Source: an optimization exercise on an open RTL-to-GDS flow (aim: small area and a short achievable clock period). Production flows keep margins and buffers that such runs may drop.
Where RTL was checked, it was by simulation tests only, not by an equivalence proof against the original.
Not every run is shown, and edits may drop behaviour that the tests do not exercise.
Function not checked in runs 3 to 9: the RTL went through the layout flow alone.
Power and IR drop assume default switching activity.

File: run.sh
#!/bin/bash
# synth_recipe.tcl (not shown) runs the flow's synth.tcl, then flattens the netlist and writes it again
# the make line also repeats each setting of config.mk as NAME=value (left out here)
make -C /OpenROAD-flow-scripts/flow DESIGN_CONFIG=/design/flow/config.mk WORK_HOME=/design/flow/orfs CLKGATE_MAP_FILE= SYNTH_SCRIPT=/design/flow/synth_recipe.tcl finish
File: design.v
`timescale 1ns/1ps
 `timescale 1ns/1ps
module uart_apb(
   apb_af, 		apb_brg, 	apb_bsel, 		apb_crx,	apb_d9, 
   apb_data,	apb_en, 	apb_rxff_rd,	apb_rxt,    apb_tx_en, prdata,
       uart_if,
   paddr, pclk, penable, prst_n, psel, pwdata, pwrite, rx_busy, 
   rx_data, rx_fe, rx_ov, rx_pe, rx_rxf, tx_busy, tx_txff_rd, rx_rxne
   );
input [31:0]	paddr;			 
input			pclk;			 
input			penable;		 
input			prst_n;			 
input			psel;			 
input   [31:0]	pwdata;			 
input			pwrite;			 
input			rx_busy;		 
input   [7:0]	rx_data;		 
input			rx_fe;			 
input			rx_ov;			 
input			rx_pe;			 
input			rx_rxf;			 
input			tx_busy;		 
input			tx_txff_rd;		 
input  			rx_rxne;
  output		apb_af;			 
  output reg [7:0]		apb_brg;		 
  output		apb_bsel;		 
  output		apb_crx;		 
  output		apb_d9;			 
  output  [7:0]	apb_data;			 
  output		apb_en;			 
  output		apb_rxff_rd;		 
  output [1:0]	apb_rxt;		 
  output		apb_tx_en;		 
  output reg [31:0]		prdata;			 
    output wire uart_if;
   wire uart_fif,uart_oif,uart_pif,uart_rif,uart_tif;	  
reg [2:0]		apb_se;
reg [4:0]		apb_ie;
reg [7:0]		apb_con;
reg ie_we;
reg dt_we;
reg br_we;
reg se_we;
reg con_we;
reg [4:0]txff_wptr;
reg [4:0]txff_rptr;
reg [7:0]temp[15:0];
wire apb_busy;
wire we;
wire rd;
wire real_br_en;
wire dt_we_txfifo;
wire dt_re_txfifo;
wire apb_ctx;
wire txff_txne;
wire txff_txnf; 
wire result_comp;
assign rd = psel & penable &(~pwrite);
assign we = psel & pwrite & penable;
assign apb_ctx = con_we & pwdata[5];
assign apb_crx = con_we & pwdata[6];
assign apb_rxff_rd = rd & (paddr[4:0]==5'h0c);
assign apb_busy = tx_busy | rx_busy;
assign apb_en = apb_se[0];
assign apb_d9 = apb_se[1];
assign apb_bsel = apb_se[2];
assign apb_rxt[1:0] = apb_con[4:3];
assign apb_tx_en = apb_en & txff_txne;
assign apb_af = apb_con[0] & apb_en;
assign real_br_en=(~apb_en)&br_we;
assign result_comp = (txff_rptr[3:0]==txff_wptr[3:0]);
assign apb_data=temp[txff_rptr[3:0]];
assign dt_we_txfifo=txff_txnf & dt_we;  
assign dt_re_txfifo= txff_txne & tx_txff_rd;
assign txff_txnf=~((txff_wptr[4]^txff_rptr[4]) & result_comp);
assign txff_txne=~( ~(txff_wptr[4]^txff_rptr[4]) & result_comp);
assign uart_fif=apb_ie[4] & rx_fe;
assign uart_pif=apb_ie[3] & rx_pe;
assign uart_oif=apb_ie[2] & rx_ov;
assign uart_rif=apb_ie[1] & rx_rxf;
assign uart_tif=apb_ie[0] & txff_txne;
assign uart_if=uart_fif | uart_pif | uart_oif | uart_rif | uart_tif;
  always @(*) begin
    case(paddr[6:0])
      7'h00:begin
       con_we=we;
       se_we=1'b0;
       br_we=1'b0;
       dt_we=1'b0;
       ie_we=1'b0;
        end
      7'h04: begin
       con_we=1'b0;
       se_we=we;
       br_we=1'b0;
       dt_we=1'b0;
       ie_we=1'b0;
             end
      7'h08: begin
       con_we=1'b0;
       se_we=1'b0;
       br_we=we;
       dt_we=1'b0;
       ie_we=1'b0;
             end
      7'h0C: begin 
       con_we=1'b0;
       se_we=1'b0;
       br_we=1'b0;
       dt_we=we;
       ie_we=1'b0;
             end
      7'h10: begin
       con_we=1'b0;
       se_we=1'b0;
       br_we=1'b0;
       dt_we=1'b0;
       ie_we=we;
             end
      default:begin
       con_we=1'b0;
       se_we=1'b0;
       br_we=1'b0;
       dt_we=1'b0;
       ie_we=1'b0;
              end
    endcase
  end
  always @(posedge pclk,negedge prst_n) begin
    if(~prst_n) apb_con<=  7'd0;
    else if(con_we) 
          apb_con<=  pwdata[6:0];
    end
  always @(posedge pclk,negedge prst_n) begin
    if(~prst_n) apb_se<=  3'd0;
    else if(se_we) 
          apb_se<=   pwdata[2:0];
    end
  always @(posedge pclk,negedge prst_n) begin
    if(~prst_n) apb_brg<=   8'd0;
    else if(real_br_en) 
          apb_brg<=   pwdata[7:0];
    end
  always @(posedge pclk,negedge prst_n) begin
    if(~prst_n) apb_ie<=   5'd0;
    else if(ie_we) 
          apb_ie<=   pwdata[4:0];
    end
  always @(posedge pclk) begin
     if(dt_we_txfifo)
    temp[txff_wptr[3:0]]<=   pwdata[7:0];
  end
  always @(*) begin
    casez(paddr[7:0])
      8'h00:prdata = {25'd0,apb_con[6:0]};
      8'h04:prdata = {24'd0,apb_busy,rx_rxne,txff_txnf,2'd0,apb_se[2:0]};
      8'h08:prdata = {24'd0,apb_brg[7:0]};
      8'h0c:prdata = {24'd0,rx_data[7:0]};
      8'h10:prdata = {27'd0,apb_ie[4:0]};
      8'h14:prdata = {27'd0,rx_fe,rx_pe,rx_ov,rx_rxf,txff_txne};
         8'h18:prdata=32'b0;
      default: prdata = 32'b0;
     endcase
  end
  always @(posedge pclk, negedge prst_n) 
    begin
      if(~prst_n) txff_wptr<=   5'd0;
      else 
        begin
          casez({dt_we_txfifo,apb_ctx})
             2'bz1: txff_wptr[4:0] <=   txff_rptr[4:0];
             2'b10: txff_wptr[4:0] <=   txff_wptr[4:0]+5'd1;
          endcase
        end
    end
  always @(posedge pclk,negedge prst_n) 
    begin
      if(~prst_n) txff_rptr <=   5'b0;
      else if(dt_re_txfifo)
        txff_rptr <=   txff_rptr+5'd1;
    end
endmodule
 `timescale 1ns/1ps
module uart_baud (
	brg_tx_shift,brg_rx_shift,
	pclk,prst_n,apb_brg, apb_en,apb_bsel);
input pclk,prst_n;
input apb_en;
input apb_bsel;
input [7:0]apb_brg;
output brg_tx_shift;
output brg_rx_shift;
reg [7:0] brg_rxcounter ;
reg [7:0] brg_txcounter ;
wire clr;
wire clr_txcounter ; 
wire clr_rxcounter; 
wire [7:0]sel_num;
assign clr 				= brg_rx_shift;
assign clr_txcounter 	= ((!apb_en) | brg_tx_shift);
assign clr_rxcounter 	= ((!apb_en) | clr);
assign sel_num 			= (apb_bsel)?8'd7:8'd15;
assign brg_tx_shift 	= (brg_txcounter ==sel_num) & brg_rx_shift;
assign brg_rx_shift 	= brg_rxcounter == apb_brg;
always @(posedge pclk,negedge prst_n)  
	if(!prst_n)
	brg_rxcounter <=  0;
	else if (clr_rxcounter)
	brg_rxcounter <=  0;
	else 
	brg_rxcounter <=  brg_rxcounter +8'd1;
always @(posedge pclk,negedge prst_n)  
	if (!prst_n)
	brg_txcounter <=  0;
	else if (clr_txcounter)
	brg_txcounter <=  0;
	else if (brg_rx_shift)
	brg_txcounter <=  brg_txcounter +8'd1;
endmodule
 `timescale 1ns/1ps
module uart_transmitter(
	pclk,	prst_n,		brg_tx_shift,	apb_d9,
	apb_af,	apb_tx_en,	apb_data,		uart_cts,
	tx_txff_rd,	uart_tx,	tx_busy);
parameter IDLE = 1'd0,
          TRANSMIT =1'd1;
input pclk;
input prst_n;
input brg_tx_shift;
input apb_d9;
input apb_af;
input apb_tx_en;
input [7:0] apb_data;
input uart_cts;
output tx_txff_rd;
output  uart_tx;
output  tx_busy;
wire tx_shift_en;
wire parity;
wire tx_complete;
wire [3:0] bit_shift;
wire uart_cts_mux;
wire fsm_en;
wire fsm_shift_en;
wire [9:0]  init_value;
reg [9:0] tx_shift_reg;
reg [3:0] sb_counter;
reg cur_state;
reg next_state;
assign tx_shift_en	=	brg_tx_shift & fsm_shift_en;
assign parity		=	^ apb_data[7:0];
assign init_value	=	(apb_d9) ?  {parity,apb_data[7:0],1'b0} : {1'b1,apb_data[7:0],1'b0}; 
assign bit_shift	=	(apb_d9) ? 4'd10 : 4'd9 ;	
assign tx_complete	=	(sb_counter == bit_shift) ;
assign uart_cts_mux	=	(apb_af) ? uart_cts : 1'b0;
assign fsm_en		=	(~uart_cts_mux) & apb_tx_en & brg_tx_shift;
assign tx_txff_rd	=	tx_complete	;
assign uart_tx		=	tx_shift_reg[0];
assign tx_busy		=	cur_state;
assign fsm_shift_en	=	cur_state;
always @ (posedge pclk,negedge prst_n)
begin
	if(~prst_n)
		tx_shift_reg<=  {10{1'b1}};
	else begin
		casez({fsm_en,tx_shift_en})
		2'b10 :   tx_shift_reg<= init_value;
		2'b?1 :   tx_shift_reg<= {1'b1,tx_shift_reg[9:1]};
		2'b00 :   tx_shift_reg<= tx_shift_reg;
		endcase
	end
end
always @ (posedge pclk, negedge prst_n)
	begin
	if(~prst_n)
		sb_counter<=4'b0;
	else
	begin
		casez({tx_complete,tx_shift_en})
		2'b1?:    sb_counter<= 4'b0;
		2'b01:    sb_counter<= sb_counter+4'b1;
		2'b00:    sb_counter<= sb_counter;
		endcase
	end		
end
always @ (posedge pclk, negedge prst_n)
begin
	if(~prst_n)
		cur_state<= IDLE;
	else
		cur_state<= next_state;
end
always @(*)
begin
	casez(cur_state)
	IDLE : begin
		if(~apb_tx_en)
			next_state	= IDLE;
		else if (fsm_en)
			next_state	= TRANSMIT;
		else  
			next_state	= IDLE;
	end
	TRANSMIT: begin
		if((~apb_tx_en)|tx_complete)
			next_state	= IDLE;
		else  
			next_state	= TRANSMIT;
	end
	endcase
end
endmodule
 `timescale 1ns/1ps
module uart_receiver(
  rx_data,	rx_rts,	rx_busy,	rx_rxne,	rx_ov,	rx_pe,	rx_fe,	rx_rxf,
  pclk		,  prst_n	,  apb_bsel		,  apb_rxt		,  apb_d9,	apb_en,  
  apb_crx	,  apb_af	,  apb_rxff_rd	,  brg_rx_shift	,  uart_rx
  );
parameter	IDLE		= 2'b00;
parameter	START_BIT	= 2'b01;
parameter	RECEIVE		= 2'b10;
output	rx_rts;
output 	rx_rxne;
output 	rx_fe;
output 	rx_pe;
output 	rx_ov;
output 	rx_rxf;
output 	[7:0]rx_data;
output  rx_busy;
input	[1:0] apb_rxt;
input   pclk;
input	prst_n;
input	apb_bsel;
input	apb_d9;
input	apb_en;
input	apb_crx;
input	apb_af;
input	apb_rxff_rd;
input	brg_rx_shift;
input	uart_rx;
wire	counter_en;
wire	set_samp_counter;
wire	samp_point;
wire	rx_shift_en;
wire	set_rx_bitcnt;
wire	clr_rx_bitcnt;
wire	rx_complete;
wire	start_en;
wire	pe;
wire	fe;
wire	fbit_comp;
wire	equal;
wire	rx_threshold;
wire 	[9:0]fifo_in;
wire	[9:0] rxfifo_out;
wire 	dt_we_rxfifo;
wire	dt_re_rxfifo;
wire 	overflow_set;
wire	clr_samp_counter;
wire	fsm_start_bit;
wire	fsm_receive ;
reg [4:0]rx_wptr,rx_rptr;
reg dt_we_rxfifo1;
reg dt_we_rxfifo2;
reg dt_we_rxfifo3;
reg [9:0]rx_memory[15:0];
reg rx_ov;  
reg [1:0] cur_state,next_state;
reg [3:0]samp_counter;
reg [3:0]rx_bitcounter;
reg [9:0]rx_shift_reg;
reg uart_rx1;
reg	uart_rx_sync;
reg	uart_rx2;
assign counter_en 		= fsm_receive | fsm_start_bit;
assign set_samp_counter = counter_en & brg_rx_shift;
assign samp_point 		= ~apb_bsel ? (samp_counter == 7):(samp_counter[2:0] == 3);
assign rx_shift_en 		= samp_point & brg_rx_shift;
assign set_rx_bitcnt 	= fsm_receive & rx_shift_en;
assign clr_rx_bitcnt 	= rx_complete;
assign rx_complete 		= rx_bitcounter == (apb_d9 ? 10:9);
assign start_en 		= ~uart_rx_sync & uart_rx2;
assign dt_we_rxfifo 	= ~rx_rxf &rx_complete;
assign dt_re_rxfifo 	= rx_rxne & apb_rxff_rd;
assign rx_threshold 	= (rx_wptr - rx_rptr) >=  (apb_rxt[1] ? (apb_rxt[0] ? 16 : 8) : (apb_rxt[0] ? 4 : 2));
assign overflow_set 	= rx_rxf & dt_we_rxfifo; 
assign pe				= ^rx_shift_reg[8:0];  
assign fe 				= !rx_shift_reg[9];    
assign fifo_in 			= apb_d9 ? {rx_shift_reg[7:0] , pe , fe} :{rx_shift_reg[8:1] , 1'b0 , fe};
assign rx_rts 			= (rx_threshold & apb_af);
assign rx_busy 			= |cur_state;
assign fsm_receive 		= cur_state[1];
assign fsm_start_bit 	= cur_state[0];
assign clr_samp_counter = ~rx_busy;  
assign rxfifo_out		= rx_memory[rx_rptr[3:0]];
assign rx_pe 			= rx_rxne & rxfifo_out[1]; 
assign rx_fe 			= rx_rxne & rxfifo_out[0];
assign rx_data 			=  rxfifo_out[9:2];
assign fbit_comp 		=  (rx_wptr[4] ^ rx_rptr[4]);
assign equal 			= (rx_wptr[3:0] == rx_rptr[3:0]);
assign rx_rxf 			= fbit_comp & equal;
assign rx_rxne 			= ~(~fbit_comp & equal);
always @(posedge pclk or negedge prst_n)
begin
	if(~prst_n ) 
		cur_state <=   IDLE;
	else if(~apb_en)
		cur_state <=  IDLE;
	else
		cur_state <=   next_state;
end
always @(*)
begin
	case (cur_state)
	IDLE:
		if(start_en)	next_state = START_BIT;
		else			next_state = cur_state;
	START_BIT: 
		if (uart_rx_sync)		next_state = IDLE;
		else if(rx_shift_en)	next_state = RECEIVE;
		else					next_state = cur_state;
	RECEIVE: 
		if(rx_complete)		next_state = IDLE;
		else				next_state = cur_state;
	default:
		next_state = cur_state;
    endcase
end
always @(posedge pclk or negedge prst_n )
begin
	if (~prst_n)    
		samp_counter <=   4'b0;
	else begin
	case ({set_samp_counter,clr_samp_counter})
		2'b00: samp_counter <=   samp_counter;
		2'b01: samp_counter <=   4'b0;
		2'b10: samp_counter <=   samp_counter + 4'd1;
		2'b11: samp_counter <=   4'b0;
		default: samp_counter <=   samp_counter;
	endcase
    end
end
always @(posedge pclk or negedge prst_n )
begin
	if (~prst_n)    
		rx_bitcounter <=   1'b0;
    else 
    case({set_rx_bitcnt, clr_rx_bitcnt})
		2'b00: rx_bitcounter <=   rx_bitcounter;
		2'b01: rx_bitcounter <=   1'b0;
		2'b10: rx_bitcounter <=   rx_bitcounter + 1'b1;
		2'b11: rx_bitcounter <=   1'b0;
		default: rx_bitcounter <=   rx_bitcounter;
    endcase
end
always @(posedge pclk or negedge prst_n)
begin
	if(~prst_n) begin
	uart_rx1 <=   1'b0;
	uart_rx_sync <=   1'b0;
	uart_rx2 <=   1'b0;
	dt_we_rxfifo1<=  1'b0;
	dt_we_rxfifo2<=  1'b0;
	dt_we_rxfifo3<=  1'b0;
	end
	else begin
	uart_rx1 <=   uart_rx;
	uart_rx_sync <=   uart_rx1;
	uart_rx2 <=   uart_rx_sync;
	dt_we_rxfifo1<=  dt_we_rxfifo;
	dt_we_rxfifo2<=  dt_we_rxfifo1;
	dt_we_rxfifo3<=  dt_we_rxfifo2;
	end
end
always @(posedge pclk)
begin
    if (rx_shift_en)
		rx_shift_reg <=    {uart_rx_sync, rx_shift_reg[9:1]} ;
end
always @(posedge pclk or negedge prst_n) 
begin
	if(~prst_n) 
		rx_rptr <=   5'd0;
	else begin
        if(dt_re_rxfifo) 
			rx_rptr <=   rx_rptr + 5'd1;
        else 
			rx_rptr <=   rx_rptr;
	end
end
always @(posedge pclk or negedge prst_n) 
begin
	if(~prst_n) 
		rx_wptr <=  5'd0;
	else begin
	case ({apb_crx,dt_we_rxfifo3})
		2'b00:  rx_wptr <=   rx_wptr;
		2'b01:  rx_wptr <=   rx_wptr + 5'd1;
		2'b10:  rx_wptr <=   rx_rptr;
		2'b11:  rx_wptr <=   rx_rptr;          
	endcase
	end
end
always @(posedge pclk)
begin
	if(dt_we_rxfifo | dt_we_rxfifo1)
		rx_memory[rx_wptr[3:0]] <=  fifo_in;
end
always @(posedge pclk) 
begin
    if(~prst_n)
		rx_ov <=   1'b0; 
    else begin
	case ({overflow_set , dt_re_rxfifo})
		2'b00:  rx_ov <=   rx_ov;
		2'b01:  rx_ov <=   1'b0;
		2'b10:  rx_ov <=   1'b1;
		2'b11:  rx_ov <=   1'b0;          
	endcase
    end
end    
endmodule
 `timescale 1ns/1ps
module uart_core ( 
   uart_tx,  
       uart_if,
   rx_rts, prdata,
   uart_rx, uart_cts, pwrite, pwdata, psel, prst_n, penable, pclk,
   paddr
   );
  output [31:0]		prdata;			 
  output		rx_rts;			 
  output		uart_if;		 
  output		uart_tx;		 
  input [31:0]		paddr;			 
  input			pclk;			 
  input			penable;		 
  input			prst_n;		 
  input			psel;			 
  input [31:0]		pwdata;			 
  input			pwrite;			 
  input			uart_cts;		 
  input			uart_rx;		 
  wire			apb_af;			 
  wire [7:0]		apb_brg;		 
  wire			apb_bsel;		 
  wire			apb_crx;		 
  wire			apb_d9;			 
  wire [7:0]		apb_data;		 
  wire			apb_en;			 
  wire			apb_rxff_rd;		 
  wire [1:0]		apb_rxt;		 
  wire			apb_tx_en;		 
  wire			brg_rx_shift;		 
  wire			brg_tx_shift;		 
  wire			rx_busy;		 
  wire [7:0]		rx_data;		 
  wire			rx_fe;			 
  wire			rx_ov;			 
  wire			rx_pe;			 
  wire			rx_rxf;			 
  wire			rx_rxne;		 
  wire			tx_busy;		 
  wire			tx_txff_rd;		 
  uart_apb apb( 
	       .apb_af			(apb_af),
	       .apb_brg			(apb_brg[7:0]),
	       .apb_bsel		(apb_bsel),
	       .apb_crx			(apb_crx),
	       .apb_d9			(apb_d9),
	       .apb_data		(apb_data[7:0]),
	       .apb_en			(apb_en),
	       .apb_rxff_rd		(apb_rxff_rd),
	       .apb_rxt			(apb_rxt[1:0]),
	       .apb_tx_en		(apb_tx_en),
	       .prdata			(prdata[31:0]),
	       .uart_if			(uart_if),
	       .paddr			(paddr[31:0]),
	       .pclk			(pclk),
	       .penable			(penable),
	       .prst_n		(prst_n),
	       .psel			(psel),
	       .pwdata			(pwdata[31:0]),
	       .pwrite			(pwrite),
	       .rx_busy			(rx_busy),
	       .rx_data			(rx_data[7:0]),
	       .rx_fe			(rx_fe),
	       .rx_ov			(rx_ov),
	       .rx_pe			(rx_pe),
	       .rx_rxf			(rx_rxf),
	       .tx_busy			(tx_busy),
	       .tx_txff_rd		(tx_txff_rd),
	       .rx_rxne			(rx_rxne));
  uart_baud baud( 
		 .brg_tx_shift		(brg_tx_shift),
		 .brg_rx_shift		(brg_rx_shift),
		 .pclk			(pclk),
		 .prst_n		(prst_n),
		 .apb_en		(apb_en),
		 .apb_bsel		(apb_bsel),
		 .apb_brg		(apb_brg[7:0]));
  uart_transmitter trans( 
			 .tx_txff_rd		(tx_txff_rd),
			 .uart_tx		(uart_tx),
			 .tx_busy		(tx_busy),
			 .pclk			(pclk),
			 .prst_n		(prst_n),
			 .brg_tx_shift		(brg_tx_shift),
			 .apb_d9		(apb_d9),
			 .apb_af		(apb_af),
			 .apb_tx_en		(apb_tx_en),
			 .apb_data		(apb_data[7:0]),
			 .uart_cts		(uart_cts));
  uart_receiver receiver ( 
			  .rx_rts		(rx_rts),
			  .rx_rxne		(rx_rxne),
			  .rx_fe		(rx_fe),
			  .rx_pe		(rx_pe),
			  .rx_ov		(rx_ov),
			  .rx_rxf		(rx_rxf),
			  .rx_data		(rx_data[7:0]),
			  .rx_busy		(rx_busy),
			  .apb_rxt		(apb_rxt[1:0]),
			  .pclk			(pclk),
			  .prst_n		(prst_n),
			  .apb_bsel		(apb_bsel),
			  .apb_d9		(apb_d9),
			  .apb_en		(apb_en),
			  .apb_crx		(apb_crx),
			  .apb_af		(apb_af),
			  .apb_rxff_rd		(apb_rxff_rd),
			  .brg_rx_shift		(brg_rx_shift),
			  .uart_rx		(uart_rx));
endmodule
File: config.mk
export PLATFORM = sky130hd
export DESIGN_NAME = uart_core
export DESIGN_NICKNAME = uart_core
export VERILOG_FILES = /design/flow/design.v
export SDC_FILE = /design/flow/constraint.sdc
export NUM_CORES = 4
export LEC_CHECK = 0
export CAP_MARGIN = 20
export CORE_MARGIN = 2
export CORE_UTILIZATION = 40
export SLEW_MARGIN = 20
File: constraint.sdc
create_clock -name core_clock -period 5.0 [get_ports {pclk}]
set_input_delay 1.0000 -clock core_clock [delete_from_list [all_inputs] [get_ports {pclk}]]
set_output_delay 1.0000 -clock core_clock [all_outputs]
set_load 0.01 [all_outputs]
Fig. 1: run 1, routed metal per tile
21 x 21 tiles, from black (low) to pale yellow (high), scaled to the fullest tile. Values are wire area over tile area, all layers added.
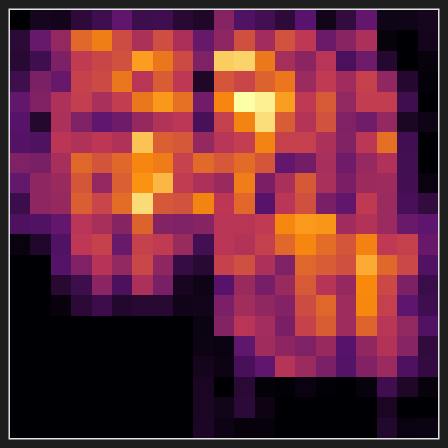
tiles over half the peak: 26%
fullest tile: 0.40
densest ninth of the die: top middle
Vias: 8,800
drt total wl: 35,200 um
routed len/inst: 20.9 um
Total Routing Usage GR: 16.3%

Fig. 2: run 1, signal routing as the flow saved it
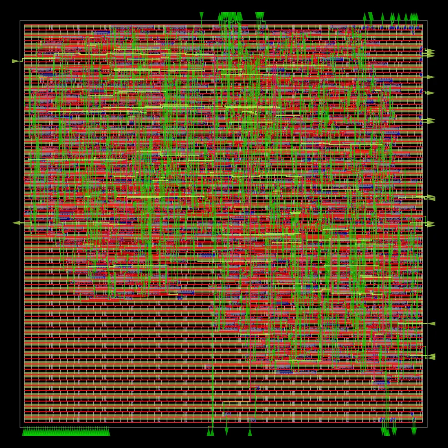
Met3 Routed Length: 1460 um
top sig layer: met4

Fig. 3: run 1, signal wires on met4
The bar under the picture is 50 um long. Cells faint in the background.
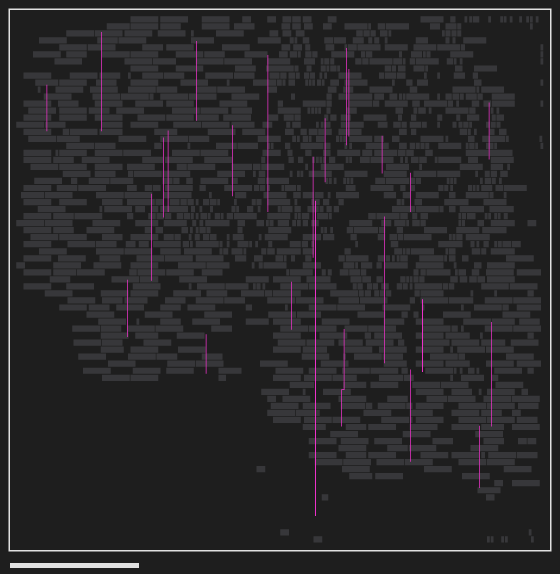
share of all routed wire: 2.4%
wire length on this layer: 846 um
main direction: vertical

==> flow_summary.yaml, run 1 <==
die:
  die_h_um: 209
  dieWidth_um: 209
  core_um2: 41700
  row_count: 75
placed_design:
  post-place-ws_ps: 552
  port_buffers: 33
  place_congestion: 0.811
  place_inst: 1606
  hpwlAfterDp_um: 22500
worst_setup_path:
  ff2ff_path_depth: 8
  r2r_start: "receiver.rx_bitcounter[0]$_DFFE_PN0P_"
  critPathLaunchType: "register"
  reg2reg_slack_ps: 1880
  cp.arrival_ps: 3530
  worstSetupPathType: "reg2out"
global_routing:
  antenna_found_initial: 0
  grt_start_max_net_pins: 74
  grt_pass1_vias: 8961
  grt_pass1_wl_um: 54000
timing:
  fin_tns_setup_ps: 0
  drv_slew: 0
  final_hold_viol_count: 0
  holdWs_ps: 336
  finClkSkew_ps: 30.8
yosys:
  yosys-top-cells-count: "298 x edfxtp_1, 81 x nand2_1, 80 x dfrtp_1"
  ys_warn_count: 4
  syn_area_per_cell_um2: 16.2
  synth_most_common_cell: "edfxtp_1"
  netlist_area_um2: 16800
  async_reset_ff_share_pct: 23.1
  synth_area_leaders: "edfxtp_1 53%, dfrtp_1 12%, mux4_2 8.8%, mux4_1 2.5%, ha_1 2.2%"
  synth-main-ff-cell: "edfxtp_1"
cts:
  htree_levels: 2
  cts.clk_slew.worst_paths_ps: 60
  ctsResizeCount: 0
  cts_setup_buffers: 0
  clkLatencyLatePin_ps: 570
min_path:
  hold_start: "receiver.dt_we_rxfifo2$_DFF_PN0_"
  holdPathStages: 0
  hold_end: "receiver.dt_we_rxfifo3$_DFF_PN0_"
finish:
  num_antenna_cells: 0
  final_cells: 1684
  drive_gt1_share_pct: 18.6
  num-nets-final: 1212
  largest_reg_flops: 160
pwr:
  vdd_ir_drop_max_mv: 0.302
run_status:
  status: "finished clean"
route:
  vias_per_cell: 5.23
  ant_nets: 0
job:
  maxCapViolCount: 0
-- run 1: critical path: stages, from the launching register on --
cell             delay (ps)
dfrtp_1                 440
inv_1                   140
ha_1                    160
inv_1                    50
fa_1                    470
inv_1                    40
ha_1                    270
nand2_1                  60
nand2_1                  60
a21o_1                  170
a21oi_1                 140
nor2b_1                  60
o311a_1                 380
clkdlybuf4s50_1         510
-- run 1: cell usage in the layout (no fill, tap or decap), drive strengths merged, types with 4 or more instances in the layout --
cell type,n
and2,21
nor2b,11
nand3,16
buf,40
dfstp,10
clkbuf,58
nand2,81
xor2,22
dfrtp,80
a31oi,5
o21ai,19
edfxtp,298
and3,5
ha,29
nand4,16
clkdlybuf4s50,32
nor2,61
mux2i,8
bufinv,4
conb,24
a222oi,4
mux2,27
nand2b,11
clkinv,12
nor3,11
mux4,82
xnor2,39
a21oi,14
inv,29
or3,4
a22oi,31
nor3b,6
or2,5
-- run 1: cells by family after synthesis --
logic type	after synthesis	synth area share (%)
compound gates	89	3.54
flops	389	66.9
simple gates	259	7.50
fa+ha+maj	30	2.28
other cells	1	0.0223
xor+xnor	61	3.18
mux	117	13.6
buf+inv	91	2.99
-- run 1: worst max-delay path by stage --
stage                                     from   endpoint  slack, ps  cells past startpoint
2_1_floorplan  receiver.rx_rptr[1]$_DFFE_PN0P_     rx_rts       1140                     13
3_3_place_gp                          paddr[3]  prdata[6]        560                      7
3_5_place_dp                          paddr[3]  prdata[6]        550                      7
4_1_cts        receiver.rx_wptr[0]$_DFFE_PN0P_     rx_rts        430                     13
5_1_grt        receiver.rx_wptr[0]$_DFFE_PN0P_     rx_rts        290                     12
6_report       receiver.rx_wptr[0]$_DFFE_PN0P_     rx_rts        470                     13
-- run 1: where the power goes --
part	internal (mW)	switching, mW
Sequential	3.48	0.0145
Combinational	0.155	0.172
Clock	1.85	1.29
-- run 1: per-stage QoR --
step           area [um^2]  power [mW]
4_1_cts              19200        7.03
5_1_grt              19200        7.20
2_1_floorplan        16900        3.79
3_3_place_gp         17800        3.89
3_5_place_dp         17800        3.89
6_report             19200        6.96
-- run 1: per-layer routing --
metal,global-route usage [%],vias to the layer above,part of all wire [%]
met5,0,-,0
met4,4.63,0,2.4
met3,2.46,60,4.1
met2,26.9,156,49
met1,22.6,4518,45
li1,-,4066,-
-- run 1: final cells by class --
type	count	share of cell area (%)
Timing Repair Buffer	72	3.30
Multi-Input combinational cell	580	26.8
Sequential cell	389	58.5
Inverter	26	0.508
Tap cell	539	3.51
Clock inverter	20	1.28
Clock buffer	58	6.05
==> run 2, diff against run 1 <==
--- a/config.mk
+++ b/config.mk
@@ -8,4 +8,5 @@
 export CAP_MARGIN = 20
 export CORE_MARGIN = 2
 export CORE_UTILIZATION = 40
+export SETUP_SLACK_MARGIN = 2.5
 export SLEW_MARGIN = 20
==> run 2 against run 1 <==
  * Largest cell class unchanged
  * Global-route usage is 0.49 points higher
  * Largest power group unchanged
  * Cell count up 2.6%
  * Critical path type unchanged
  * Still clean on timing, DRC and antenna
  * Power decreased by 1.6%
==> flow_summary.yaml, run 2 <==
run_status:
  status: "finished clean"
cts:
  clkLatencyLatePin_ps: 560
  cts.clk_slew.worst_paths_ps: 60
  htree_levels: 2
global_routing:
  grt_pass1_wl_um: 55300
  grt_start_max_net_pins: 62
  antenna_found_initial: 0
  gr-max-usage-layer: "met2"
  grt_pass1_vias: 9295
  met2_usage_pct: 28.7
  met1_usage_pct: 21.7
  track_usage_pct: 16.8
  grtUsageMet3_pct: 3.38
timing:
  final_hold_viol_count: 0
  drv_slew: 0
  fin_tns_setup_ps: 0
  holdWs_ps: 347
yosys:
  synth-main-ff-cell: "edfxtp_1"
  ys_warn_count: 4
  netlist_area_um2: 16800
  synth_area_leaders: "edfxtp_1 53%, dfrtp_1 12%, mux4_2 8.8%, mux4_1 2.5%, ha_1 2.2%"
  yosys-top-cells-count: "298 x edfxtp_1, 81 x nand2_1, 80 x dfrtp_1"
  async_reset_ff_share_pct: 23.1
  syn_area_per_cell_um2: 16.2
  synth_most_common_cell: "edfxtp_1"
worst_setup_path:
  ff2ff_path_depth: 10
  reg2reg_slack_ps: 2440
  cp.arrival_ps: 2990
  worstSetupPathType: "reg2out"
  critPathLaunchType: "register"
finish:
  postLayoutCellArea_um2: 20200
  drive_gt1_share_pct: 32.3
  num-nets-final: 1257
  layout_commonest_cell: "edfxtp_1"
  num_antenna_cells: 0
  final_cells: 1727
  layout_common_cells: "298 x edfxtp_1, 74 x dfrtp_1, 71 x mux4_2"
  largest_reg_flops: 160
min_path:
  hold_end: "receiver.dt_we_rxfifo3$_DFF_PN0_"
  hold_start: "receiver.dt_we_rxfifo2$_DFF_PN0_"
  holdPathStages: 0
placed_design:
  place_inst: 1591
  hpwlAfterDp_um: 23300
  placedInstanceArea_um2: 17900
  port_buffers: 33
route:
  vias_per_cell: 5.19
  ant_nets: 0
  vias: 8971
die:
  core_um2: 41700
  dieWidth_um: 209
  die_h_um: 209
job:
  maxCapViolCount: 0
pwr:
  vdd_ir_drop_max_mv: 0.277
-- run 2: changes by cell type in the layout (fill, tap and decap cells not counted), moves of 16 or more --
| cell | change |
|---|---|
| and2_1 | -16 |
| nor2_1 | -16 |
| buf_4 | +16 |
| buf_6 | +18 |
| clkdlybuf4s50_1 | -22 |
-- run 2: cells by family (layout without fill, tap and decap cells) --
| family | Yosys count | count (layout) | share of synthesized area [%] |
|---|---|---|---|
| xor+xnor | 61 | 61 | 3.18 |
| other cells | 1 | 24 | 0.0223 |
| flops | 389 | 389 | 66.9 |
| compound gates | 89 | 89 | 3.54 |
| buf+inv | 91 | 219 | 2.99 |
| fa+ha+maj | 30 | 30 | 2.28 |
| mux | 117 | 117 | 13.6 |
| simple gates | 259 | 259 | 7.50 |
-- run 2: worst max path at each step --
stage                                         start         to  slack (ps)
floorplan           receiver.rx_rptr[1]$_DFFE_PN0P_     rx_rts        1680
global placement                           paddr[5]  prdata[0]         410
detailed placement                         paddr[5]  prdata[0]         350
CTS                 receiver.rx_rptr[0]$_DFFE_PN0P_     rx_rts         960
global route        receiver.rx_rptr[0]$_DFFE_PN0P_     rx_rts         920
finish              receiver.rx_rptr[0]$_DFFE_PN0P_     rx_rts        1010
-- run 2: layout make-up --
class                   instances  area share, %
well taps                     539           3.34
multi-input cells             580           28.3
clock inverters                21          0.780
inverters                      26          0.520
repair buffers                118           5.92
clock buffers                  54           5.53
flip-flops and latches        389           55.6
-- run 2: power by group --
group          switching, mW  internal, mW  total, mW
Combinational          0.213         0.235      0.448
Sequential            0.0196          3.48       3.50
Clock                   1.23          1.68       2.91
-- run 2: worst max-delay path, cell delays in order, from the launching register on --
cell	delay, ps
dfrtp_4	520
ha_4	170
inv_2	50
fa_2	430
inv_2	70
ha_4	190
nand2_2	60
nand2_1	40
a21o_1	190
a21oi_2	130
nor2b_1	50
o311a_1	360
buf_2	170
-- run 2: stage by stage --
stage / power (mW) / util [%] / setup WS [ps]
after floorplan: 3.82 / - / 1680
after global placement: 3.91 / 42.9 / 413
after detailed placement: 3.91 / 42.9 / 351
after CTS: 6.90 / 47.7 / 960
after global routing: 7.09 / 48.5 / 916
final: 6.85 / 48.5 / 1010
-- run 2: repair_timing --
action,CTS,global route
setup buffers,39,20
gates cloned,1,1
pin swaps,28,18
hold buffers,0,0
endpoints found under the setup margin,337,319
resized for setup,147,54
-- run 2: metal layers --
layer	part of all wire, %	wire, um
met4	2.4	881
met5	0	0
met3	4.5	1640
met1	43	15500
met2	50	18100
Fig. 4: run 2, signal wires on met4
The bar under the picture is 50 um long. Cells faint in the background.
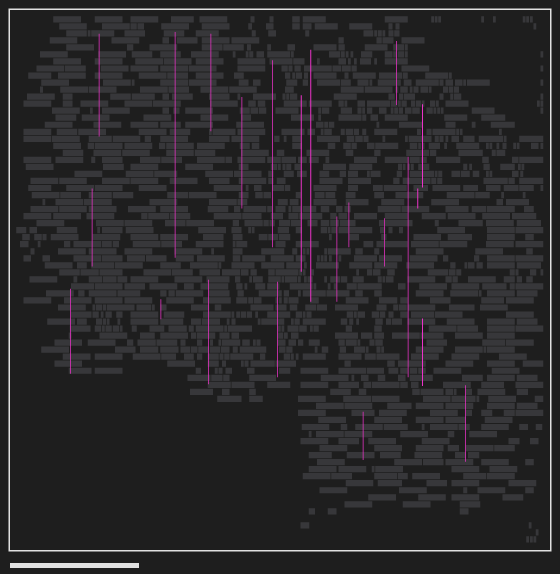
longest straight run: 97.2 um
nets with wire on the layer: 11
wire length on this layer: 881 um
share of all routed wire: 2.4%

Fig. 5: run 2, routed metal per tile
21 x 21 tiles, from black (low) to pale yellow (high), scaled to the fullest tile. Values are wire area over tile area, all layers added.
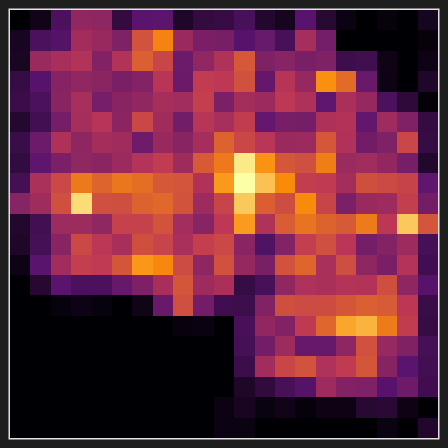
tiles over half the peak: 23%
fullest tile: 0.41
densest ninth of the die: middle
emptiest ninth of the die: bottom left
nearly empty tiles: 20%
mean over tiles: 0.13

Fig. 6: run 2, cell density map
21 x 21 tiles, from black (low) to pale yellow (high), 0 to 100% covered.
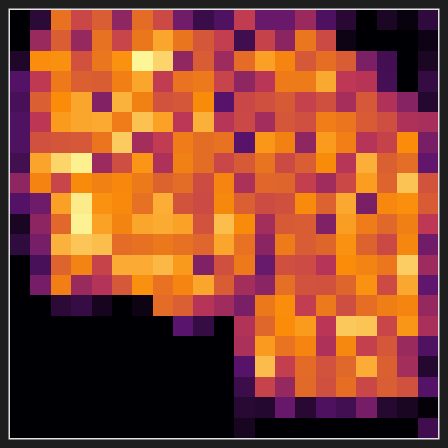
tiles over 75% full: 14%
emptiest ninth of the die: bottom left
nearly empty tiles: 20%
mean over tiles: 45%

## Run 3: files that changed since run 2, shown whole
==> design.v <==
`timescale 1ns/1ps
 `timescale 1ns/1ps
module uart_core (
   uart_tx, uart_if, rx_rts, prdata,
   uart_rx, uart_cts, pwrite, pwdata, psel, prst_n, penable, pclk,
   paddr
   );
  output        uart_tx;
  output        uart_if;
  output        rx_rts;
  output [31:0] prdata;
  input         uart_rx;
  input         uart_cts;
  input         pwrite;
  input  [31:0] pwdata;
  input         psel;
  input         prst_n;
  input         penable;
  input         pclk;
  input  [31:0] paddr;
  wire acc     = psel & penable;
  wire we      = acc & pwrite;
  wire rd      = acc & ~pwrite;
  wire con_we  = we & (paddr[6:0] == 7'h00);
  wire se_we   = we & (paddr[6:0] == 7'h04);
  wire br_we   = we & (paddr[6:0] == 7'h08);
  wire dt_we   = we & (paddr[6:0] == 7'h0C);
  wire ie_we   = we & (paddr[6:0] == 7'h10);
  wire ctx     = con_we & pwdata[5];
  wire crx     = con_we & pwdata[6];
  wire rxff_rd = rd & (paddr[4:0] == 5'h0C);
  reg [6:0] con;
  reg [2:0] se;
  reg [7:0] brg;
  reg [4:0] ie;
  wire en   = se[0];
  wire d9   = se[1];
  wire bsel = se[2];
  wire af   = con[0] & en;
  always @(posedge pclk or negedge prst_n)
    if (!prst_n) begin
      con <= 7'd0;
      se  <= 3'd0;
      brg <= 8'd0;
      ie  <= 5'd0;
    end else begin
      if (con_we)      con <= pwdata[6:0];
      if (se_we)       se  <= pwdata[2:0];
      if (br_we & ~en) brg <= pwdata[7:0];
      if (ie_we)       ie  <= pwdata[4:0];
    end
  reg [7:0] rxc, txc;
  wire rx_tick = (rxc == brg);
  wire tx_tick = (txc == (bsel ? 8'd7 : 8'd15)) & rx_tick;
  always @(posedge pclk or negedge prst_n)
    if (!prst_n) begin
      rxc <= 8'd0;
      txc <= 8'd0;
    end else begin
      if (~en | rx_tick) rxc <= 8'd0;
      else               rxc <= rxc + 8'd1;
      if (~en | tx_tick) txc <= 8'd0;
      else if (rx_tick)  txc <= txc + 8'd1;
    end
  reg [4:0] tw, tr;
  reg [7:0] tmem [0:15];
  reg [3:0] sbc;
  wire t_eq   = (tw[3:0] == tr[3:0]);
  wire t_x    = tw[4] ^ tr[4];
  wire txnf   = ~(t_x & t_eq);
  wire txne   = ~(~t_x & t_eq);
  wire t_push = dt_we & txnf;
  wire tx_complete = (sbc == (d9 ? 4'd10 : 4'd9));
  wire t_pop  = txne & tx_complete;
  wire [4:0] tr_n = t_pop ? tr + 5'd1 : tr;
  always @(posedge pclk or negedge prst_n)
    if (!prst_n) begin
      tw <= 5'd0;
      tr <= 5'd0;
    end else begin
      if (ctx)         tw <= tr;
      else if (t_push) tw <= tw + 5'd1;
      tr <= tr_n;
    end
  always @(posedge pclk)
    if (t_push) tmem[tw[3:0]] <= pwdata[7:0];
  reg [9:0] tsr;
  reg       tst;
  wire [7:0] tdata  = tmem[tr[3:0]];
  wire       tx_en  = en & txne;
  wire       fsm_en = ~(af & uart_cts) & tx_en & tx_tick;
  wire       tsh    = tx_tick & tst;
  wire       tst_n  = tst ? (tx_en & ~tx_complete) : fsm_en;
  always @(posedge pclk or negedge prst_n)
    if (!prst_n) begin
      tsr <= 10'h3ff;
      sbc <= 4'd0;
      tst <= 1'b0;
    end else begin
      if (tsh)         tsr <= {1'b1, tsr[9:1]};
      else if (fsm_en) tsr <= {(d9 ? ^tdata : 1'b1), tdata, 1'b0};
      if (tx_complete) sbc <= 4'd0;
      else if (tsh)    sbc <= sbc + 4'd1;
      tst <= tst_n;
    end
  assign uart_tx = tsr[0];
  reg       rx1, rxs, rx2;
  reg [1:0] rst;
  reg [3:0] samp, bitc;
  reg [9:0] rsr;
  reg       we1, we2, we3;
  reg [4:0] rw, rr;
  reg [9:0] rmem [0:15];
  wire start_en    = ~rxs & rx2;
  wire rbusy       = rst[1] | rst[0];
  wire samp_pt     = ~bsel ? (samp == 4'd7) : (samp[2:0] == 3'd3);
  wire rsh         = samp_pt & rx_tick;
  wire rx_complete = (bitc == (d9 ? 4'd10 : 4'd9));
  reg [1:0] rst_nx;
  always @(*)
    case (rst)
      2'd0:    rst_nx = start_en ? 2'd1 : 2'd0;
      2'd1:    rst_nx = rxs ? 2'd0 : (rsh ? 2'd2 : 2'd1);
      2'd2:    rst_nx = rx_complete ? 2'd0 : 2'd2;
      default: rst_nx = 2'd3;
    endcase
  wire [1:0] rst_n = en ? rst_nx : 2'd0;
  wire r_eq   = (rw[3:0] == rr[3:0]);
  wire r_x    = rw[4] ^ rr[4];
  wire rxf    = r_x & r_eq;
  wire rxne   = ~(~r_x & r_eq);
  wire dt_wr  = ~rxf & rx_complete;
  wire mem_wr = dt_wr | we1;
  wire pe     = ^rsr[8:0];
  wire fe     = ~rsr[9];
  wire [9:0] fifo_in = d9 ? {rsr[7:0], pe, fe} : {rsr[8:1], 1'b0, fe};
  wire r_pop  = rxne & rxff_rd;
  wire [4:0] rr_n = r_pop ? rr + 5'd1 : rr;
  wire [4:0] rw_i = we3 ? rw + 5'd1 : rw;           
  wire [4:0] rw_n = crx ? rr : rw_i;
  always @(posedge pclk or negedge prst_n)
    if (!prst_n) begin
      rx1  <= 1'b0;
      rxs  <= 1'b0;
      rx2  <= 1'b0;
      rst  <= 2'd0;
      samp <= 4'd0;
      bitc <= 4'd0;
      we1  <= 1'b0;
      we2  <= 1'b0;
      we3  <= 1'b0;
      rw   <= 5'd0;
      rr   <= 5'd0;
    end else begin
      rx1 <= uart_rx;
      rxs <= rx1;
      rx2 <= rxs;
      rst <= rst_n;
      if (~rbusy)       samp <= 4'd0;
      else if (rx_tick) samp <= samp + 4'd1;
      if (rx_complete)        bitc <= 4'd0;
      else if (rst[1] & rsh)  bitc <= bitc + 4'd1;
      we1 <= dt_wr;
      we2 <= we1;
      we3 <= we2;
      rw  <= rw_n;
      rr  <= rr_n;
    end
  always @(posedge pclk)
    if (rsh) rsr <= {rxs, rsr[9:1]};
  always @(posedge pclk)
    if (mem_wr) rmem[rw[3:0]] <= fifo_in;
  wire [3:0] rr1   = rr[3:0] + 4'd1;
  wire [9:0] h0    = rmem[rr[3:0]];
  wire [1:0] h1    = rmem[rr1][1:0];
  wire       byp0  = mem_wr & (rw[3:0] == rr[3:0]);
  wire       byp1  = mem_wr & (rw[3:0] == rr1);
  wire [9:0] hd_i  = byp0 ? fifo_in : h0;              
  wire [1:0] hp_1  = byp1 ? fifo_in[1:0] : h1;         
  wire [4:0] ie_n  = ie_we ? pwdata[4:0] : ie;
  wire [6:0] con_n = con_we ? pwdata[6:0] : con;
  wire [2:0] se_n  = se_we ? pwdata[2:0] : se;
  wire       rxf_n  = (rw_n[4] ^ rr_n[4]) & (rw_n[3:0] == rr_n[3:0]);
  wire       rxne_n = ~(~(rw_n[4] ^ rr_n[4]) & (rw_n[3:0] == rr_n[3:0]));
  wire [1:0] hfp_n  = r_pop ? hp_1 : hd_i[1:0];
  wire [4:0] tw_n   = ctx ? tr : (t_push ? tw + 5'd1 : tw);
  wire       txne_n = ~(~(tw_n[4] ^ tr_n[4]) & (tw_n[3:0] == tr_n[3:0]));
  wire       if_n   = (ie_n[4] & rxne_n & hfp_n[0]) | (ie_n[3] & rxne_n & hfp_n[1]) |
                      (ie_n[1] & rxf_n) | (ie_n[0] & txne_n);
  wire [5:0] rdiff_n = {1'b0, rw_n} - {1'b0, rr_n};
  wire [4:0] rthr_n  = con_n[4] ? (con_n[3] ? 5'd16 : 5'd8) : (con_n[3] ? 5'd4 : 5'd2);
  wire       rts_n   = con_n[0] & se_n[0] & (rdiff_n[5] | (rdiff_n[4:0] >= rthr_n));
  wire       rxf_i  = (rw_i[4] ^ rr[4]) & (rw_i[3:0] == rr[3:0]);
  wire       rxne_i = ~(~(rw_i[4] ^ rr[4]) & (rw_i[3:0] == rr[3:0]));
  wire       txnf_i = ~((tw[4] ^ tr_n[4]) & (tw[3:0] == tr_n[3:0]));
  wire       txne_i = ~(~(tw[4] ^ tr_n[4]) & (tw[3:0] == tr_n[3:0]));
  wire       busy_i = tst_n | rst_n[1] | rst_n[0];
  reg  [7:0] prd_nx;
  always @(*)
    case (paddr[7:0])
      8'h00:   prd_nx = {1'b0, con};
      8'h04:   prd_nx = {busy_i, rxne_i, txnf_i, 2'b0, se};
      8'h08:   prd_nx = brg;
      8'h0c:   prd_nx = hd_i[9:2];
      8'h10:   prd_nx = {3'b0, ie};
      8'h14:   prd_nx = {3'b0, rxne_i & hd_i[0], rxne_i & hd_i[1], 1'b0, rxf_i, txne_i};
      default: prd_nx = 8'd0;
    endcase
  reg [7:0] prd;
  reg       if_q, rts_q;
  always @(posedge pclk)
    prd <= prd_nx;
  always @(posedge pclk or negedge prst_n)
    if (!prst_n) begin
      if_q  <= 1'b0;
      rts_q <= 1'b0;
    end else begin
      if_q  <= if_n;
      rts_q <= rts_n;
    end
  assign prdata  = {24'd0, prd};
  assign uart_if = if_q;
  assign rx_rts  = rts_q;
endmodule
==> config.mk <==
export PLATFORM = sky130hd
export DESIGN_NAME = uart_core
export DESIGN_NICKNAME = uart_core
export VERILOG_FILES = /design/flow/design.v
export SDC_FILE = /design/flow/constraint.sdc
export NUM_CORES = 4
export LEC_CHECK = 0
export CAP_MARGIN = 20
export CORE_MARGIN = 2
export CORE_UTILIZATION = 40
export SETUP_SLACK_MARGIN = 3.0
export SLEW_MARGIN = 20
==> run 3 against run 2 <==
  * Still clean on timing, DRC and antenna
  * Final area rose by 20%
  * Clock power rose by 12%
  * Power grew 7.0%
  * Via count is 30% higher
  * Worst hold slack improved by 5.9 ps
  * Area after synthesis is 7.7% higher
  * Die area increased by 7.6%
  * First-iteration DRC count increased by 58%
  * Cell count up 22%
  * Critical path type is now reg2reg
  * Critical endpoint is now rts_q$_DFF_PN0_
  * Largest power group unchanged
==> flow_summary.yaml, run 3 <==
placed_design:
  port_buffers: 33
  post-place-ws_ps: 252
  placedInstanceArea_um2: 19700
  place_congestion: 0.869
global_routing:
  grt_pass1_vias: 11600
  grt_start_max_net_pins: 65
  antenna_found_initial: 0
min_path:
  hold_start: "rx1$_DFF_PN0_"
worst_setup_path:
  cp.arrival_ps: 3800
  crit_path_end: "rts_q$_DFF_PN0_"
  ff2ff_path_depth: 14
  r2r_start: "rw[3]$_DFF_PN0_"
  startpoint: "rw[3]$_DFF_PN0_"
  critPathLaunchType: "register"
yosys:
  synth_area_leaders: "edfxtp_1 49%, dfrtp_1 11%, mux4_2 7.1%, mux2i_1 4.3%, xnor2_1 2.2%"
  syn_area_per_cell_um2: 14.6
  synth-main-ff-cell: "edfxtp_1"
  async_reset_ff_share_pct: 23.1
  synth_most_common_cell: "edfxtp_1"
finish:
  num_antenna_cells: 0
  drive_gt1_share_pct: 40.5
  layout_commonest_cell: "edfxtp_1"
run_status:
  status: "finished clean"
job:
  maxCapViolCount: 0
die:
  core_um2: 44400
  die_h_um: 217
timing:
  setup_ws_ps: 1670
  drv_slew: 0
cts:
  holdBufCountCts: 0
  htree_levels: 2
run 3: cell count changes after synthesis, sizes merged, moves of 14 or more:
cell,delta
a221oi,+16
a22oi,-16
mux2i,+69
mux4,-25
a21oi,+14
run 3: through the flow:
stage          instances  utilization (%)
6_report            2100             54.6
3_5_place_dp        1832             44.3
4_1_cts             2054             53.2
3_3_place_gp        1832             44.3
2_1_floorplan       1259                -
5_1_grt             2100             54.6
run 3: final cells by class:
class	count	area (um^2)
clock buffer	63	1280
tap	592	741
inverter	34	135
timing repair buffer	247	2790
clock inverter	13	185
fill	3421	20200
sequential	398	11500
multi-input combinational	753	7650
run 3: critical path, stage by stage, from the launching register on:
cell and delay, ps:
dfrtp_4 480, xor2_1 200, or4_4 570, o21a_4 240
mux2i_4 190, mux2_4 340, inv_2 80, ha_4 120
a21oi_2 40, o21bai_1 140, a21oi_1 100, xnor2_1 130
ha_1 300, a211oi_2 210, a21oi_1 80
run 3: power breakdown:
part | internal [mW] | switching [mW] | total [mW]
logic | 0.242 | 0.254 | 0.496
clock network | 1.98 | 1.29 | 3.27
registers | 3.55 | 0.0132 | 3.56
run 3: metal layers:
metal / vias to the layer above / global-route usage [%] / share of wire [%] / wire (um)
li1: 5194 / - / - / -
met4: 0 / 6.78 / 3.2 / 1590
met1: 6020 / 27.2 / 41 / 20700
met2: 352 / 36.2 / 50 / 25100
met5: - / 0 / 0 / 0
met3: 108 / 3.27 / 5.1 / 2570
run 3: cells by family (layout without fill, tap and decap cells):
logic type / Yosys count / after routing / synth area share (%)
compound gates: 159 / 159 / 6.31
xor+xnor: 81 / 81 / 4.11
fa+ha+maj: 25 / 25 / 1.73
buf+inv: 112 / 357 / 3.02
flops: 398 / 398 / 63.1
mux: 164 / 164 / 13.2
other cells: 1 / 24 / 0.0207
simple gates: 296 / 300 / 8.49
run 3: worst min path at each step:
stage               endpoint  slack (ps)  cells past startpoint
3_3_place_gp   rxs$_DFF_PN0_         340                      0
6_report       rxs$_DFF_PN0_         350                      0
3_5_place_dp   rxs$_DFF_PN0_         340                      0
5_1_grt        rxs$_DFF_PN0_         370                      0
4_1_cts        rxs$_DFF_PN0_         350                      0
2_1_floorplan  rxs$_DFF_PN0_         330                      0
run 3: what timing repair did:
item	in CTS	in global routing
pin swaps	105	48
resized for setup	328	52
buffers inserted	133	45
gates cloned	13	1
setup endpoints to repair	387	361
Fig. 7: run 3, signal wires on met4
The bar under the picture is 50 um long. Cells faint in the background.
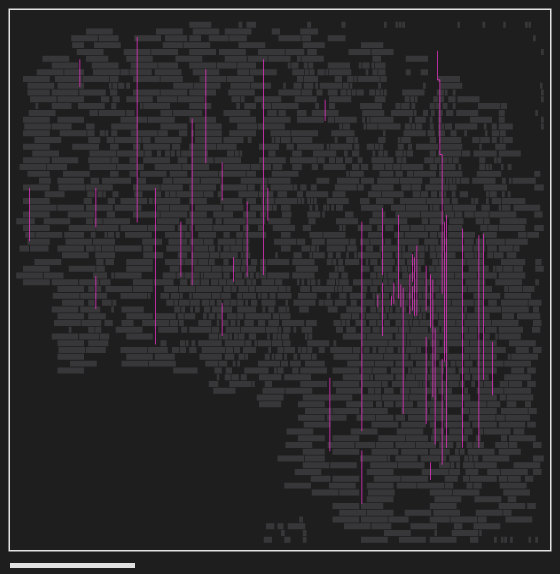
main direction: vertical
longest straight run: 93.2 um
nets with wire on the layer: 35
wire length on this layer: 1,590 um

Fig. 8: run 3, M2 wires
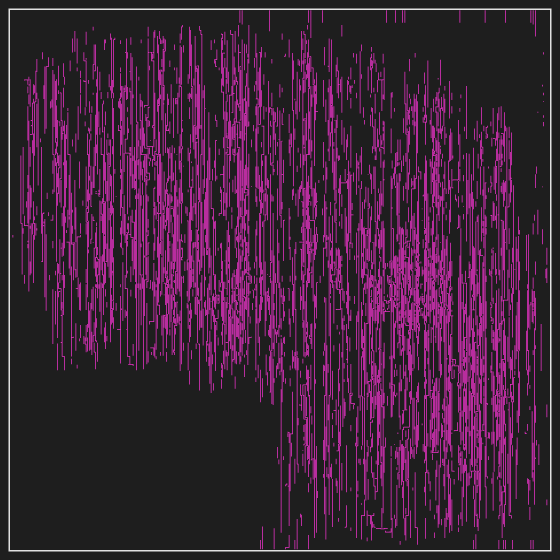
main direction: vertical
wire length on this layer: 25.1 mm
nets with wire on the layer: 1,337
longest straight run: 98.6 um
share of all routed wire: 50%

Fig. 9: run 3, routed metal per tile
22 x 22 tiles, from black (low) to pale yellow (high), scaled to the fullest tile. Values are wire area over tile area, all layers added.
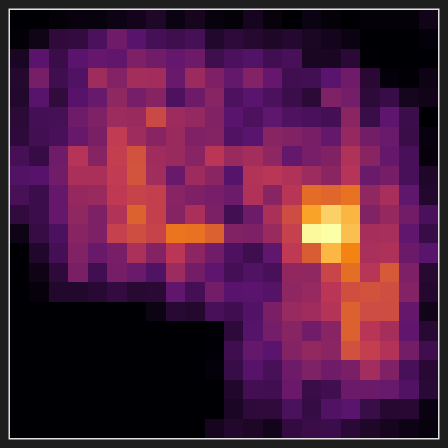
mean over tiles: 0.17
fullest tile: 0.71
emptiest ninth of the die: bottom left
routed len/inst: 23.8 um
drt total wl: 50,000 um
Total Routing Usage GR: 21.0%

==> run 4, diff against run 3 <==
--- a/design.v
+++ b/design.v
@@ -18,17 +18,26 @@
   input         penable;
   input         pclk;
   input  [31:0] paddr;
-  wire acc     = psel & penable;
-  wire we      = acc & pwrite;
-  wire rd      = acc & ~pwrite;
-  wire con_we  = we & (paddr[6:0] == 7'h00);
-  wire se_we   = we & (paddr[6:0] == 7'h04);
-  wire br_we   = we & (paddr[6:0] == 7'h08);
-  wire dt_we   = we & (paddr[6:0] == 7'h0C);
-  wire ie_we   = we & (paddr[6:0] == 7'h10);
-  wire ctx     = con_we & pwdata[5];
-  wire crx     = con_we & pwdata[6];
-  wire rxff_rd = rd & (paddr[4:0] == 5'h0C);
+  wire setup = psel & ~penable;
+  reg  con_we, se_we, br_we, dt_we, ie_we, rxff_rd;
+  always @(posedge pclk or negedge prst_n)
+    if (!prst_n) begin
+      con_we  <= 1'b0;
+      se_we   <= 1'b0;
+      br_we   <= 1'b0;
+      dt_we   <= 1'b0;
+      ie_we   <= 1'b0;
+      rxff_rd <= 1'b0;
+    end else begin
+      con_we  <= setup &  pwrite & (paddr[6:0] == 7'h00);
+      se_we   <= setup &  pwrite & (paddr[6:0] == 7'h04);
+      br_we   <= setup &  pwrite & (paddr[6:0] == 7'h08);
+      dt_we   <= setup &  pwrite & (paddr[6:0] == 7'h0C);
+      ie_we   <= setup &  pwrite & (paddr[6:0] == 7'h10);
+      rxff_rd <= setup & ~pwrite & (paddr[4:0] == 5'h0C);
+    end
+  wire ctx = con_we & pwdata[5];
+  wire crx = con_we & pwdata[6];
   reg [6:0] con;
   reg [2:0] se;
   reg [7:0] brg;
@@ -178,18 +187,28 @@
   wire [9:0] hd_i  = byp0 ? fifo_in : h0;              
   wire [1:0] hp_1  = byp1 ? fifo_in[1:0] : h1;         
   wire [4:0] ie_n  = ie_we ? pwdata[4:0] : ie;
-  wire [6:0] con_n = con_we ? pwdata[6:0] : con;
-  wire [2:0] se_n  = se_we ? pwdata[2:0] : se;
-  wire       rxf_n  = (rw_n[4] ^ rr_n[4]) & (rw_n[3:0] == rr_n[3:0]);
-  wire       rxne_n = ~(~(rw_n[4] ^ rr_n[4]) & (rw_n[3:0] == rr_n[3:0]));
+  wire [1:0] rxt_n = con_we ? pwdata[4:3] : con[4:3];
+  wire       af_n  = con_we ? (pwdata[0] & se[0]) : (se_we ? (con[0] & pwdata[0]) : af);
+  wire       rxf_u  = (rw_i[4] ^ rr_n[4]) & (rw_i[3:0] == rr_n[3:0]);
+  wire       rxne_u = ~(~(rw_i[4] ^ rr_n[4]) & (rw_i[3:0] == rr_n[3:0]));
+  wire       rxf_n  = crx ? 1'b0  : rxf_u;
+  wire       rxne_n = crx ? r_pop : rxne_u;
   wire [1:0] hfp_n  = r_pop ? hp_1 : hd_i[1:0];
-  wire [4:0] tw_n   = ctx ? tr : (t_push ? tw + 5'd1 : tw);
-  wire       txne_n = ~(~(tw_n[4] ^ tr_n[4]) & (tw_n[3:0] == tr_n[3:0]));
+  wire [4:0] tw_u   = t_push ? tw + 5'd1 : tw;
+  wire       txne_u = ~(~(tw_u[4] ^ tr_n[4]) & (tw_u[3:0] == tr_n[3:0]));
+  wire       txne_n = ctx ? t_pop : txne_u;
   wire       if_n   = (ie_n[4] & rxne_n & hfp_n[0]) | (ie_n[3] & rxne_n & hfp_n[1]) |
                       (ie_n[1] & rxf_n) | (ie_n[0] & txne_n);
-  wire [5:0] rdiff_n = {1'b0, rw_n} - {1'b0, rr_n};
-  wire [4:0] rthr_n  = con_n[4] ? (con_n[3] ? 5'd16 : 5'd8) : (con_n[3] ? 5'd4 : 5'd2);
-  wire       rts_n   = con_n[0] & se_n[0] & (rdiff_n[5] | (rdiff_n[4:0] >= rthr_n));
+  wire [5:0] rdiff_u = {1'b0, rw_i} - {1'b0, rr_n};
+  reg        rthr_u;
+  always @(*)
+    case (rxt_n)
+      2'd0: rthr_u = rdiff_u[5] | (|rdiff_u[4:1]);
+      2'd1: rthr_u = rdiff_u[5] | (|rdiff_u[4:2]);
+      2'd2: rthr_u = rdiff_u[5] | (|rdiff_u[4:3]);
+      2'd3: rthr_u = rdiff_u[5] | rdiff_u[4];
+    endcase
+  wire       rts_n   = af_n & (crx ? r_pop : rthr_u);
   wire       rxf_i  = (rw_i[4] ^ rr[4]) & (rw_i[3:0] == rr[3:0]);
   wire       rxne_i = ~(~(rw_i[4] ^ rr[4]) & (rw_i[3:0] == rr[3:0]));
   wire       txnf_i = ~((tw[4] ^ tr_n[4]) & (tw[3:0] == tr_n[3:0]));
--- a/config.mk
+++ b/config.mk
@@ -7,6 +7,6 @@
 export LEC_CHECK = 0
 export CAP_MARGIN = 20
 export CORE_MARGIN = 2
-export CORE_UTILIZATION = 40
-export SETUP_SLACK_MARGIN = 3.0
+export CORE_UTILIZATION = 60
+export SETUP_SLACK_MARGIN = 2.5
 export SLEW_MARGIN = 20
==> run 4 against run 3 <==
  * Still clean on timing, DRC and antenna
  * Clock-buffer cell count is 9 lower
  * Combinational power grew 39%
  * Sequential share of layout area is 6.1 points higher
  * Register-to-register slack better by 240 ps
  * Utilization grew 19 points
  * Via count decreased by 11%
  * Worst hold slack worse by 19 ps
  * First-iteration DRC count fell by 25%
  * Routed wire length decreased by 15%
  * Critical path type unchanged
  * Critical endpoint unchanged
==> flow_summary.yaml, run 4 <==
pwr:
  internal_power_mw: 5.81
  clock_power_share_pct: 40.8
  combPwrFrac_pct: 9.1
  vdd_ir_drop_max_mv: 0.297
worst_setup_path:
  cp_top_family: "compound AO/OA/AOI/OAI gates"
  cp_num_buf_inv: 2
  cp.arrival_ps: 3510
  path_cells: "buf_12 > xor2_4 > or4_4 > o21ai_4 > buf_4 > a21oi_1 > nor2b_4 > ha_4 > a211oi_4 > maj3_2 > o2111ai_1 > o2111ai_2 > o211ai_1"
cts:
  htree_levels: 2
  clkLatencyLatePin_ps: 550
finish:
  num-nets-final: 1373
  largest_reg_flops: 160
  layout_commonest_cell: "edfxtp_1"
  drive_gt1_share_pct: 32.0
  layout_common_cells: "298 x edfxtp_1, 97 x mux4_2, 82 x buf_4"
job:
  maxCapViolCount: 0
yosys:
  ys_warn_count: 1
  syn_area_per_cell_um2: 15.8
  synth_area_leaders: "edfxtp_1 49%, dfrtp_1 12%, mux4_2 12%, xnor2_1 2.8%, mux2_2 1.6%"
  yosys-top-cells-count: "298 x edfxtp_1, 97 x mux4_2, 88 x dfrtp_1"
  netlist_area_um2: 18100
  async_reset_ff_share_pct: 24.3
global_routing:
  grt_pass1_wl_um: 63900
  met1_usage_pct: 36.2
die:
  row_count: 63
route:
  wl_per_cell_um: 24.8
placed_design:
  port_buffers: 33
  place_congestion: 0.839
timing:
  final_hold_viol_count: 0
  finClkSkew_ps: 17.7
  setup_ws_ps: 1900
  fin_tns_setup_ps: 0
run_status:
  status: "finished clean"
==> run 4: power by group through the flow <==
| stage | combinational [mW] | clock (mW) | sequential (mW) |
|---|---|---|---|
| 2_1_floorplan | 0.406 | 0 | 3.81 |
| 3_3_place_gp | 0.498 | 0 | 3.86 |
| 3_5_place_dp | 0.511 | 0 | 3.86 |
| 4_1_cts | 0.665 | 3.12 | 3.77 |
| 5_1_grt | 0.747 | 3.27 | 3.78 |
| 6_report | 0.687 | 3.08 | 3.77 |
==> run 4: final cells by class <==
| cell class | count | area [um^2] | share of cell area [%] |
|---|---|---|---|
| inverters | 32 | 123 | 0.564 |
| multi-input cells | 658 | 6660 | 30.6 |
| repair buffers | 143 | 1490 | 6.86 |
| flip-flops and latches | 404 | 11600 | 53.4 |
| clock inverters | 22 | 225 | 1.04 |
| clock buffers | 54 | 1140 | 5.23 |
| well taps | 390 | 488 | 2.24 |
==> run 4: through the flow <==
| step | power [mW] | hold slack, ps | area (um^2) | cells |
|---|---|---|---|---|
| 2_1_floorplan | 4.22 | 331 | 18300 | 1168 |
| 3_3_place_gp | 4.35 | 332 | 18900 | 1547 |
| 3_5_place_dp | 4.37 | 335 | 18900 | 1547 |
| 4_1_cts | 7.56 | 331 | 21300 | 1677 |
| 5_1_grt | 7.80 | 342 | 21700 | 1703 |
| 6_report | 7.53 | 334 | 21700 | 1703 |
==> run 4: path summary, 6_finish.rpt <==
kind / startpoint / to / slack (ps) / cells past startpoint
min in group asynchronous: prst_n / tr[0]$_DFF_PN0_ / 580 / 1
worst min-delay path: rx1$_DFF_PN0_ / rxs$_DFF_PN0_ / 330 / 0
max in group asynchronous: prst_n / tsr[9]$_DFFE_PN1P_ / 3460 / 2
worst max-delay path: rr[3]$_DFF_PN0_ / rts_q$_DFF_PN0_ / 1900 / 13
worst max register to register: rr[3]$_DFF_PN0_ / rts_q$_DFF_PN0_ / 1900 / 13
worst min register to register: rx1$_DFF_PN0_ / rxs$_DFF_PN0_ / 330 / 0
==> run 4: routing by layer <==
layer / wire, um / share of wire, %
met5: 0 / 0
met1: 16900 / 40
met3: 1930 / 4.6
met2: 22100 / 52
met4: 1320 / 3.1
==> run 4: timing repair <==
| item | CTS | global route |
|---|---|---|
| buffers inserted | 49 | 23 |
| gates cloned | 5 | 3 |
| resized for setup | 142 | 42 |
| pin swaps | 34 | 32 |
| setup endpoints to repair | 309 | 204 |
| hold buffers | 0 | 0 |
==> run 4: kinds of logic (layout without fill, tap and decap cells) <==
group	Yosys count	in the layout	share of synthesized area [%]
AOI/OAI and AO/OA	133	133	5.22
xor gates and xnor gates	85	85	4.29
adders and majority gates	22	22	1.51
buffers and inverters	106	251	3.04
DFF	404	404	64.0
muxes	150	150	15.2
other	1	24	0.0207
and+or+nand+nor	244	244	6.75
Fig. 10: run 4, cell density map
18 x 18 tiles, from black (low) to pale yellow (high), 0 to 100% covered.
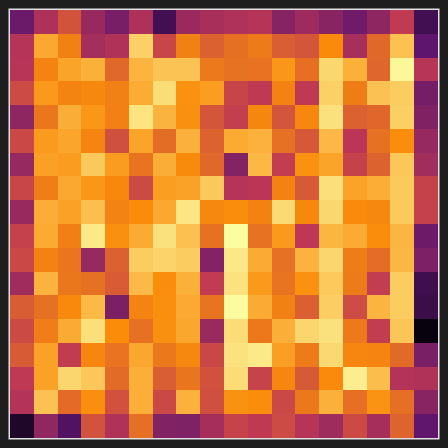
fullest tile: 99%
mean over tiles: 67%
tiles over 75% full: 40%
initial core utilization: 61.1%
post-layout util: 73.3%
core box area: 29,600 um^2

Fig. 11: run 4, signal wires on met4
The bar under the picture is 50 um long. Cells faint in the background.
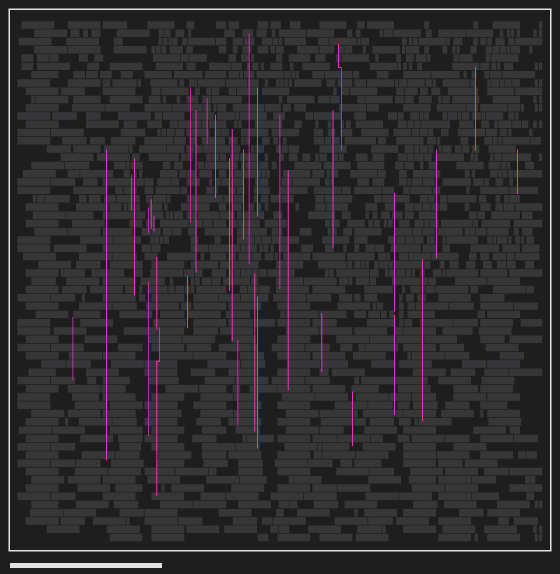
longest straight run: 102 um
wire length on this layer: 1,320 um
nets with wire on the layer: 28
drt total wl: 42,300 um
Vias: 10,400

Fig. 12: run 4, routed metal per tile
36 x 36 tiles, from black (low) to pale yellow (high), scaled to the fullest tile. Values are wire area over tile area, all layers added.
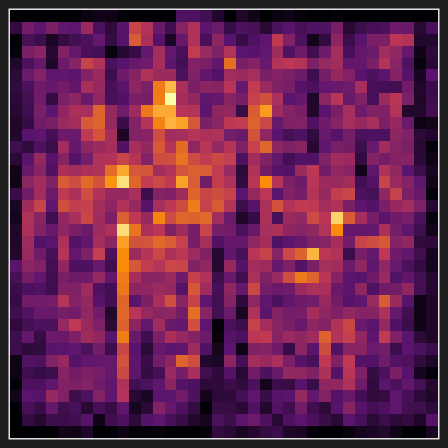
nearly empty tiles: 3.9%
tiles over half the peak: 12%
mean over tiles: 0.21

==> run 5, diff against run 4 <==
--- a/config.mk
+++ b/config.mk
@@ -7,6 +7,6 @@
 export LEC_CHECK = 0
 export CAP_MARGIN = 20
 export CORE_MARGIN = 2
-export CORE_UTILIZATION = 60
-export SETUP_SLACK_MARGIN = 2.5
+export CORE_UTILIZATION = 40
+export SETUP_SLACK_MARGIN = 2.7
 export SLEW_MARGIN = 20
==> run 5 against run 4 <==
  * Still clean on timing, DRC and antenna
  * Final area increased by 3.2%
  * Power rose by 0.88%
  * Global-route usage is 8.7 points lower
  * First-iteration DRC count rose by 20%
  * Routed wire length is 4.2% higher
  * Worst hold slack gained 16 ps
  * Via count increased by 1.5%
  * Critical path type unchanged
  * Largest power group unchanged
  * Highest routed layer unchanged
==> flow_summary.yaml, run 5 <==
worst_setup_path:
  critPathLaunchType: "register"
  cp_top_family: "compound AO/OA/AOI/OAI gates"
  crit_slowest_cell: "or4_4"
  r2r_start: "rr[1]$_DFF_PN0_"
  ff2ff_path_depth: 12
  cp_slowest_stage_delay_ps: 580
  worstSetupPathType: "reg2reg"
  cp_num_buf_inv: 1
run_status:
  status: "finished clean"
finish:
  largest_reg_flops: 160
  postLayoutCellArea_um2: 22400
  drive_gt1_share_pct: 34.0
  utilization_pct: 50.5
  layout_common_cells: "298 x edfxtp_1, 101 x buf_4, 97 x mux4_2"
  multi_input_area_um2: 6780
  regArea_um2: 11600
  final_cells: 1946
placed_design:
  hpwlAfterDp_um: 25900
  place_inst: 1745
  place_congestion: 0.788
  placedInstanceArea_um2: 19100
  post-place-ws_ps: 1250
yosys:
  synth_most_common_cell: "edfxtp_1"
  async_reset_ff_share_pct: 24.3
  synth_area_leaders: "edfxtp_1 49%, dfrtp_1 12%, mux4_2 12%, xnor2_1 2.8%, mux2_2 1.6%"
  syn_area_per_cell_um2: 15.8
  synth-main-ff-cell: "edfxtp_1"
  ys_warn_count: 1
job:
  maxCapViolCount: 0
timing:
  fin_tns_setup_ps: 0
  holdWs_ps: 349
  drv_slew: 0
  finClkSkew_ps: 14.1
global_routing:
  track_usage_pct: 18.9
  grt_pass1_vias: 10700
cts:
  cts.clk_slew.worst_paths_ps: 60
  htree_levels: 2
  clkLatencyLatePin_ps: 580
  holdBufCountCts: 0
min_path:
  holdPathStages: 0
die:
  die_h_um: 217
  core_um2: 44400
  dieWidth_um: 217
  initial_core_util_pct: 40.7
pwr:
  total_power_mw: 7.60
route:
  vias_per_cell: 5.45
run 5: path summary, 6_finish.rpt:
check                                     end  slack (ps)
max in group asynchronous  tsr[4]$_DFFE_PN1P_        3740
hold / removal                  rxs$_DFF_PN0_         350
hold reg to reg                 rxs$_DFF_PN0_         350
setup / recovery              rts_q$_DFF_PN0_        1790
setup reg to reg              rts_q$_DFF_PN0_        1790
min in group asynchronous       tst$_DFF_PN0_         470
run 5: what timing repair did:
item                                    CTS  global route
gates resized for setup                 162            43
pin swaps                                40            22
gates cloned                             12             2
buffers inserted                         80            27
endpoints found under the setup margin  335           256
run 5: cell families after synthesis:
kind of cell               synth area share [%]
AOI/OAI and AO/OA                          5.22
adders and majority gates                  1.51
and+or+nand+nor                            6.75
other                                    0.0207
buffers and inverters                      3.04
DFF                                        64.0
muxes                                      15.2
xor gates and xnor gates                   4.29
run 5: report_power, final:
group | internal [mW] | total (mW) | switching [mW]
logic | 0.342 | 0.690 | 0.347
clock network | 1.80 | 3.14 | 1.34
registers | 3.69 | 3.77 | 0.0843
run 5: layout make-up:
| class | count | share of cell area [%] |
|---|---|---|
| Timing Repair Buffer | 173 | 8.00 |
| Multi-Input combinational cell | 665 | 30.2 |
| Tap cell | 592 | 3.30 |
| Sequential cell | 404 | 51.7 |
| Inverter | 32 | 0.535 |
| Clock buffer | 53 | 5.10 |
| Clock inverter | 27 | 1.11 |
run 5: per-layer routing:
metal  routed length [um]  share of wire, %  global-route usage (%)
met4                 1560               3.5                    7.24
met2                21700                49                    31.4
met3                 2530               5.7                    3.28
met1                18300                42                    25.0
met5                    0                 0                       0
Fig. 13: run 5, signal wires on met4
The bar under the picture is 50 um long. Cells faint in the background.
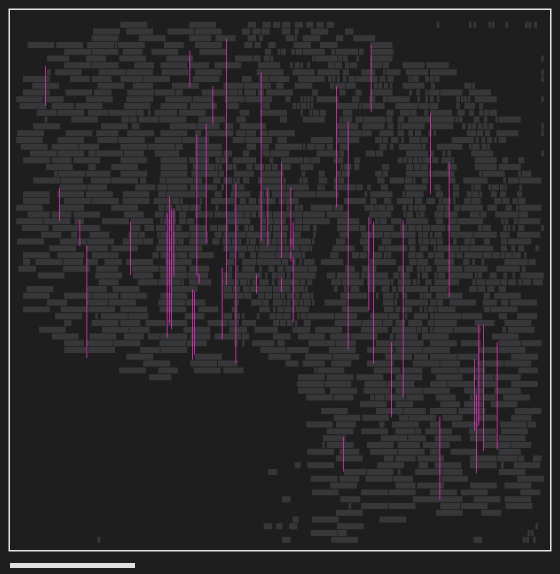
longest straight run: 98.6 um
nets with wire on the layer: 30
wire length on this layer: 1,560 um
main direction: vertical
share of all routed wire: 3.5%

Fig. 14: run 5, cell density map
22 x 22 tiles, from black (low) to pale yellow (high), 0 to 100% covered.
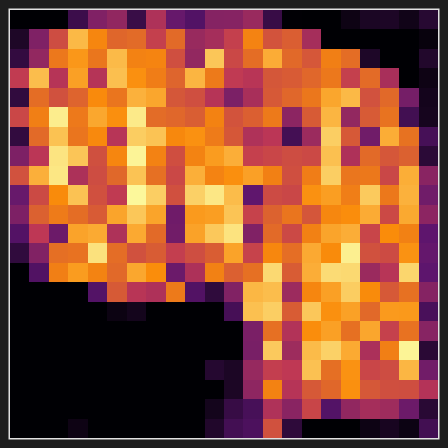
emptiest ninth of the die: bottom left
tiles over 75% full: 21%
fullest tile: 98%
nearly empty tiles: 20%

Fig. 15: run 5, routed metal per tile
22 x 22 tiles, from black (low) to pale yellow (high), scaled to the fullest tile. Values are wire area over tile area, all layers added.
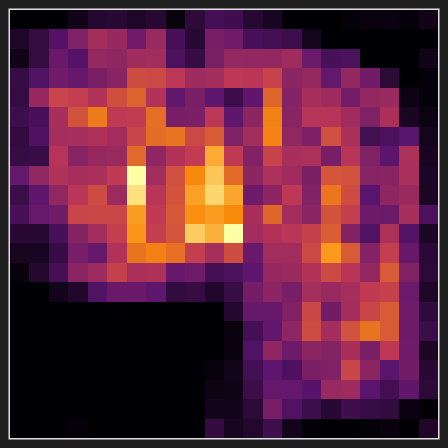
nearly empty tiles: 22%
tiles over half the peak: 18%
fullest tile: 0.53
densest ninth of the die: middle
emptiest ninth of the die: bottom left
drt total wl: 44,100 um
Vias: 10,600
routed len/inst: 22.6 um

--- run 6 (changed files replaced; the others as in run 5) ---
==> design.v <==
`timescale 1ns/1ps
 `timescale 1ns/1ps
module uart_core (
   uart_tx, uart_if, rx_rts, prdata,
   uart_rx, uart_cts, pwrite, pwdata, psel, prst_n, penable, pclk,
   paddr
   );
  output        uart_tx;
  output        uart_if;
  output        rx_rts;
  output [31:0] prdata;
  input         uart_rx;
  input         uart_cts;
  input         pwrite;
  input  [31:0] pwdata;
  input         psel;
  input         prst_n;
  input         penable;
  input         pclk;
  input  [31:0] paddr;
  wire setup = psel & ~penable;
  reg  con_we, se_we, br_we, dt_we, ie_we, rxff_rd;
  always @(posedge pclk or negedge prst_n)
    if (!prst_n) begin
      con_we  <= 1'b0;
      se_we   <= 1'b0;
      br_we   <= 1'b0;
      dt_we   <= 1'b0;
      ie_we   <= 1'b0;
      rxff_rd <= 1'b0;
    end else begin
      con_we  <= setup &  pwrite & (paddr[6:0] == 7'h00);
      se_we   <= setup &  pwrite & (paddr[6:0] == 7'h04);
      br_we   <= setup &  pwrite & (paddr[6:0] == 7'h08);
      dt_we   <= setup &  pwrite & (paddr[6:0] == 7'h0C);
      ie_we   <= setup &  pwrite & (paddr[6:0] == 7'h10);
      rxff_rd <= setup & ~pwrite & (paddr[4:0] == 5'h0C);
    end
  wire ctx = con_we & pwdata[5];
  wire crx = con_we & pwdata[6];
  reg [6:0] con;
  reg [2:0] se;
  reg [7:0] brg;
  reg [4:0] ie;
  wire en   = se[0];
  wire d9   = se[1];
  wire bsel = se[2];
  wire af   = con[0] & en;
  always @(posedge pclk or negedge prst_n)
    if (!prst_n) begin
      con <= 7'd0;
      se  <= 3'd0;
      brg <= 8'd0;
      ie  <= 5'd0;
    end else begin
      if (con_we)      con <= pwdata[6:0];
      if (se_we)       se  <= pwdata[2:0];
      if (br_we & ~en) brg <= pwdata[7:0];
      if (ie_we)       ie  <= pwdata[4:0];
    end
  reg [7:0] rxc, txc;
  wire rx_tick = (rxc == brg);
  wire tx_tick = (txc == (bsel ? 8'd7 : 8'd15)) & rx_tick;
  always @(posedge pclk or negedge prst_n)
    if (!prst_n) begin
      rxc <= 8'd0;
      txc <= 8'd0;
    end else begin
      if (~en | rx_tick) rxc <= 8'd0;
      else               rxc <= rxc + 8'd1;
      if (~en | tx_tick) txc <= 8'd0;
      else if (rx_tick)  txc <= txc + 8'd1;
    end
  reg [4:0] tw, tr;
  reg [7:0] tmem [0:15];
  reg [3:0] sbc;
  reg       txne, txnf;
  wire t_push = dt_we & txnf;
  wire tx_complete = (sbc == (d9 ? 4'd10 : 4'd9));
  wire t_pop  = txne & tx_complete;
  wire [4:0] tr_n = t_pop ? tr + 5'd1 : tr;
  wire [4:0] tw_u = t_push ? tw + 5'd1 : tw;
  wire [4:0] tw_n = ctx ? tr : tw_u;
  wire txne_u = ~((tw_u[4] == tr_n[4]) & (tw_u[3:0] == tr_n[3:0]));
  wire txnf_u = ~((tw_u[4] != tr_n[4]) & (tw_u[3:0] == tr_n[3:0]));
  wire txne_n = ctx ? t_pop : txne_u;
  wire txnf_n = ctx | txnf_u;
  always @(posedge pclk or negedge prst_n)
    if (!prst_n) begin
      tw   <= 5'd0;
      tr   <= 5'd0;
      txne <= 1'b0;
      txnf <= 1'b1;
    end else begin
      tw   <= tw_n;
      tr   <= tr_n;
      txne <= txne_n;
      txnf <= txnf_n;
    end
  always @(posedge pclk)
    if (t_push) tmem[tw[3:0]] <= pwdata[7:0];
  reg [9:0] tsr;
  reg       tst;
  reg       tpar;
  wire [7:0] tdata  = tmem[tr[3:0]];
  wire       tx_en  = en & txne;
  wire       fsm_en = ~(af & uart_cts) & tx_en & tx_tick;
  wire       tsh    = tx_tick & tst;
  wire       tst_n  = tst ? (tx_en & ~tx_complete) : fsm_en;
  wire       tload  = fsm_en & ~tsh;
  always @(posedge pclk or negedge prst_n)
    if (!prst_n) begin
      tsr  <= 10'h3ff;
      sbc  <= 4'd0;
      tst  <= 1'b0;
      tpar <= 1'b0;
    end else begin
      if (tsh)         tsr <= {1'b1, tsr[9:1]};
      else if (tload)  tsr <= {1'b1, tdata, 1'b0};
      else if (tpar)   tsr[9] <= ^tsr[8:1];
      tpar <= tload & d9;
      if (tx_complete) sbc <= 4'd0;
      else if (tsh)    sbc <= sbc + 4'd1;
      tst <= tst_n;
    end
  assign uart_tx = tsr[0];
  reg       rx1, rxs, rx2;
  reg [1:0] rst;
  reg [3:0] samp, bitc;
  reg [9:0] rsr;
  reg       we1, we2, we3;
  wire start_en    = ~rxs & rx2;
  wire rbusy       = rst[1] | rst[0];
  wire samp_pt     = ~bsel ? (samp == 4'd7) : (samp[2:0] == 3'd3);
  wire rsh         = samp_pt & rx_tick;
  wire rx_complete = (bitc == (d9 ? 4'd10 : 4'd9));
  reg [1:0] rst_nx;
  always @(*)
    case (rst)
      2'd0:    rst_nx = start_en ? 2'd1 : 2'd0;
      2'd1:    rst_nx = rxs ? 2'd0 : (rsh ? 2'd2 : 2'd1);
      2'd2:    rst_nx = rx_complete ? 2'd0 : 2'd2;
      default: rst_nx = 2'd3;
    endcase
  wire [1:0] rst_n = en ? rst_nx : 2'd0;
  always @(posedge pclk or negedge prst_n)
    if (!prst_n) begin
      rx1  <= 1'b0;
      rxs  <= 1'b0;
      rx2  <= 1'b0;
      rst  <= 2'd0;
      samp <= 4'd0;
      bitc <= 4'd0;
    end else begin
      rx1 <= uart_rx;
      rxs <= rx1;
      rx2 <= rxs;
      rst <= rst_n;
      if (~rbusy)       samp <= 4'd0;
      else if (rx_tick) samp <= samp + 4'd1;
      if (rx_complete)        bitc <= 4'd0;
      else if (rst[1] & rsh)  bitc <= bitc + 4'd1;
    end
  always @(posedge pclk)
    if (rsh) rsr <= {rxs, rsr[9:1]};
  reg [4:0] rw, rr;
  reg       rxne, rxf;
  reg [9:0] rq [0:15];
  wire dt_wr  = ~rxf & rx_complete;
  wire mem_wr = dt_wr | we1;
  wire pe     = ^rsr[8:0];
  wire fe     = ~rsr[9];
  wire [9:0] fifo_in = d9 ? {rsr[7:0], pe, fe} : {rsr[8:1], 1'b0, fe};
  wire r_pop  = rxne & rxff_rd;
  wire [4:0] rr_n = r_pop ? rr + 5'd1 : rr;
  wire [4:0] rw_u = we3 ? rw + 5'd1 : rw;
  wire [4:0] rw_n = crx ? rr : rw_u;
  wire rxne_u = ~((rw_u[4] == rr_n[4]) & (rw_u[3:0] == rr_n[3:0]));
  wire rxf_u  =  (rw_u[4] != rr_n[4]) & (rw_u[3:0] == rr_n[3:0]);
  wire rxne_n = crx ? r_pop : rxne_u;
  wire rxf_n  = ~crx & rxf_u;
  always @(posedge pclk or negedge prst_n)
    if (!prst_n) begin
      we1  <= 1'b0;
      we2  <= 1'b0;
      we3  <= 1'b0;
      rw   <= 5'd0;
      rr   <= 5'd0;
      rxne <= 1'b0;
      rxf  <= 1'b0;
    end else begin
      we1  <= dt_wr;
      we2  <= we1;
      we3  <= we2;
      rw   <= rw_n;
      rr   <= rr_n;
      rxne <= rxne_n;
      rxf  <= rxf_n;
    end
  wire [3:0] widx = rw[3:0] - rr_n[3:0];
  reg  [9:0] rq_n [0:15];
  integer k;
  always @(*)
    for (k = 0; k < 16; k = k + 1)
      rq_n[k] = (mem_wr & (widx == k)) ? fifo_in : (r_pop ? rq[(k + 1) % 16] : rq[k]);
  always @(posedge pclk)
    for (k = 0; k < 16; k = k + 1)
      rq[k] <= rq_n[k];
  wire [4:0] ie_n  = ie_we ? pwdata[4:0] : ie;
  wire [1:0] rxt_n = con_we ? pwdata[4:3] : con[4:3];
  wire       af_n  = con_we ? (pwdata[0] & se[0]) : (se_we ? (con[0] & pwdata[0]) : af);
  wire [9:0] hd_n  = rq_n[0];
  wire       if_n  = (ie_n[4] & rxne_n & hd_n[0]) | (ie_n[3] & rxne_n & hd_n[1]) |
                     (ie_n[1] & rxf_n) | (ie_n[0] & txne_n);
  wire [5:0] rdiff_u = {1'b0, rw_u} - {1'b0, rr_n};
  reg        rthr_u;
  always @(*)
    case (rxt_n)
      2'd0: rthr_u = rdiff_u[5] | (|rdiff_u[4:1]);
      2'd1: rthr_u = rdiff_u[5] | (|rdiff_u[4:2]);
      2'd2: rthr_u = rdiff_u[5] | (|rdiff_u[4:3]);
      2'd3: rthr_u = rdiff_u[5] | rdiff_u[4];
    endcase
  wire       rts_n = af_n & (crx ? r_pop : rthr_u);
  wire       busy_n = tst_n | rst_n[1] | rst_n[0];
  reg  [7:0] prd_nx;
  always @(*)
    case (paddr[7:0])
      8'h00:   prd_nx = {1'b0, con};
      8'h04:   prd_nx = {busy_n, rxne_n, txnf_n, 2'b0, se};
      8'h08:   prd_nx = brg;
      8'h0c:   prd_nx = hd_n[9:2];
      8'h10:   prd_nx = {3'b0, ie};
      8'h14:   prd_nx = {3'b0, rxne_n & hd_n[0], rxne_n & hd_n[1], 1'b0, rxf_n, txne_n};
      default: prd_nx = 8'd0;
    endcase
  reg [7:0] prd;
  reg       if_q, rts_q;
  always @(posedge pclk)
    prd <= prd_nx;
  always @(posedge pclk or negedge prst_n)
    if (!prst_n) begin
      if_q  <= 1'b0;
      rts_q <= 1'b0;
    end else begin
      if_q  <= if_n;
      rts_q <= rts_n;
    end
  assign prdata  = {24'd0, prd};
  assign uart_if = if_q;
  assign rx_rts  = rts_q;
endmodule
==> config.mk <==
export PLATFORM = sky130hd
export DESIGN_NAME = uart_core
export DESIGN_NICKNAME = uart_core
export VERILOG_FILES = /design/flow/design.v
export SDC_FILE = /design/flow/constraint.sdc
export NUM_CORES = 4
export LEC_CHECK = 0
export CAP_MARGIN = 20
export CORE_MARGIN = 2
export CORE_UTILIZATION = 60
export SETUP_SLACK_MARGIN = 2.4
export SLEW_MARGIN = 20
==> run 6 against run 5 <==
  * Largest cell class unchanged
  * Sequential power increased by 3%
  * Register-to-register slack improved by 310 ps
  * Worst setup slack improved by 310 ps
  * Cell count down 5.9%
  * Critical path depth unchanged
  * First-iteration DRC count grew 5.8%
  * Fmax rose by 11%
==> flow_summary.yaml, run 6 <==
run_status:
  status: "finished clean"
worst_setup_path:
  path_cells: "ha_1 > and3_4 > nor2_4 > xnor2_2 > ha_4 > a21oi_4 > buf_6 > buf_6 > a211oi_4 > buf_6 > buf_16 > mux2_2"
  cp.arrival_ps: 3180
  worstSetupPathType: "reg2reg"
  startpoint: "rr[0]$_DFF_PN0_"
  critPathLaunchType: "register"
  crit_top_cell: "buf_6"
  cp_slowest_stage_delay_ps: 400
  crit_slowest_cell: "dfrtp_1"
pwr:
  vdd_ir_drop_max_mv: 0.302
route:
  wl_per_cell_um: 23.8
  vias: 11000
  vias_per_cell: 6.02
  wirelength_um: 43600
  ant_nets: 0
global_routing:
  grt_pass1_wl_um: 65700
  grt_pass1_vias: 11000
  antenna_found_initial: 0
  track_usage_pct: 26.4
  grt_start_max_net_pins: 66
placed_design:
  post-place-ws_ps: 1160
  place_congestion: 0.828
finish:
  layout_commonest_cell: "edfxtp_1"
  drive_gt1_share_pct: 36.8
  layout_common_cells: "288 x edfxtp_1, 112 x mux2_4, 88 x dfrtp_1"
  num_antenna_cells: 0
  num-nets-final: 1496
  largest_reg_flops: 160
yosys:
  yosys-top-cells-count: "288 x edfxtp_1, 160 x mux2_2, 92 x dfrtp_1"
  netlist_area_um2: 18500
  ys_warn_count: 3
  synth_most_common_cell: "edfxtp_1"
  async_reset_ff_share_pct: 25.2
  syn_area_per_cell_um2: 14.9
  synth_area_leaders: "edfxtp_1 47%, dfrtp_1 12%, mux2_2 9.7%, mux4_2 4.9%, dfxtp_1 1.9%"
cts:
  cts.clk_slew.worst_paths_ps: 60
  cts_tree: "yes"
  htree_levels: 2
timing:
  finClkSkew_ps: 20.2
  setup_ws_ps: 2110
  fin_tns_setup_ps: 0
  drv_slew: 0
  final_hold_viol_count: 0
die:
  initial_core_util_pct: 60.7
  core_um2: 30500
  die_h_um: 180
  row_count: 64
job:
  maxCapViolCount: 0
min_path:
  hold_start: "we2$_DFF_PN0_"
[run 6: cell count changes after synthesis, moves of 10 or more]
cell / delta
a22oi_1: +12
mux2_1: +12
edfxtp_1: -10
o21ai_0: +19
mux4_2: -57
dfxtp_1: +10
mux2_2: +134
xnor2_1: -21
[run 6: metrics by stage]
stage,utilization (%),power [mW],cell area [um^2],cells
floorplan,-,4.32,18700,1269
global placement,63.0,4.46,19200,1641
detailed placement,63.0,4.48,19200,1641
CTS,73.4,7.45,22400,1815
global route,74.8,7.69,22800,1832
finish,74.8,7.43,22800,1832
[run 6: critical path: cells and delay by family (launching register included)]
kind | cells | cell delay (ps)
simple gates | 2 | 280
buf+inv | 4 | 590
mux | 1 | 320
flops | 1 | 400
xor+xnor | 1 | 230
compound gates | 2 | 350
fa+ha+maj | 2 | 480
[run 6: timing repair]
item,CTS,global route
gates cloned,22,1
setup buffers,76,16
setup endpoints to repair,346,330
hold buffers,0,0
pin swaps,41,34
resized for setup,253,54
endpoints found under the hold margin,0,0
[run 6: path summary, 6_finish.rpt]
path,endpoint,slack [ps],depth (start not counted)
hold / removal,we3$_DFF_PN0_,350,0
setup reg to reg,rq[11][8]$_DFFE_PP_,2110,12
setup / recovery,rq[11][8]$_DFFE_PP_,2110,12
hold reg to reg,we3$_DFF_PN0_,350,0
min in group asynchronous,txc[0]$_DFFE_PN0P_,580,1
max in group asynchronous,tr[0]$_DFF_PN0_,3350,2
[run 6: logic make-up (layout without fill, tap and decap cells)]
family / count (synthesis) / count (layout) / synth area share [%]
AOI/OAI and AO/OA: 150 / 153 / 5.67
xor gates and xnor gates: 67 / 67 / 3.51
adders and majority gates: 21 / 21 / 1.46
buffers and inverters: 111 / 262 / 3.04
DFF: 409 / 409 / 62.7
muxes: 237 / 237 / 16.8
other: 1 / 24 / 0.0203
and+or+nand+nor: 250 / 263 / 6.80
[run 6: layout make-up]
| type | instances | area, um^2 |
|---|---|---|
| fill | 1821 | 7680 |
| clock buffer | 58 | 1130 |
| inverter | 35 | 131 |
| timing repair buffer | 151 | 1620 |
| tap | 396 | 495 |
| sequential | 409 | 11600 |
| multi-input combinational | 765 | 7700 |
| clock inverter | 18 | 140 |
[run 6: routing by layer]
metal  vias to the layer above  wire, um  global-route usage, %
li1                       4968         -                      -
met5                         -         0                      0
met4                         0       977                   6.05
met3                        71      2630                   4.34
met2                       365     20400                   40.4
met1                      5632     19700                   40.2
[run 6: where the power goes]
group / internal (mW) / switching, mW / leakage (nW)
Clock: 1.65 / 1.29 / 0.616
Combinational: 0.297 / 0.323 / 3.90
Sequential: 3.74 / 0.131 / 4.04
Fig. 16: run 6, routed metal per tile
36 x 36 tiles, from black (low) to pale yellow (high), scaled to the fullest tile. Values are wire area over tile area, all layers added.
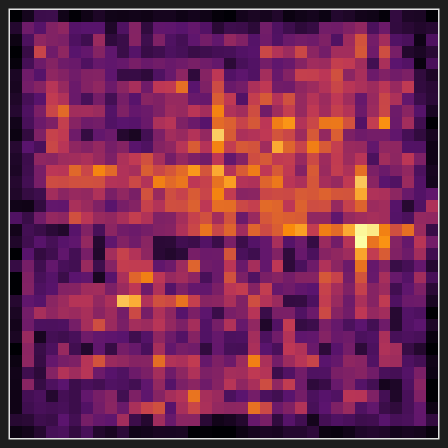
mean over tiles: 0.22
tiles over half the peak: 17%
fullest tile: 0.65
nearly empty tiles: 1.6%

Fig. 17: run 6, M2 wires
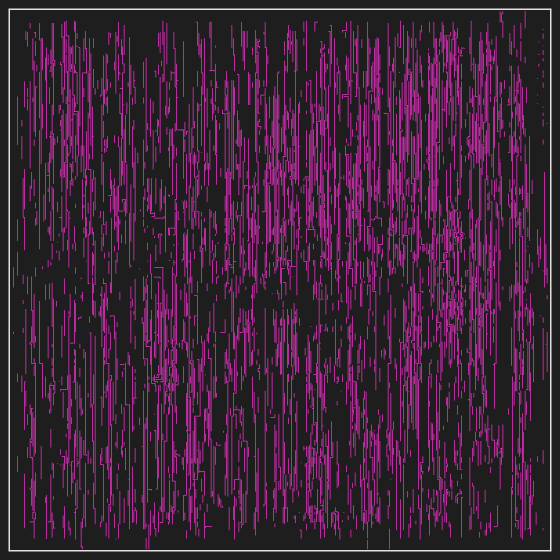
longest straight run: 71.6 um
wire length on this layer: 20.4 mm

Fig. 18: run 6, cell density map
18 x 18 tiles, from black (low) to pale yellow (high), 0 to 100% covered.
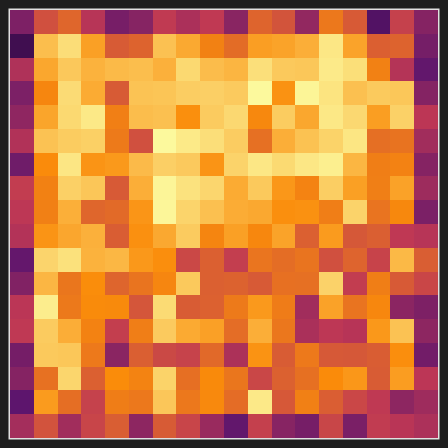
fullest tile: 99%
emptiest ninth of the die: bottom right
tiles over 75% full: 44%
mean over tiles: 69%

==> run 7, diff against run 6 <==
--- a/config.mk
+++ b/config.mk
@@ -8,5 +8,5 @@
 export CAP_MARGIN = 20
 export CORE_MARGIN = 2
 export CORE_UTILIZATION = 60
-export SETUP_SLACK_MARGIN = 2.4
+export SETUP_SLACK_MARGIN = 2.8
 export SLEW_MARGIN = 20
==> run 7 against run 6 <==
  * Power increased by 2.4%
  * Non-clock buffer count increased by 17
  * Combinational power increased by 14%
  * Fmax decreased by 1.6%
  * Register-to-register slack got worse by 50 ps
  * Largest cell class unchanged
  * Clock-buffer cell count decreased by 8
  * Clock power increased by 3%
  * Cell count increased by 0.82%
  * First-iteration DRC count increased by 17%
  * Largest power group unchanged
  * Critical endpoint is now prd[7]$_DFF_P_
  * Sequential share of layout area decreased by 0.58 points
==> flow_summary.yaml, run 7 <==
global_routing:
  grt_start_max_net_pins: 74
  grt_pass1_vias: 11000
  antenna_found_initial: 0
cts:
  cts.clk_slew.worst_paths_ps: 60
  htree_levels: 2
  holdBufCountCts: 0
  cts_tree: "yes"
  clkLatencyLatePin_ps: 550
finish:
  drive_gt1_share_pct: 40.3
  layout_commonest_cell: "edfxtp_1"
  largest_reg_flops: 160
  layout_common_cells: "288 x edfxtp_1, 99 x mux2_2, 81 x dfrtp_1"
die:
  initial_core_util_pct: 60.7
  core_um2: 30500
  dieWidth_um: 180
  row_count: 64
  die_h_um: 180
run_status:
  status: "finished clean"
pwr:
  internal_power_mw: 5.80
  combPwrFrac_pct: 9.3
  p_sw_mw: 1.81
  power.share.sequential_pct: 51.1
  vdd_ir_drop_max_mv: 0.371
  clock_power_share_pct: 39.6
worst_setup_path:
  cp.arrival_ps: 3360
  r2r_start: "rr[1]$_DFF_PN0_"
  worstSetupPathType: "reg2reg"
  critPathLaunchType: "register"
  reg2reg_slack_ps: 2060
  r2r_end: "prd[7]$_DFF_P_"
yosys:
  yosys-top-cells-count: "288 x edfxtp_1, 160 x mux2_2, 92 x dfrtp_1"
  synth-main-ff-cell: "edfxtp_1"
  async_reset_ff_share_pct: 25.2
  syn_area_per_cell_um2: 14.9
  ys_warn_count: 3
timing:
  finClkSkew_ps: 16.4
  drv_slew: 0
  fin_tns_setup_ps: 0
placed_design:
  place_congestion: 0.817
  hpwlAfterDp_um: 24600
  port_buffers: 33
  placedInstanceArea_um2: 19200
  place_inst: 1635
route:
  vias_per_cell: 6.01
  ant_nets: 0
  vias: 11100
job:
  maxCapViolCount: 0
==> run 7: cell families after synthesis <==
kind of cell               count (synthesis)  share of synthesized area [%]
and+or+nand+nor                          250                           6.80
DFF                                      409                           62.7
adders and majority gates                 21                           1.46
muxes                                    237                           16.8
AOI/OAI and AO/OA                        150                           5.67
buffers and inverters                    111                           3.04
xor gates and xnor gates                  67                           3.51
other                                      1                         0.0203
==> run 7: through the flow <==
step | hold slack, ps | worst slack [ps] | utilization, %
floorplan | 331 | 2110 | -
global placement | 337 | 1180 | 63.0
detailed placement | 337 | 1160 | 63.0
CTS | 351 | 2210 | 71.9
global route | 366 | 1990 | 75.7
finish | 350 | 2060 | 75.7
==> run 7: layout make-up <==
| class | count | area, um^2 |
|---|---|---|
| repair buffers | 168 | 1820 |
| well taps | 396 | 495 |
| clock inverters | 28 | 228 |
| fillers | 1830 | 7400 |
| flip-flops and latches | 409 | 11600 |
| clock buffers | 50 | 1100 |
| multi-input cells | 761 | 7720 |
| inverters | 35 | 131 |
==> run 7: routing by layer <==
| metal | wire length, um | global-route usage (%) |
|---|---|---|
| met5 | 0 | 0 |
| met4 | 900 | 6.24 |
| met3 | 2510 | 5.06 |
| met2 | 20500 | 39.5 |
| met1 | 19200 | 37.0 |
==> run 7: how the worst max path moves through the flow <==
stage | from | endpoint | slack [ps] | cells after the start
after floorplan | rxne$_DFF_PN0_ | prd[0]$_DFF_P_ | 2110 | 13
after global placement | rxff_rd$_DFF_PN0_ | rq[12][2]$_DFFE_PP_ | 1180 | 9
after detailed placement | rxff_rd$_DFF_PN0_ | rq[12][4]$_DFFE_PP_ | 1160 | 9
after CTS | rr[1]$_DFF_PN0_ | prd[7]$_DFF_P_ | 2210 | 11
after global routing | rr[1]$_DFF_PN0_ | prd[7]$_DFF_P_ | 1990 | 12
final | rr[1]$_DFF_PN0_ | prd[7]$_DFF_P_ | 2060 | 12
==> run 7: worst max-delay path, cell delays in order (launching register included) <==
cell and delay [ps]:
dfrtp_1 440, buf_6 130, buf_6 90, a21boi_4 280, nor2_4 90, xnor2_2 200, ha_4 260, nor2b_4 140
o21a_1 180, o31ai_4 90, a21o_4 250, mux2_4 330, a221o_1 330
==> run 7: power groups by stage <==
stage               logic, mW  clock network [mW]  registers [mW]
CTS                     0.599                3.06            3.87
floorplan               0.430                   0            3.89
global route            0.773                3.21            3.90
global placement        0.524                   0            3.93
finish                  0.705                3.01            3.89
detailed placement      0.538                   0            3.94
==> run 7: repair_timing <==
action | CTS | global route
buffers inserted | 69 | 42
pin swaps | 35 | 54
gates resized for setup | 172 | 172
endpoints found under the setup margin | 404 | 349
cloned | 17 | 6
Fig. 19: run 7, M2 wires
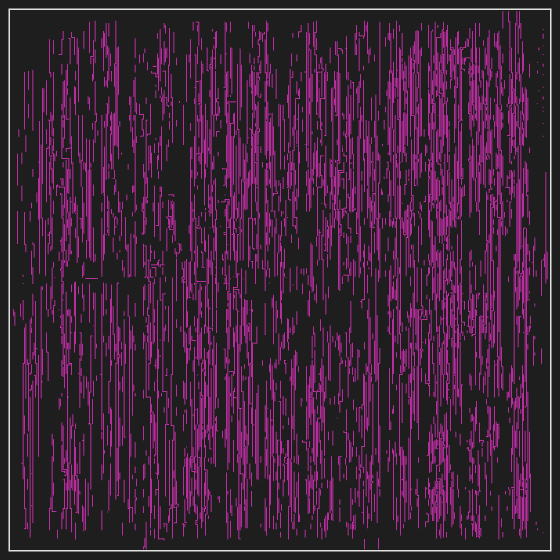
share of all routed wire: 48%
main direction: vertical
wire length on this layer: 20.5 mm
longest straight run: 63.6 um

Fig. 20: run 7, signal routing as the flow saved it
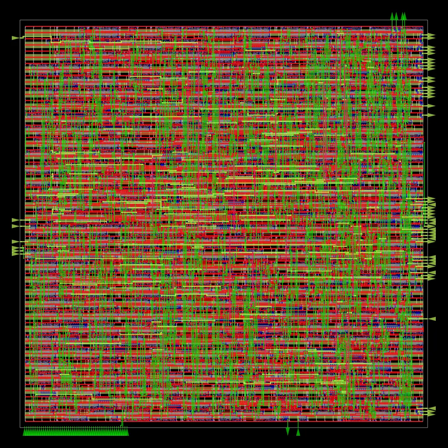
routed len/inst: 23.3 um
Total Routing Usage GR: 25.3%

Fig. 21: run 7, signal wires on met4
The bar under the picture is 50 um long. Cells faint in the background.
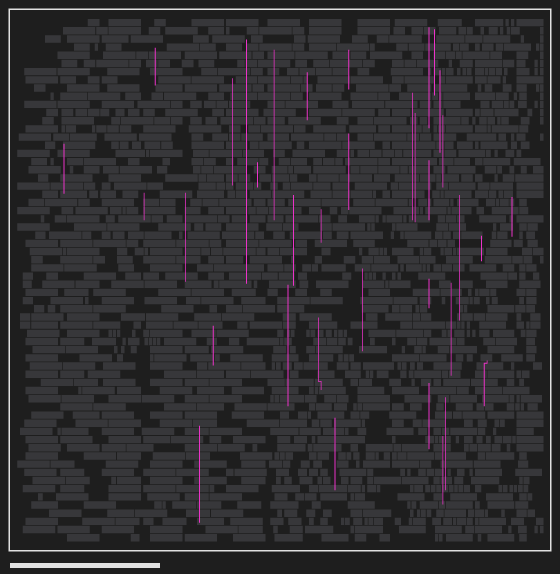
wire length on this layer: 900 um
share of all routed wire: 2.1%
main direction: vertical
longest straight run: 80.9 um
nets with wire on the layer: 21

==> run 8: a larger rewrite; changed files in full <==
==> design.v <==
`timescale 1ns/1ps
 `timescale 1ns/1ps
module uart_core (
   uart_tx, uart_if, rx_rts, prdata,
   uart_rx, uart_cts, pwrite, pwdata, psel, prst_n, penable, pclk,
   paddr
   );
  output        uart_tx;
  output        uart_if;
  output        rx_rts;
  output [31:0] prdata;
  input         uart_rx;
  input         uart_cts;
  input         pwrite;
  input  [31:0] pwdata;
  input         psel;
  input         prst_n;
  input         penable;
  input         pclk;
  input  [31:0] paddr;
  wire setup = psel & ~penable;
  reg  con_we, se_we, br_we, dt_we, ie_we, rxff_rd;
  always @(posedge pclk or negedge prst_n)
    if (!prst_n) begin
      con_we  <= 1'b0;
      se_we   <= 1'b0;
      br_we   <= 1'b0;
      dt_we   <= 1'b0;
      ie_we   <= 1'b0;
      rxff_rd <= 1'b0;
    end else begin
      con_we  <= setup &  pwrite & (paddr[6:0] == 7'h00);
      se_we   <= setup &  pwrite & (paddr[6:0] == 7'h04);
      br_we   <= setup &  pwrite & (paddr[6:0] == 7'h08);
      dt_we   <= setup &  pwrite & (paddr[6:0] == 7'h0C);
      ie_we   <= setup &  pwrite & (paddr[6:0] == 7'h10);
      rxff_rd <= setup & ~pwrite & (paddr[4:0] == 5'h0C);
    end
  wire ctx = con_we & pwdata[5];
  wire crx = con_we & pwdata[6];
  reg [6:0] con;
  reg [2:0] se;
  reg [7:0] brg;
  reg [4:0] ie;
  wire en   = se[0];
  wire d9   = se[1];
  wire bsel = se[2];
  wire af   = con[0] & en;
  always @(posedge pclk or negedge prst_n)
    if (!prst_n) begin
      con <= 7'd0;
      se  <= 3'd0;
      brg <= 8'd0;
      ie  <= 5'd0;
    end else begin
      if (con_we)      con <= pwdata[6:0];
      if (se_we)       se  <= pwdata[2:0];
      if (br_we & ~en) brg <= pwdata[7:0];
      if (ie_we)       ie  <= pwdata[4:0];
    end
  reg [7:0] rxc, txc;
  reg       rx_tick, tx_tick;
  wire [7:0] rxc_n   = (~en | rx_tick) ? 8'd0 : rxc + 8'd1;
  wire [7:0] txc_n   = (~en | tx_tick) ? 8'd0 : (rx_tick ? txc + 8'd1 : txc);
  wire       brg_ld  = br_we & ~en;
  wire       rxtk_n  = (~en | rx_tick) ? (brg_ld ? (pwdata[7:0] == 8'd0) : (brg == 8'd0))
                                       : (rxc + 8'd1 == brg);
  wire       bsel_n  = se_we ? pwdata[2] : bsel;
  wire       txtk_n  = (txc_n == (bsel_n ? 8'd7 : 8'd15)) & rxtk_n;
  always @(posedge pclk or negedge prst_n)
    if (!prst_n) begin
      rxc     <= 8'd0;
      txc     <= 8'd0;
      rx_tick <= 1'b1;
      tx_tick <= 1'b0;
    end else begin
      rxc     <= rxc_n;
      txc     <= txc_n;
      rx_tick <= rxtk_n;
      tx_tick <= txtk_n;
    end
  reg [4:0] tw, tr;
  reg [7:0] tmem [0:15];
  reg [3:0] sbc;
  reg       txne, txnf;
  wire t_push = dt_we & txnf;
  reg  tx_complete;                    
  wire d9_n = se_we ? pwdata[1] : d9;
  wire t_pop  = txne & tx_complete;
  wire [4:0] tr_n = t_pop ? tr + 5'd1 : tr;
  wire [4:0] tw_u = t_push ? tw + 5'd1 : tw;
  wire [4:0] tw_n = ctx ? tr : tw_u;
  wire txne_u = ~((tw_u[4] == tr_n[4]) & (tw_u[3:0] == tr_n[3:0]));
  wire txnf_u = ~((tw_u[4] != tr_n[4]) & (tw_u[3:0] == tr_n[3:0]));
  wire txne_n = ctx ? t_pop : txne_u;
  wire txnf_n = ctx | txnf_u;
  always @(posedge pclk or negedge prst_n)
    if (!prst_n) begin
      tw   <= 5'd0;
      tr   <= 5'd0;
      txne <= 1'b0;
      txnf <= 1'b1;
    end else begin
      tw   <= tw_n;
      tr   <= tr_n;
      txne <= txne_n;
      txnf <= txnf_n;
    end
  always @(posedge pclk)
    if (t_push) tmem[tw[3:0]] <= pwdata[7:0];
  reg [9:0] tsr;
  reg       tst;
  reg       tpar;
  wire [7:0] tdata  = tmem[tr[3:0]];
  wire       tx_en  = en & txne;
  wire       fsm_en = ~(af & uart_cts) & tx_en & tx_tick;
  wire       tsh    = tx_tick & tst;
  wire       tst_n  = tst ? (tx_en & ~tx_complete) : fsm_en;
  wire       tload  = fsm_en & ~tsh;
  wire [3:0] sbc_n  = tx_complete ? 4'd0 : (tsh ? sbc + 4'd1 : sbc);
  always @(posedge pclk or negedge prst_n)
    if (!prst_n) begin
      tsr  <= 10'h3ff;
      sbc  <= 4'd0;
      tx_complete <= 1'b0;
      tst  <= 1'b0;
      tpar <= 1'b0;
    end else begin
      if (tsh)         tsr <= {1'b1, tsr[9:1]};
      else if (tload)  tsr <= {1'b1, tdata, 1'b0};
      else if (tpar)   tsr[9] <= ^tsr[8:1];
      tpar <= tload & d9;
      sbc  <= sbc_n;
      tx_complete <= (sbc_n == (d9_n ? 4'd10 : 4'd9));
      tst <= tst_n;
    end
  assign uart_tx = tsr[0];
  reg       rx1, rxs, rx2;
  reg [1:0] rst;
  reg [3:0] samp, bitc;
  reg [9:0] rsr;
  reg       we1, we2, we3;
  wire start_en    = ~rxs & rx2;
  wire rbusy       = rst[1] | rst[0];
  wire samp_pt     = ~bsel ? (samp == 4'd7) : (samp[2:0] == 3'd3);
  wire rsh         = samp_pt & rx_tick;
  reg  rx_complete;                    
  wire [3:0] bitc_n = rx_complete ? 4'd0 : ((rst[1] & rsh) ? bitc + 4'd1 : bitc);
  reg [1:0] rst_nx;
  always @(*)
    case (rst)
      2'd0:    rst_nx = start_en ? 2'd1 : 2'd0;
      2'd1:    rst_nx = rxs ? 2'd0 : (rsh ? 2'd2 : 2'd1);
      2'd2:    rst_nx = rx_complete ? 2'd0 : 2'd2;
      default: rst_nx = 2'd3;
    endcase
  wire [1:0] rst_n = en ? rst_nx : 2'd0;
  always @(posedge pclk or negedge prst_n)
    if (!prst_n) begin
      rx1  <= 1'b0;
      rxs  <= 1'b0;
      rx2  <= 1'b0;
      rst  <= 2'd0;
      samp <= 4'd0;
      bitc <= 4'd0;
      rx_complete <= 1'b0;
    end else begin
      rx1 <= uart_rx;
      rxs <= rx1;
      rx2 <= rxs;
      rst <= rst_n;
      if (~rbusy)       samp <= 4'd0;
      else if (rx_tick) samp <= samp + 4'd1;
      bitc <= bitc_n;
      rx_complete <= (bitc_n == (d9_n ? 4'd10 : 4'd9));
    end
  always @(posedge pclk)
    if (rsh) rsr <= {rxs, rsr[9:1]};
  reg [4:0] rw, rr;
  reg [3:0] wo;                        
  reg       rxne, rxf;
  reg [9:0] rq [0:15];
  wire dt_wr  = ~rxf & rx_complete;
  wire mem_wr = dt_wr | we1;
  wire pe     = ^rsr[8:0];
  wire fe     = ~rsr[9];
  wire [9:0] fifo_in = d9 ? {rsr[7:0], pe, fe} : {rsr[8:1], 1'b0, fe};
  wire r_pop  = rxne & rxff_rd;
  wire [4:0] rr_n = r_pop ? rr + 5'd1 : rr;
  wire [4:0] rw_u = we3 ? rw + 5'd1 : rw;
  wire [4:0] rw_n = crx ? rr : rw_u;
  wire rxne_u = ~((rw_u[4] == rr_n[4]) & (rw_u[3:0] == rr_n[3:0]));
  wire rxf_u  =  (rw_u[4] != rr_n[4]) & (rw_u[3:0] == rr_n[3:0]);
  wire rxne_n = crx ? r_pop : rxne_u;
  wire rxf_n  = ~crx & rxf_u;
  always @(posedge pclk or negedge prst_n)
    if (!prst_n) begin
      we1  <= 1'b0;
      we2  <= 1'b0;
      we3  <= 1'b0;
      rw   <= 5'd0;
      rr   <= 5'd0;
      rxne <= 1'b0;
      rxf  <= 1'b0;
      wo   <= 4'd0;
    end else begin
      we1  <= dt_wr;
      we2  <= we1;
      we3  <= we2;
      rw   <= rw_n;
      rr   <= rr_n;
      rxne <= rxne_n;
      rxf  <= rxf_n;
      wo   <= rw_n[3:0] - rr_n[3:0];
    end
  wire [15:0] wdec = 16'd1 << wo;
  reg  [9:0] rq_n [0:15];
  integer k;
  always @(*)
    for (k = 0; k < 16; k = k + 1)
      rq_n[k] = (mem_wr & (r_pop ? wdec[(k + 1) % 16] : wdec[k])) ? fifo_in
                : (r_pop ? rq[(k + 1) % 16] : rq[k]);
  always @(posedge pclk)
    for (k = 0; k < 16; k = k + 1)
      rq[k] <= rq_n[k];
  wire [9:0] hd_n  = rq_n[0];
  wire       fe_n  = rxne_u & hd_n[0];
  wire       pe_n  = rxne_u & hd_n[1];
  wire       if_0  = (ie[4] & fe_n) | (ie[3] & pe_n) | (ie[1] & rxf_u) | (ie[0] & txne_u);
  wire       if_ie = (pwdata[4] & fe_n) | (pwdata[3] & pe_n) | (pwdata[1] & rxf_u) | (pwdata[0] & txne_u);
  wire       if_cn = (~pwdata[6] & ((ie[4] & fe_n) | (ie[3] & pe_n) | (ie[1] & rxf_u))) |
                     (ie[0] & (pwdata[5] ? t_pop : txne_u));
  wire       if_n  = ie_we ? if_ie : (con_we ? if_cn : if_0);
  wire [5:0] rd0 = {1'b0, rw_u} - {1'b0, rr};
  wire [5:0] rd1 = {1'b0, rw_u} - {1'b0, rr + 5'd1};
  function thr;
    input [1:0] t;
    input [5:0] d;
    case (t)
      2'd0: thr = d[5] | (|d[4:1]);
      2'd1: thr = d[5] | (|d[4:2]);
      2'd2: thr = d[5] | (|d[4:3]);
      2'd3: thr = d[5] | d[4];
    endcase
  endfunction
  wire       rts_0  = af & (r_pop ? thr(con[4:3], rd1) : thr(con[4:3], rd0));
  wire       rts_se = con[0] & pwdata[0] & thr(con[4:3], rd0);
  wire       rts_cn = pwdata[0] & en & ~pwdata[6] & thr(pwdata[4:3], rd0);
  wire       rts_n  = se_we ? rts_se : (con_we ? rts_cn : rts_0);
  wire       busy_n = tst_n | rst_n[1] | rst_n[0];
  reg  [7:0] prd_nx;
  always @(*)
    case (paddr[7:0])
      8'h00:   prd_nx = {1'b0, con};
      8'h04:   prd_nx = {busy_n, rxne_n, txnf_n, 2'b0, se};
      8'h08:   prd_nx = brg;
      8'h0c:   prd_nx = hd_n[9:2];
      8'h10:   prd_nx = {3'b0, ie};
      8'h14:   prd_nx = {3'b0, rxne_n & hd_n[0], rxne_n & hd_n[1], 1'b0, rxf_n, txne_n};
      default: prd_nx = 8'd0;
    endcase
  reg [7:0] prd;
  reg       if_q, rts_q;
  always @(posedge pclk)
    prd <= prd_nx;
  always @(posedge pclk or negedge prst_n)
    if (!prst_n) begin
      if_q  <= 1'b0;
      rts_q <= 1'b0;
    end else begin
      if_q  <= if_n;
      rts_q <= rts_n;
    end
  assign prdata  = {24'd0, prd};
  assign uart_if = if_q;
  assign rx_rts  = rts_q;
endmodule
==> run 8 against run 7 <==
  * Still clean on timing, DRC and antenna
  * Clock skew rose by 6.3 ps
  * Combinational power shrank 65%
  * Clock power increased by 3%
  * Register-to-register slack improved by 250 ps
  * Critical path depth is 1 higher
  * Critical path type unchanged
  * Critical endpoint is now rts_q$_DFF_PN0_
  * Largest power group unchanged
==> flow_summary.yaml, run 8 <==
min_path:
  holdPathStages: 0
  hold_start: "we2$_DFF_PN0_"
  hold_end: "we3$_DFF_PN0_"
finish:
  layout_common_cells: "288 x edfxtp_1, 173 x nand2_1, 120 x nor2_1"
  num-nets-final: 1615
  fillers: 2094
  layout_commonest_cell: "edfxtp_1"
timing:
  fin_tns_setup_ps: 0
  holdWs_ps: 355
  finClkSkew_ps: 22.8
  drv_slew: 0
  setup_ws_ps: 2310
die:
  core_um2: 30400
  dieWidth_um: 179
  initial_core_util_pct: 60.7
  die_h_um: 179
  row_count: 64
pwr:
  p_sw_share_pct: 21.0
  vdd_ir_drop_max_mv: 0.297
  combPwrFrac_pct: 3.4
  power.share.sequential_pct: 52.8
  internal_power_mw: 5.61
  p_sw_mw: 1.49
yosys:
  async_reset_ff_share_pct: 26.6
  synth_most_common_cell: "edfxtp_1"
  netlist_area_um2: 18500
  yosys-top-cells-count: "288 x edfxtp_1, 197 x nand2_1, 129 x nor2_1"
  synth-main-ff-cell: "edfxtp_1"
  synth_area_leaders: "edfxtp_1 47%, dfrtp_1 13%, mux4_2 4.9%, nand2_1 4.0%, o21ai_0 3.1%"
placed_design:
  post-place-ws_ps: 1340
route:
  vias: 11300
  wirelength_um: 40300
cts:
  clkLatencyLatePin_ps: 550
  holdBufCountCts: 0
global_routing:
  track_usage_pct: 24.9
  antenna_found_initial: 0
  grt_pass1_wl_um: 63100
  grt_pass1_vias: 11300
job:
  maxCapViolCount: 0
run_status:
  status: "finished clean"
worst_setup_path:
  critPathLaunchType: "register"
run 8: cell count changes in the layout (fill, tap and decap cells not counted), sizes merged, moves of 8 or more:
cell and delta:
a21oi +31, xnor2 +11, a22oi -11, clkbuf +9, o21ai +75, mux2 -141
buf -62, nand3 +8, o31ai -8, or2 -14, nand2 +136, nor2 +44
run 8: through the flow:
stage          instances  util (%)  area [um^2]
3_3_place_gp        1819      63.0        19200
6_report            1946      71.2        21700
2_1_floorplan       1465         -        18700
5_1_grt             1946      71.2        21700
3_5_place_dp        1819      63.0        19200
4_1_cts             1926      69.7        21200
run 8: worst max-delay path by stage:
| stage | start | endpoint | slack (ps) | cells after the start |
|---|---|---|---|---|
| 2_1_floorplan | rw[1]$_DFF_PN0_ | rts_q$_DFF_PN0_ | 2450 | 11 |
| 3_3_place_gp | pwdata[6] | wo[3]$_DFF_PN0_ | 1380 | 8 |
| 3_5_place_dp | pwdata[6] | wo[3]$_DFF_PN0_ | 1340 | 8 |
| 4_1_cts | rw[0]$_DFF_PN0_ | rts_q$_DFF_PN0_ | 2280 | 11 |
| 5_1_grt | rw[0]$_DFF_PN0_ | rts_q$_DFF_PN0_ | 2170 | 13 |
| 6_report | rw[0]$_DFF_PN0_ | rts_q$_DFF_PN0_ | 2310 | 13 |
run 8: cell type report:
cell class | count | area [um^2] | area share (%)
clock buffer | 60 | 1260 | 5.80
clock inverter | 18 | 123 | 0.566
inverter | 36 | 135 | 0.623
multi-input combinational | 916 | 6880 | 31.8
sequential | 417 | 11800 | 54.6
tap | 396 | 495 | 2.29
timing repair buffer | 103 | 957 | 4.42
run 8: routing by layer:
metal,share of wire (%),wire length (um),vias up,global-route usage (%)
met4,2.0,802,0,6.21
met2,50,20200,285,42.1
met1,43,17400,5648,34.7
met3,4.6,1850,65,3.34
li1,-,-,5321,-
met5,0,0,-,0
run 8: critical path, stage by stage (launching register included):
cell	delay (ps)
dfrtp_2	450
ha_4	180
nand2_4	70
xor2_4	160
inv_2	90
ha_4	270
nor2_1	60
a211oi_2	350
buf_4	180
a31o_2	150
a22oi_2	70
o311ai_2	260
nand2_1	70
o211a_1	210
run 8: power by group through the flow:
stage | combinational, mW | clock [mW] | sequential [mW]
finish | 0.244 | 3.10 | 3.75
global placement | 0.210 | 0 | 3.82
CTS | 0.230 | 3.14 | 3.75
global route | 0.270 | 3.29 | 3.75
detailed placement | 0.215 | 0 | 3.82
floorplan | 0.144 | 0 | 3.79
run 8: repair_timing:
item / CTS / global route
cloned: 2 / 1
gates resized for setup: 137 / 70
pin swaps: 29 / 28
endpoints found under the setup margin: 291 / 107
buffers inserted: 27 / 19
endpoints found under the hold margin: 0 / 0
run 8: cell families (layout without fill, tap and decap cells):
| family | after synthesis | after routing | synth area share (%) |
|---|---|---|---|
| XOR/XNOR | 81 | 81 | 4.18 |
| AO/OA/AOI/OAI | 236 | 236 | 7.48 |
| AND/OR/NAND/NOR | 444 | 446 | 10.6 |
| flip-flops | 417 | 417 | 63.9 |
| buffers and inverters | 134 | 217 | 3.29 |
| multiplexers | 102 | 102 | 8.50 |
| other | 1 | 24 | 0.0203 |
| adder cells (fa/ha/maj) | 27 | 27 | 1.95 |
Fig. 22: run 8, signal routing as the flow saved it
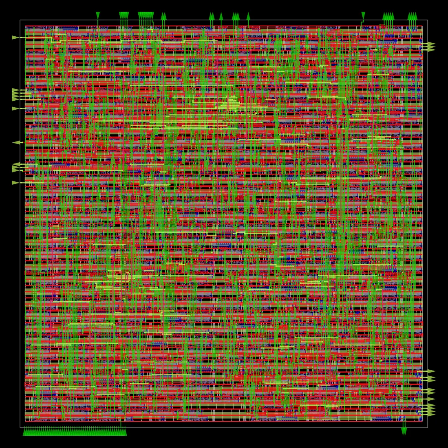
Metal-1 WL: 17,400 um
met2 WL: 20,200 um

Fig. 23: run 8, M2 wires
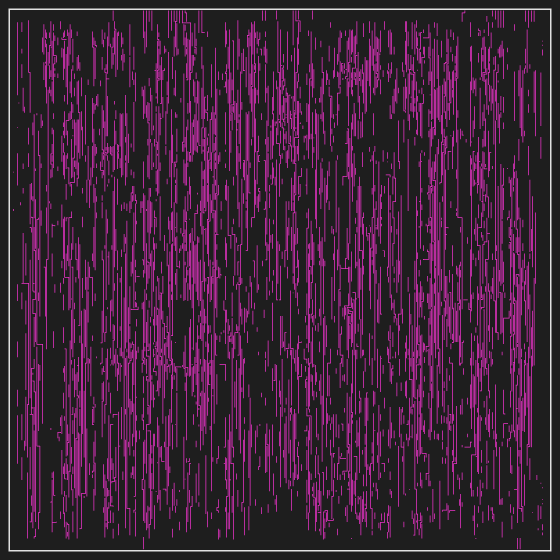
main direction: vertical
share of all routed wire: 50%
wire length on this layer: 20.2 mm
longest straight run: 76.2 um

Fig. 24: run 8, cell density map
18 x 18 tiles, from black (low) to pale yellow (high), 0 to 100% covered.
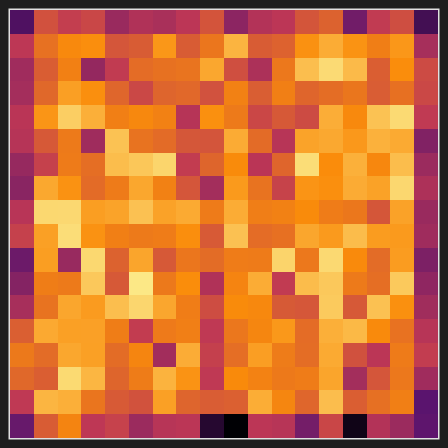
nearly empty tiles: 0.30%
tiles over 75% full: 32%
mean over tiles: 66%

==> run 9, diff against run 8 <==
--- a/design.v
+++ b/design.v
@@ -176,7 +176,7 @@
     end
   always @(posedge pclk)
     if (rsh) rsr <= {rxs, rsr[9:1]};
-  reg [4:0] rw, rr;
+  reg [4:0] rwu, rr;
   reg [3:0] wo;                        
   reg       rxne, rxf;
   reg [9:0] rq [0:15];
@@ -187,18 +187,20 @@
   wire [9:0] fifo_in = d9 ? {rsr[7:0], pe, fe} : {rsr[8:1], 1'b0, fe};
   wire r_pop  = rxne & rxff_rd;
   wire [4:0] rr_n = r_pop ? rr + 5'd1 : rr;
-  wire [4:0] rw_u = we3 ? rw + 5'd1 : rw;
-  wire [4:0] rw_n = crx ? rr : rw_u;
-  wire rxne_u = ~((rw_u[4] == rr_n[4]) & (rw_u[3:0] == rr_n[3:0]));
-  wire rxf_u  =  (rw_u[4] != rr_n[4]) & (rw_u[3:0] == rr_n[3:0]);
+  wire [5:0] rd0  = {1'b0, rwu} - {1'b0, rr};
+  wire [5:0] rd1  = {1'b0, rwu} + {1'b1, ~rr};
+  wire [5:0] rdn  = r_pop ? rd1 : rd0;
+  wire rxne_u = |rdn[4:0];
+  wire rxf_u  = (rdn[4:0] == 5'd16);
   wire rxne_n = crx ? r_pop : rxne_u;
   wire rxf_n  = ~crx & rxf_u;
+  wire [4:0] rw_n = crx ? rr : rwu;
   always @(posedge pclk or negedge prst_n)
     if (!prst_n) begin
       we1  <= 1'b0;
       we2  <= 1'b0;
       we3  <= 1'b0;
-      rw   <= 5'd0;
+      rwu  <= 5'd0;
       rr   <= 5'd0;
       rxne <= 1'b0;
       rxf  <= 1'b0;
@@ -207,11 +209,11 @@
       we1  <= dt_wr;
       we2  <= we1;
       we3  <= we2;
-      rw   <= rw_n;
+      rwu  <= rw_n + {4'd0, we2};
       rr   <= rr_n;
       rxne <= rxne_n;
       rxf  <= rxf_n;
-      wo   <= rw_n[3:0] - rr_n[3:0];
+      wo   <= crx ? 4'd0 : rdn[3:0];
     end
   wire [15:0] wdec = 16'd1 << wo;
   reg  [9:0] rq_n [0:15];
@@ -231,8 +233,6 @@
   wire       if_cn = (~pwdata[6] & ((ie[4] & fe_n) | (ie[3] & pe_n) | (ie[1] & rxf_u))) |
                      (ie[0] & (pwdata[5] ? t_pop : txne_u));
   wire       if_n  = ie_we ? if_ie : (con_we ? if_cn : if_0);
-  wire [5:0] rd0 = {1'b0, rw_u} - {1'b0, rr};
-  wire [5:0] rd1 = {1'b0, rw_u} - {1'b0, rr + 5'd1};
   function thr;
     input [1:0] t;
     input [5:0] d;
@@ -243,7 +243,8 @@
       2'd3: thr = d[5] | d[4];
     endcase
   endfunction
-  wire       rts_0  = af & (r_pop ? thr(con[4:3], rd1) : thr(con[4:3], rd0));
+  wire [5:0] rd1t   = (&rr) ? {1'b0, rwu} : rd1;
+  wire       rts_0  = af & (r_pop ? thr(con[4:3], rd1t) : thr(con[4:3], rd0));
   wire       rts_se = con[0] & pwdata[0] & thr(con[4:3], rd0);
   wire       rts_cn = pwdata[0] & en & ~pwdata[6] & thr(pwdata[4:3], rd0);
   wire       rts_n  = se_we ? rts_se : (con_we ? rts_cn : rts_0);
--- a/config.mk
+++ b/config.mk
@@ -8,5 +8,5 @@
 export CAP_MARGIN = 20
 export CORE_MARGIN = 2
 export CORE_UTILIZATION = 60
-export SETUP_SLACK_MARGIN = 2.8
+export SETUP_SLACK_MARGIN = 3.0
 export SLEW_MARGIN = 20
==> run 9 against run 8 <==
  * Power rose by 5.6%
  * Critical path type unchanged
  * Worst hold slack better by 86 ps
  * Sequential power increased by 4%
  * Highest routed layer is now met5
  * Die area shrank 0.65%
  * Worst setup slack improved by 100 ps
  * Global-route usage is 1.4 points higher
  * Clock skew shrank 4.8 ps
  * Sequential share of layout area decreased by 4.6 points
==> flow_summary.yaml, run 9 <==
die:
  dieWidth_um: 179
  row_count: 64
  core_um2: 30300
pwr:
  vdd_ir_drop_max_mv: 0.299
global_routing:
  antenna_found_initial: 1
  grt_pass1_wl_um: 63200
placed_design:
  port_buffers: 33
  placedInstanceArea_um2: 19100
  place_congestion: 0.813
yosys:
  netlist_area_um2: 18300
  synth_most_common_cell: "edfxtp_1"
  synth_area_leaders: "edfxtp_1 47%, dfrtp_1 13%, nand2_1 5.1%, mux4_2 4.9%, o21ai_0 4.3%"
  yosys-top-cells-count: "288 x edfxtp_1, 248 x nand2_1, 157 x o21ai_0"
cts:
  cts_tree: "yes"
worst_setup_path:
  startpoint: "rr[2]$_DFFE_PN0P_"
finish:
  largest_reg_flops: 160
  postLayoutCellArea_um2: 23700
  layout_commonest_cell: "edfxtp_1"
route:
  wirelength_um: 47300
timing:
  holdWs_ps: 441
  finClkSkew_ps: 17.9
  final_hold_viol_count: 0
job:
  maxCapViolCount: 0
min_path:
  holdPathStages: 0
run_status:
  status: "finished clean"
-- run 9: cell types whose count changed in the layout (fill, tap and decap cells not counted), sizes merged, moves of 11 or more --
cell and delta:
buf +80, nand2 +67, o21ai +43, nor2 -20
a21oi -17, mux2 -17, xnor2 -11
-- run 9: what timing repair did --
item,in CTS,in global routing
pin swaps,34,130
buffers inserted,47,55
resized for setup,217,374
endpoints found under the hold margin,0,0
endpoints found under the setup margin,428,368
gates cloned,6,34
-- run 9: routing by layer --
metal  GRT usage (%)  routed length, um
met5               0                 13
met4            6.40               1020
met3            5.30               4010
met2            38.2              22200
met1            40.9              20000
-- run 9: power by group --
part | switching [mW] | internal (mW) | total, mW
registers | 0.107 | 3.79 | 3.89
logic | 0.289 | 0.230 | 0.519
clock network | 1.33 | 1.75 | 3.08
total | 1.72 | 5.77 | 7.49
-- run 9: final cells by class --
type                    count  area [um^2]  area share, %
multi-input cells         967         7940           33.5
repair buffers            176         1940           8.21
inverters                  32          120          0.508
well taps                 396          495           2.09
clock inverters            18          131          0.555
flip-flops and latches    416        11800           49.9
clock buffers              61         1220           5.15
-- run 9: worst max-delay path, stage by stage (launching register included) --
cell      delay, ps
dfrtp_1         380
inv_2           100
ha_4            240
and3b_1         210
or3b_4          380
a21o_1          220
a221oi_4        350
and2_4          210
a211oi_2         40
a2111o_1        340
Fig. 25: run 9, M2 wires
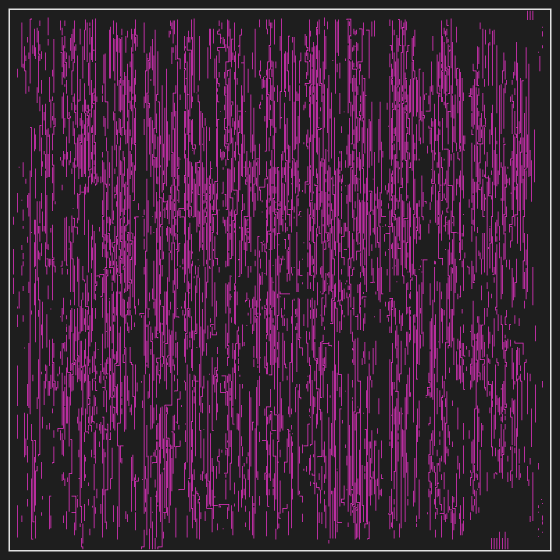
longest straight run: 80.6 um
nets with wire on the layer: 1,475
wire length on this layer: 22.2 mm

Fig. 26: run 9, signal routing as the flow saved it
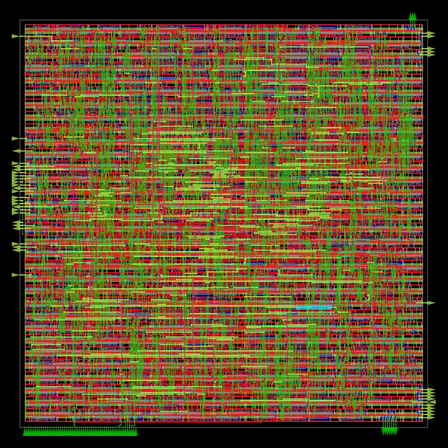
Metal-1 WL: 20,000 um
Total Routing Usage GR: 26.3%
Vias: 12,600
top sig layer: met5

Fig. 27: run 9, signal wires on met4
The bar under the picture is 50 um long. Cells faint in the background.
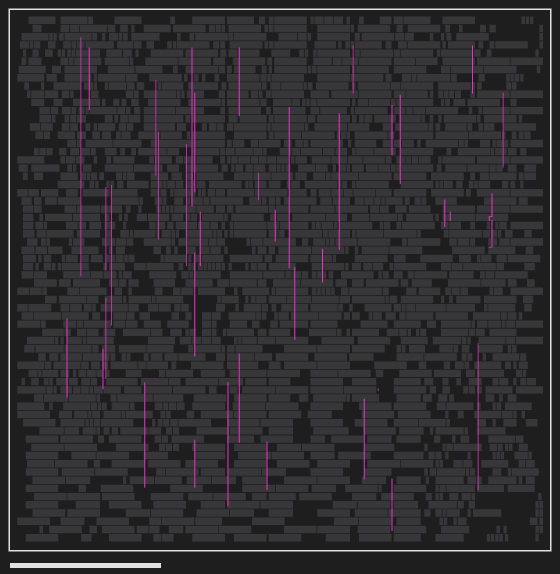
longest straight run: 78.9 um
main direction: vertical


==> notes/layouts.md <==
Pictures saved along the way, in no particular order.

M2 wires.
shot_01.png
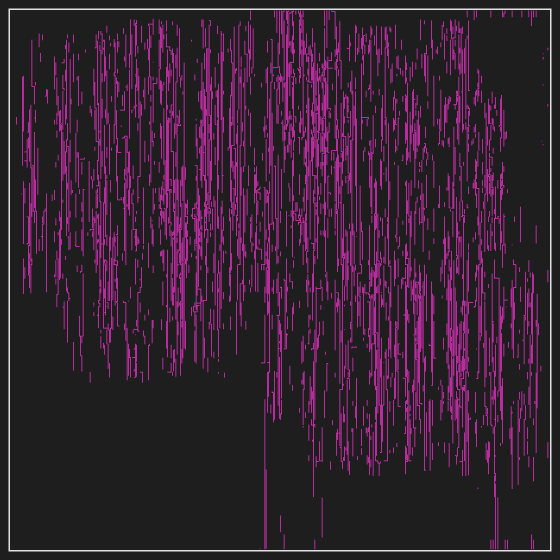
shot_02.png
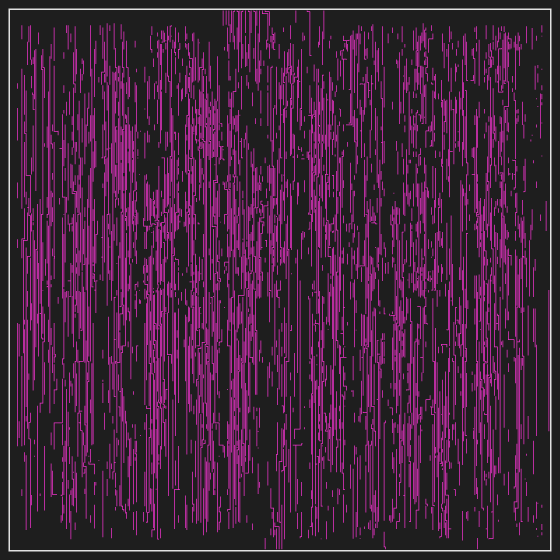
shot_03.png
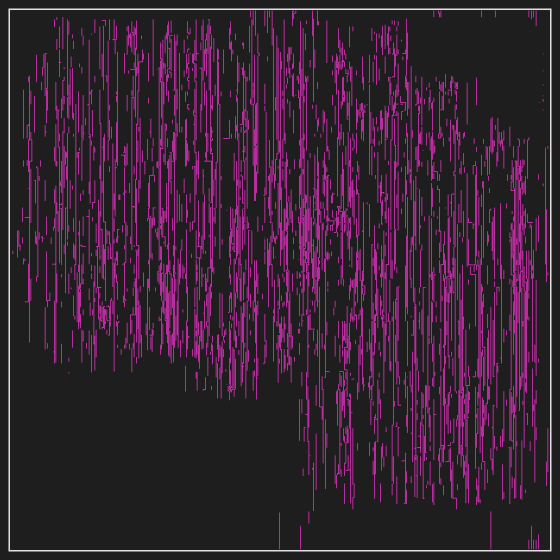
For run 4, see shot_02.png.
For run 1, see shot_01.png.
For run 2, see shot_03.png.


## Gallery

Routed metal per tile.
36 x 36 tiles, from black (low) to pale yellow (high), scaled to the fullest tile. Values are wire area over tile area, all layers added.
Plate I
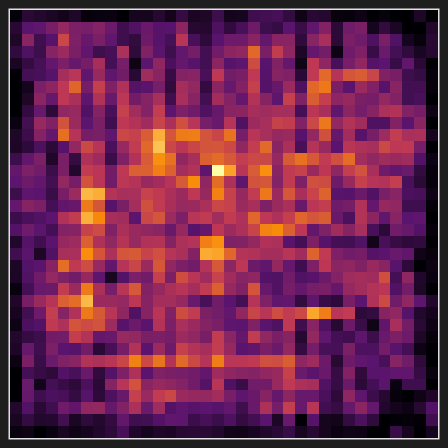
Plate II
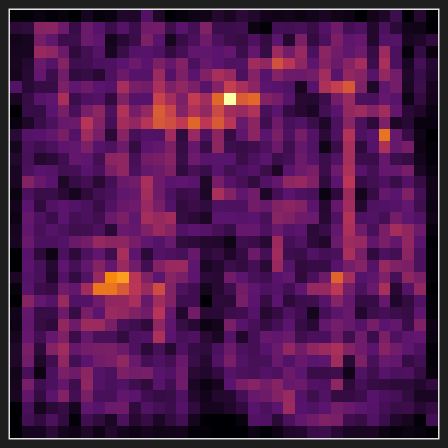
Plate III
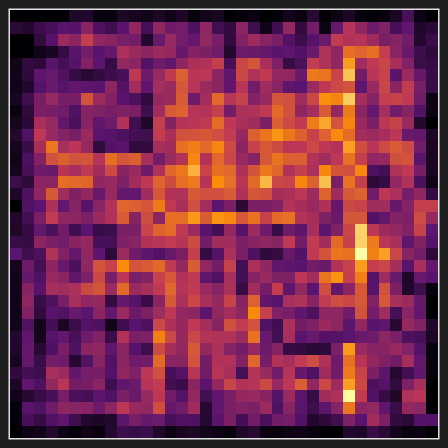
For run 7, see Plate III.
For run 8, see Plate II.
For run 9, see Plate I.

Key to Plate II:
fullest tile: 0.87
densest ninth of the die: top middle
mean over tiles: 0.20
tiles over half the peak: 2.0%
nearly empty tiles: 3.5%

[what the ideal ports hide]
The flow's constraints put no driver on any port. The routed layouts listed below were extracted and timed again, unchanged, in two steps.
Step 1: set_driving_cell puts a clkbuf_16 on pclk and a buf_2 on each other input, an assumption about the parent block.
Step 2, shift: input delay + t, output delay - t, t = (earliest + latest rising clock arrival at the registers) / 2. This alone moves slack from input paths to output paths.
Three values: no drivers, after step 1, after step 2; two values: the first two.
run	shift t [ns]	setup slack, ns	cell pins on the clock port's net
run 1	0.607	0.473 / 0.419 / 0.481	1
run 2	0.605	1.008 / 0.954 / 1.318	1
run 3	0.625	1.667 / 1.667 / 1.094	1
run 4	0.593	1.903 / 1.903 / 1.865	1
run 5	0.632	1.794 / 1.794 / 1.665	1
run 6	0.589	2.106 / 2.106 / 1.806	1
run 7	0.595	2.060 / 2.060 / 1.887	1
run 8	0.589	2.314 / 2.314 / 2.212	1
run 9	0.592	2.419 / 2.419 / 2.389	1
After both steps every run listed still meets setup and hold. The setup slack of run 3, which loses most, moves by 0.000 ns with the drivers and by -0.573 ns with both steps.
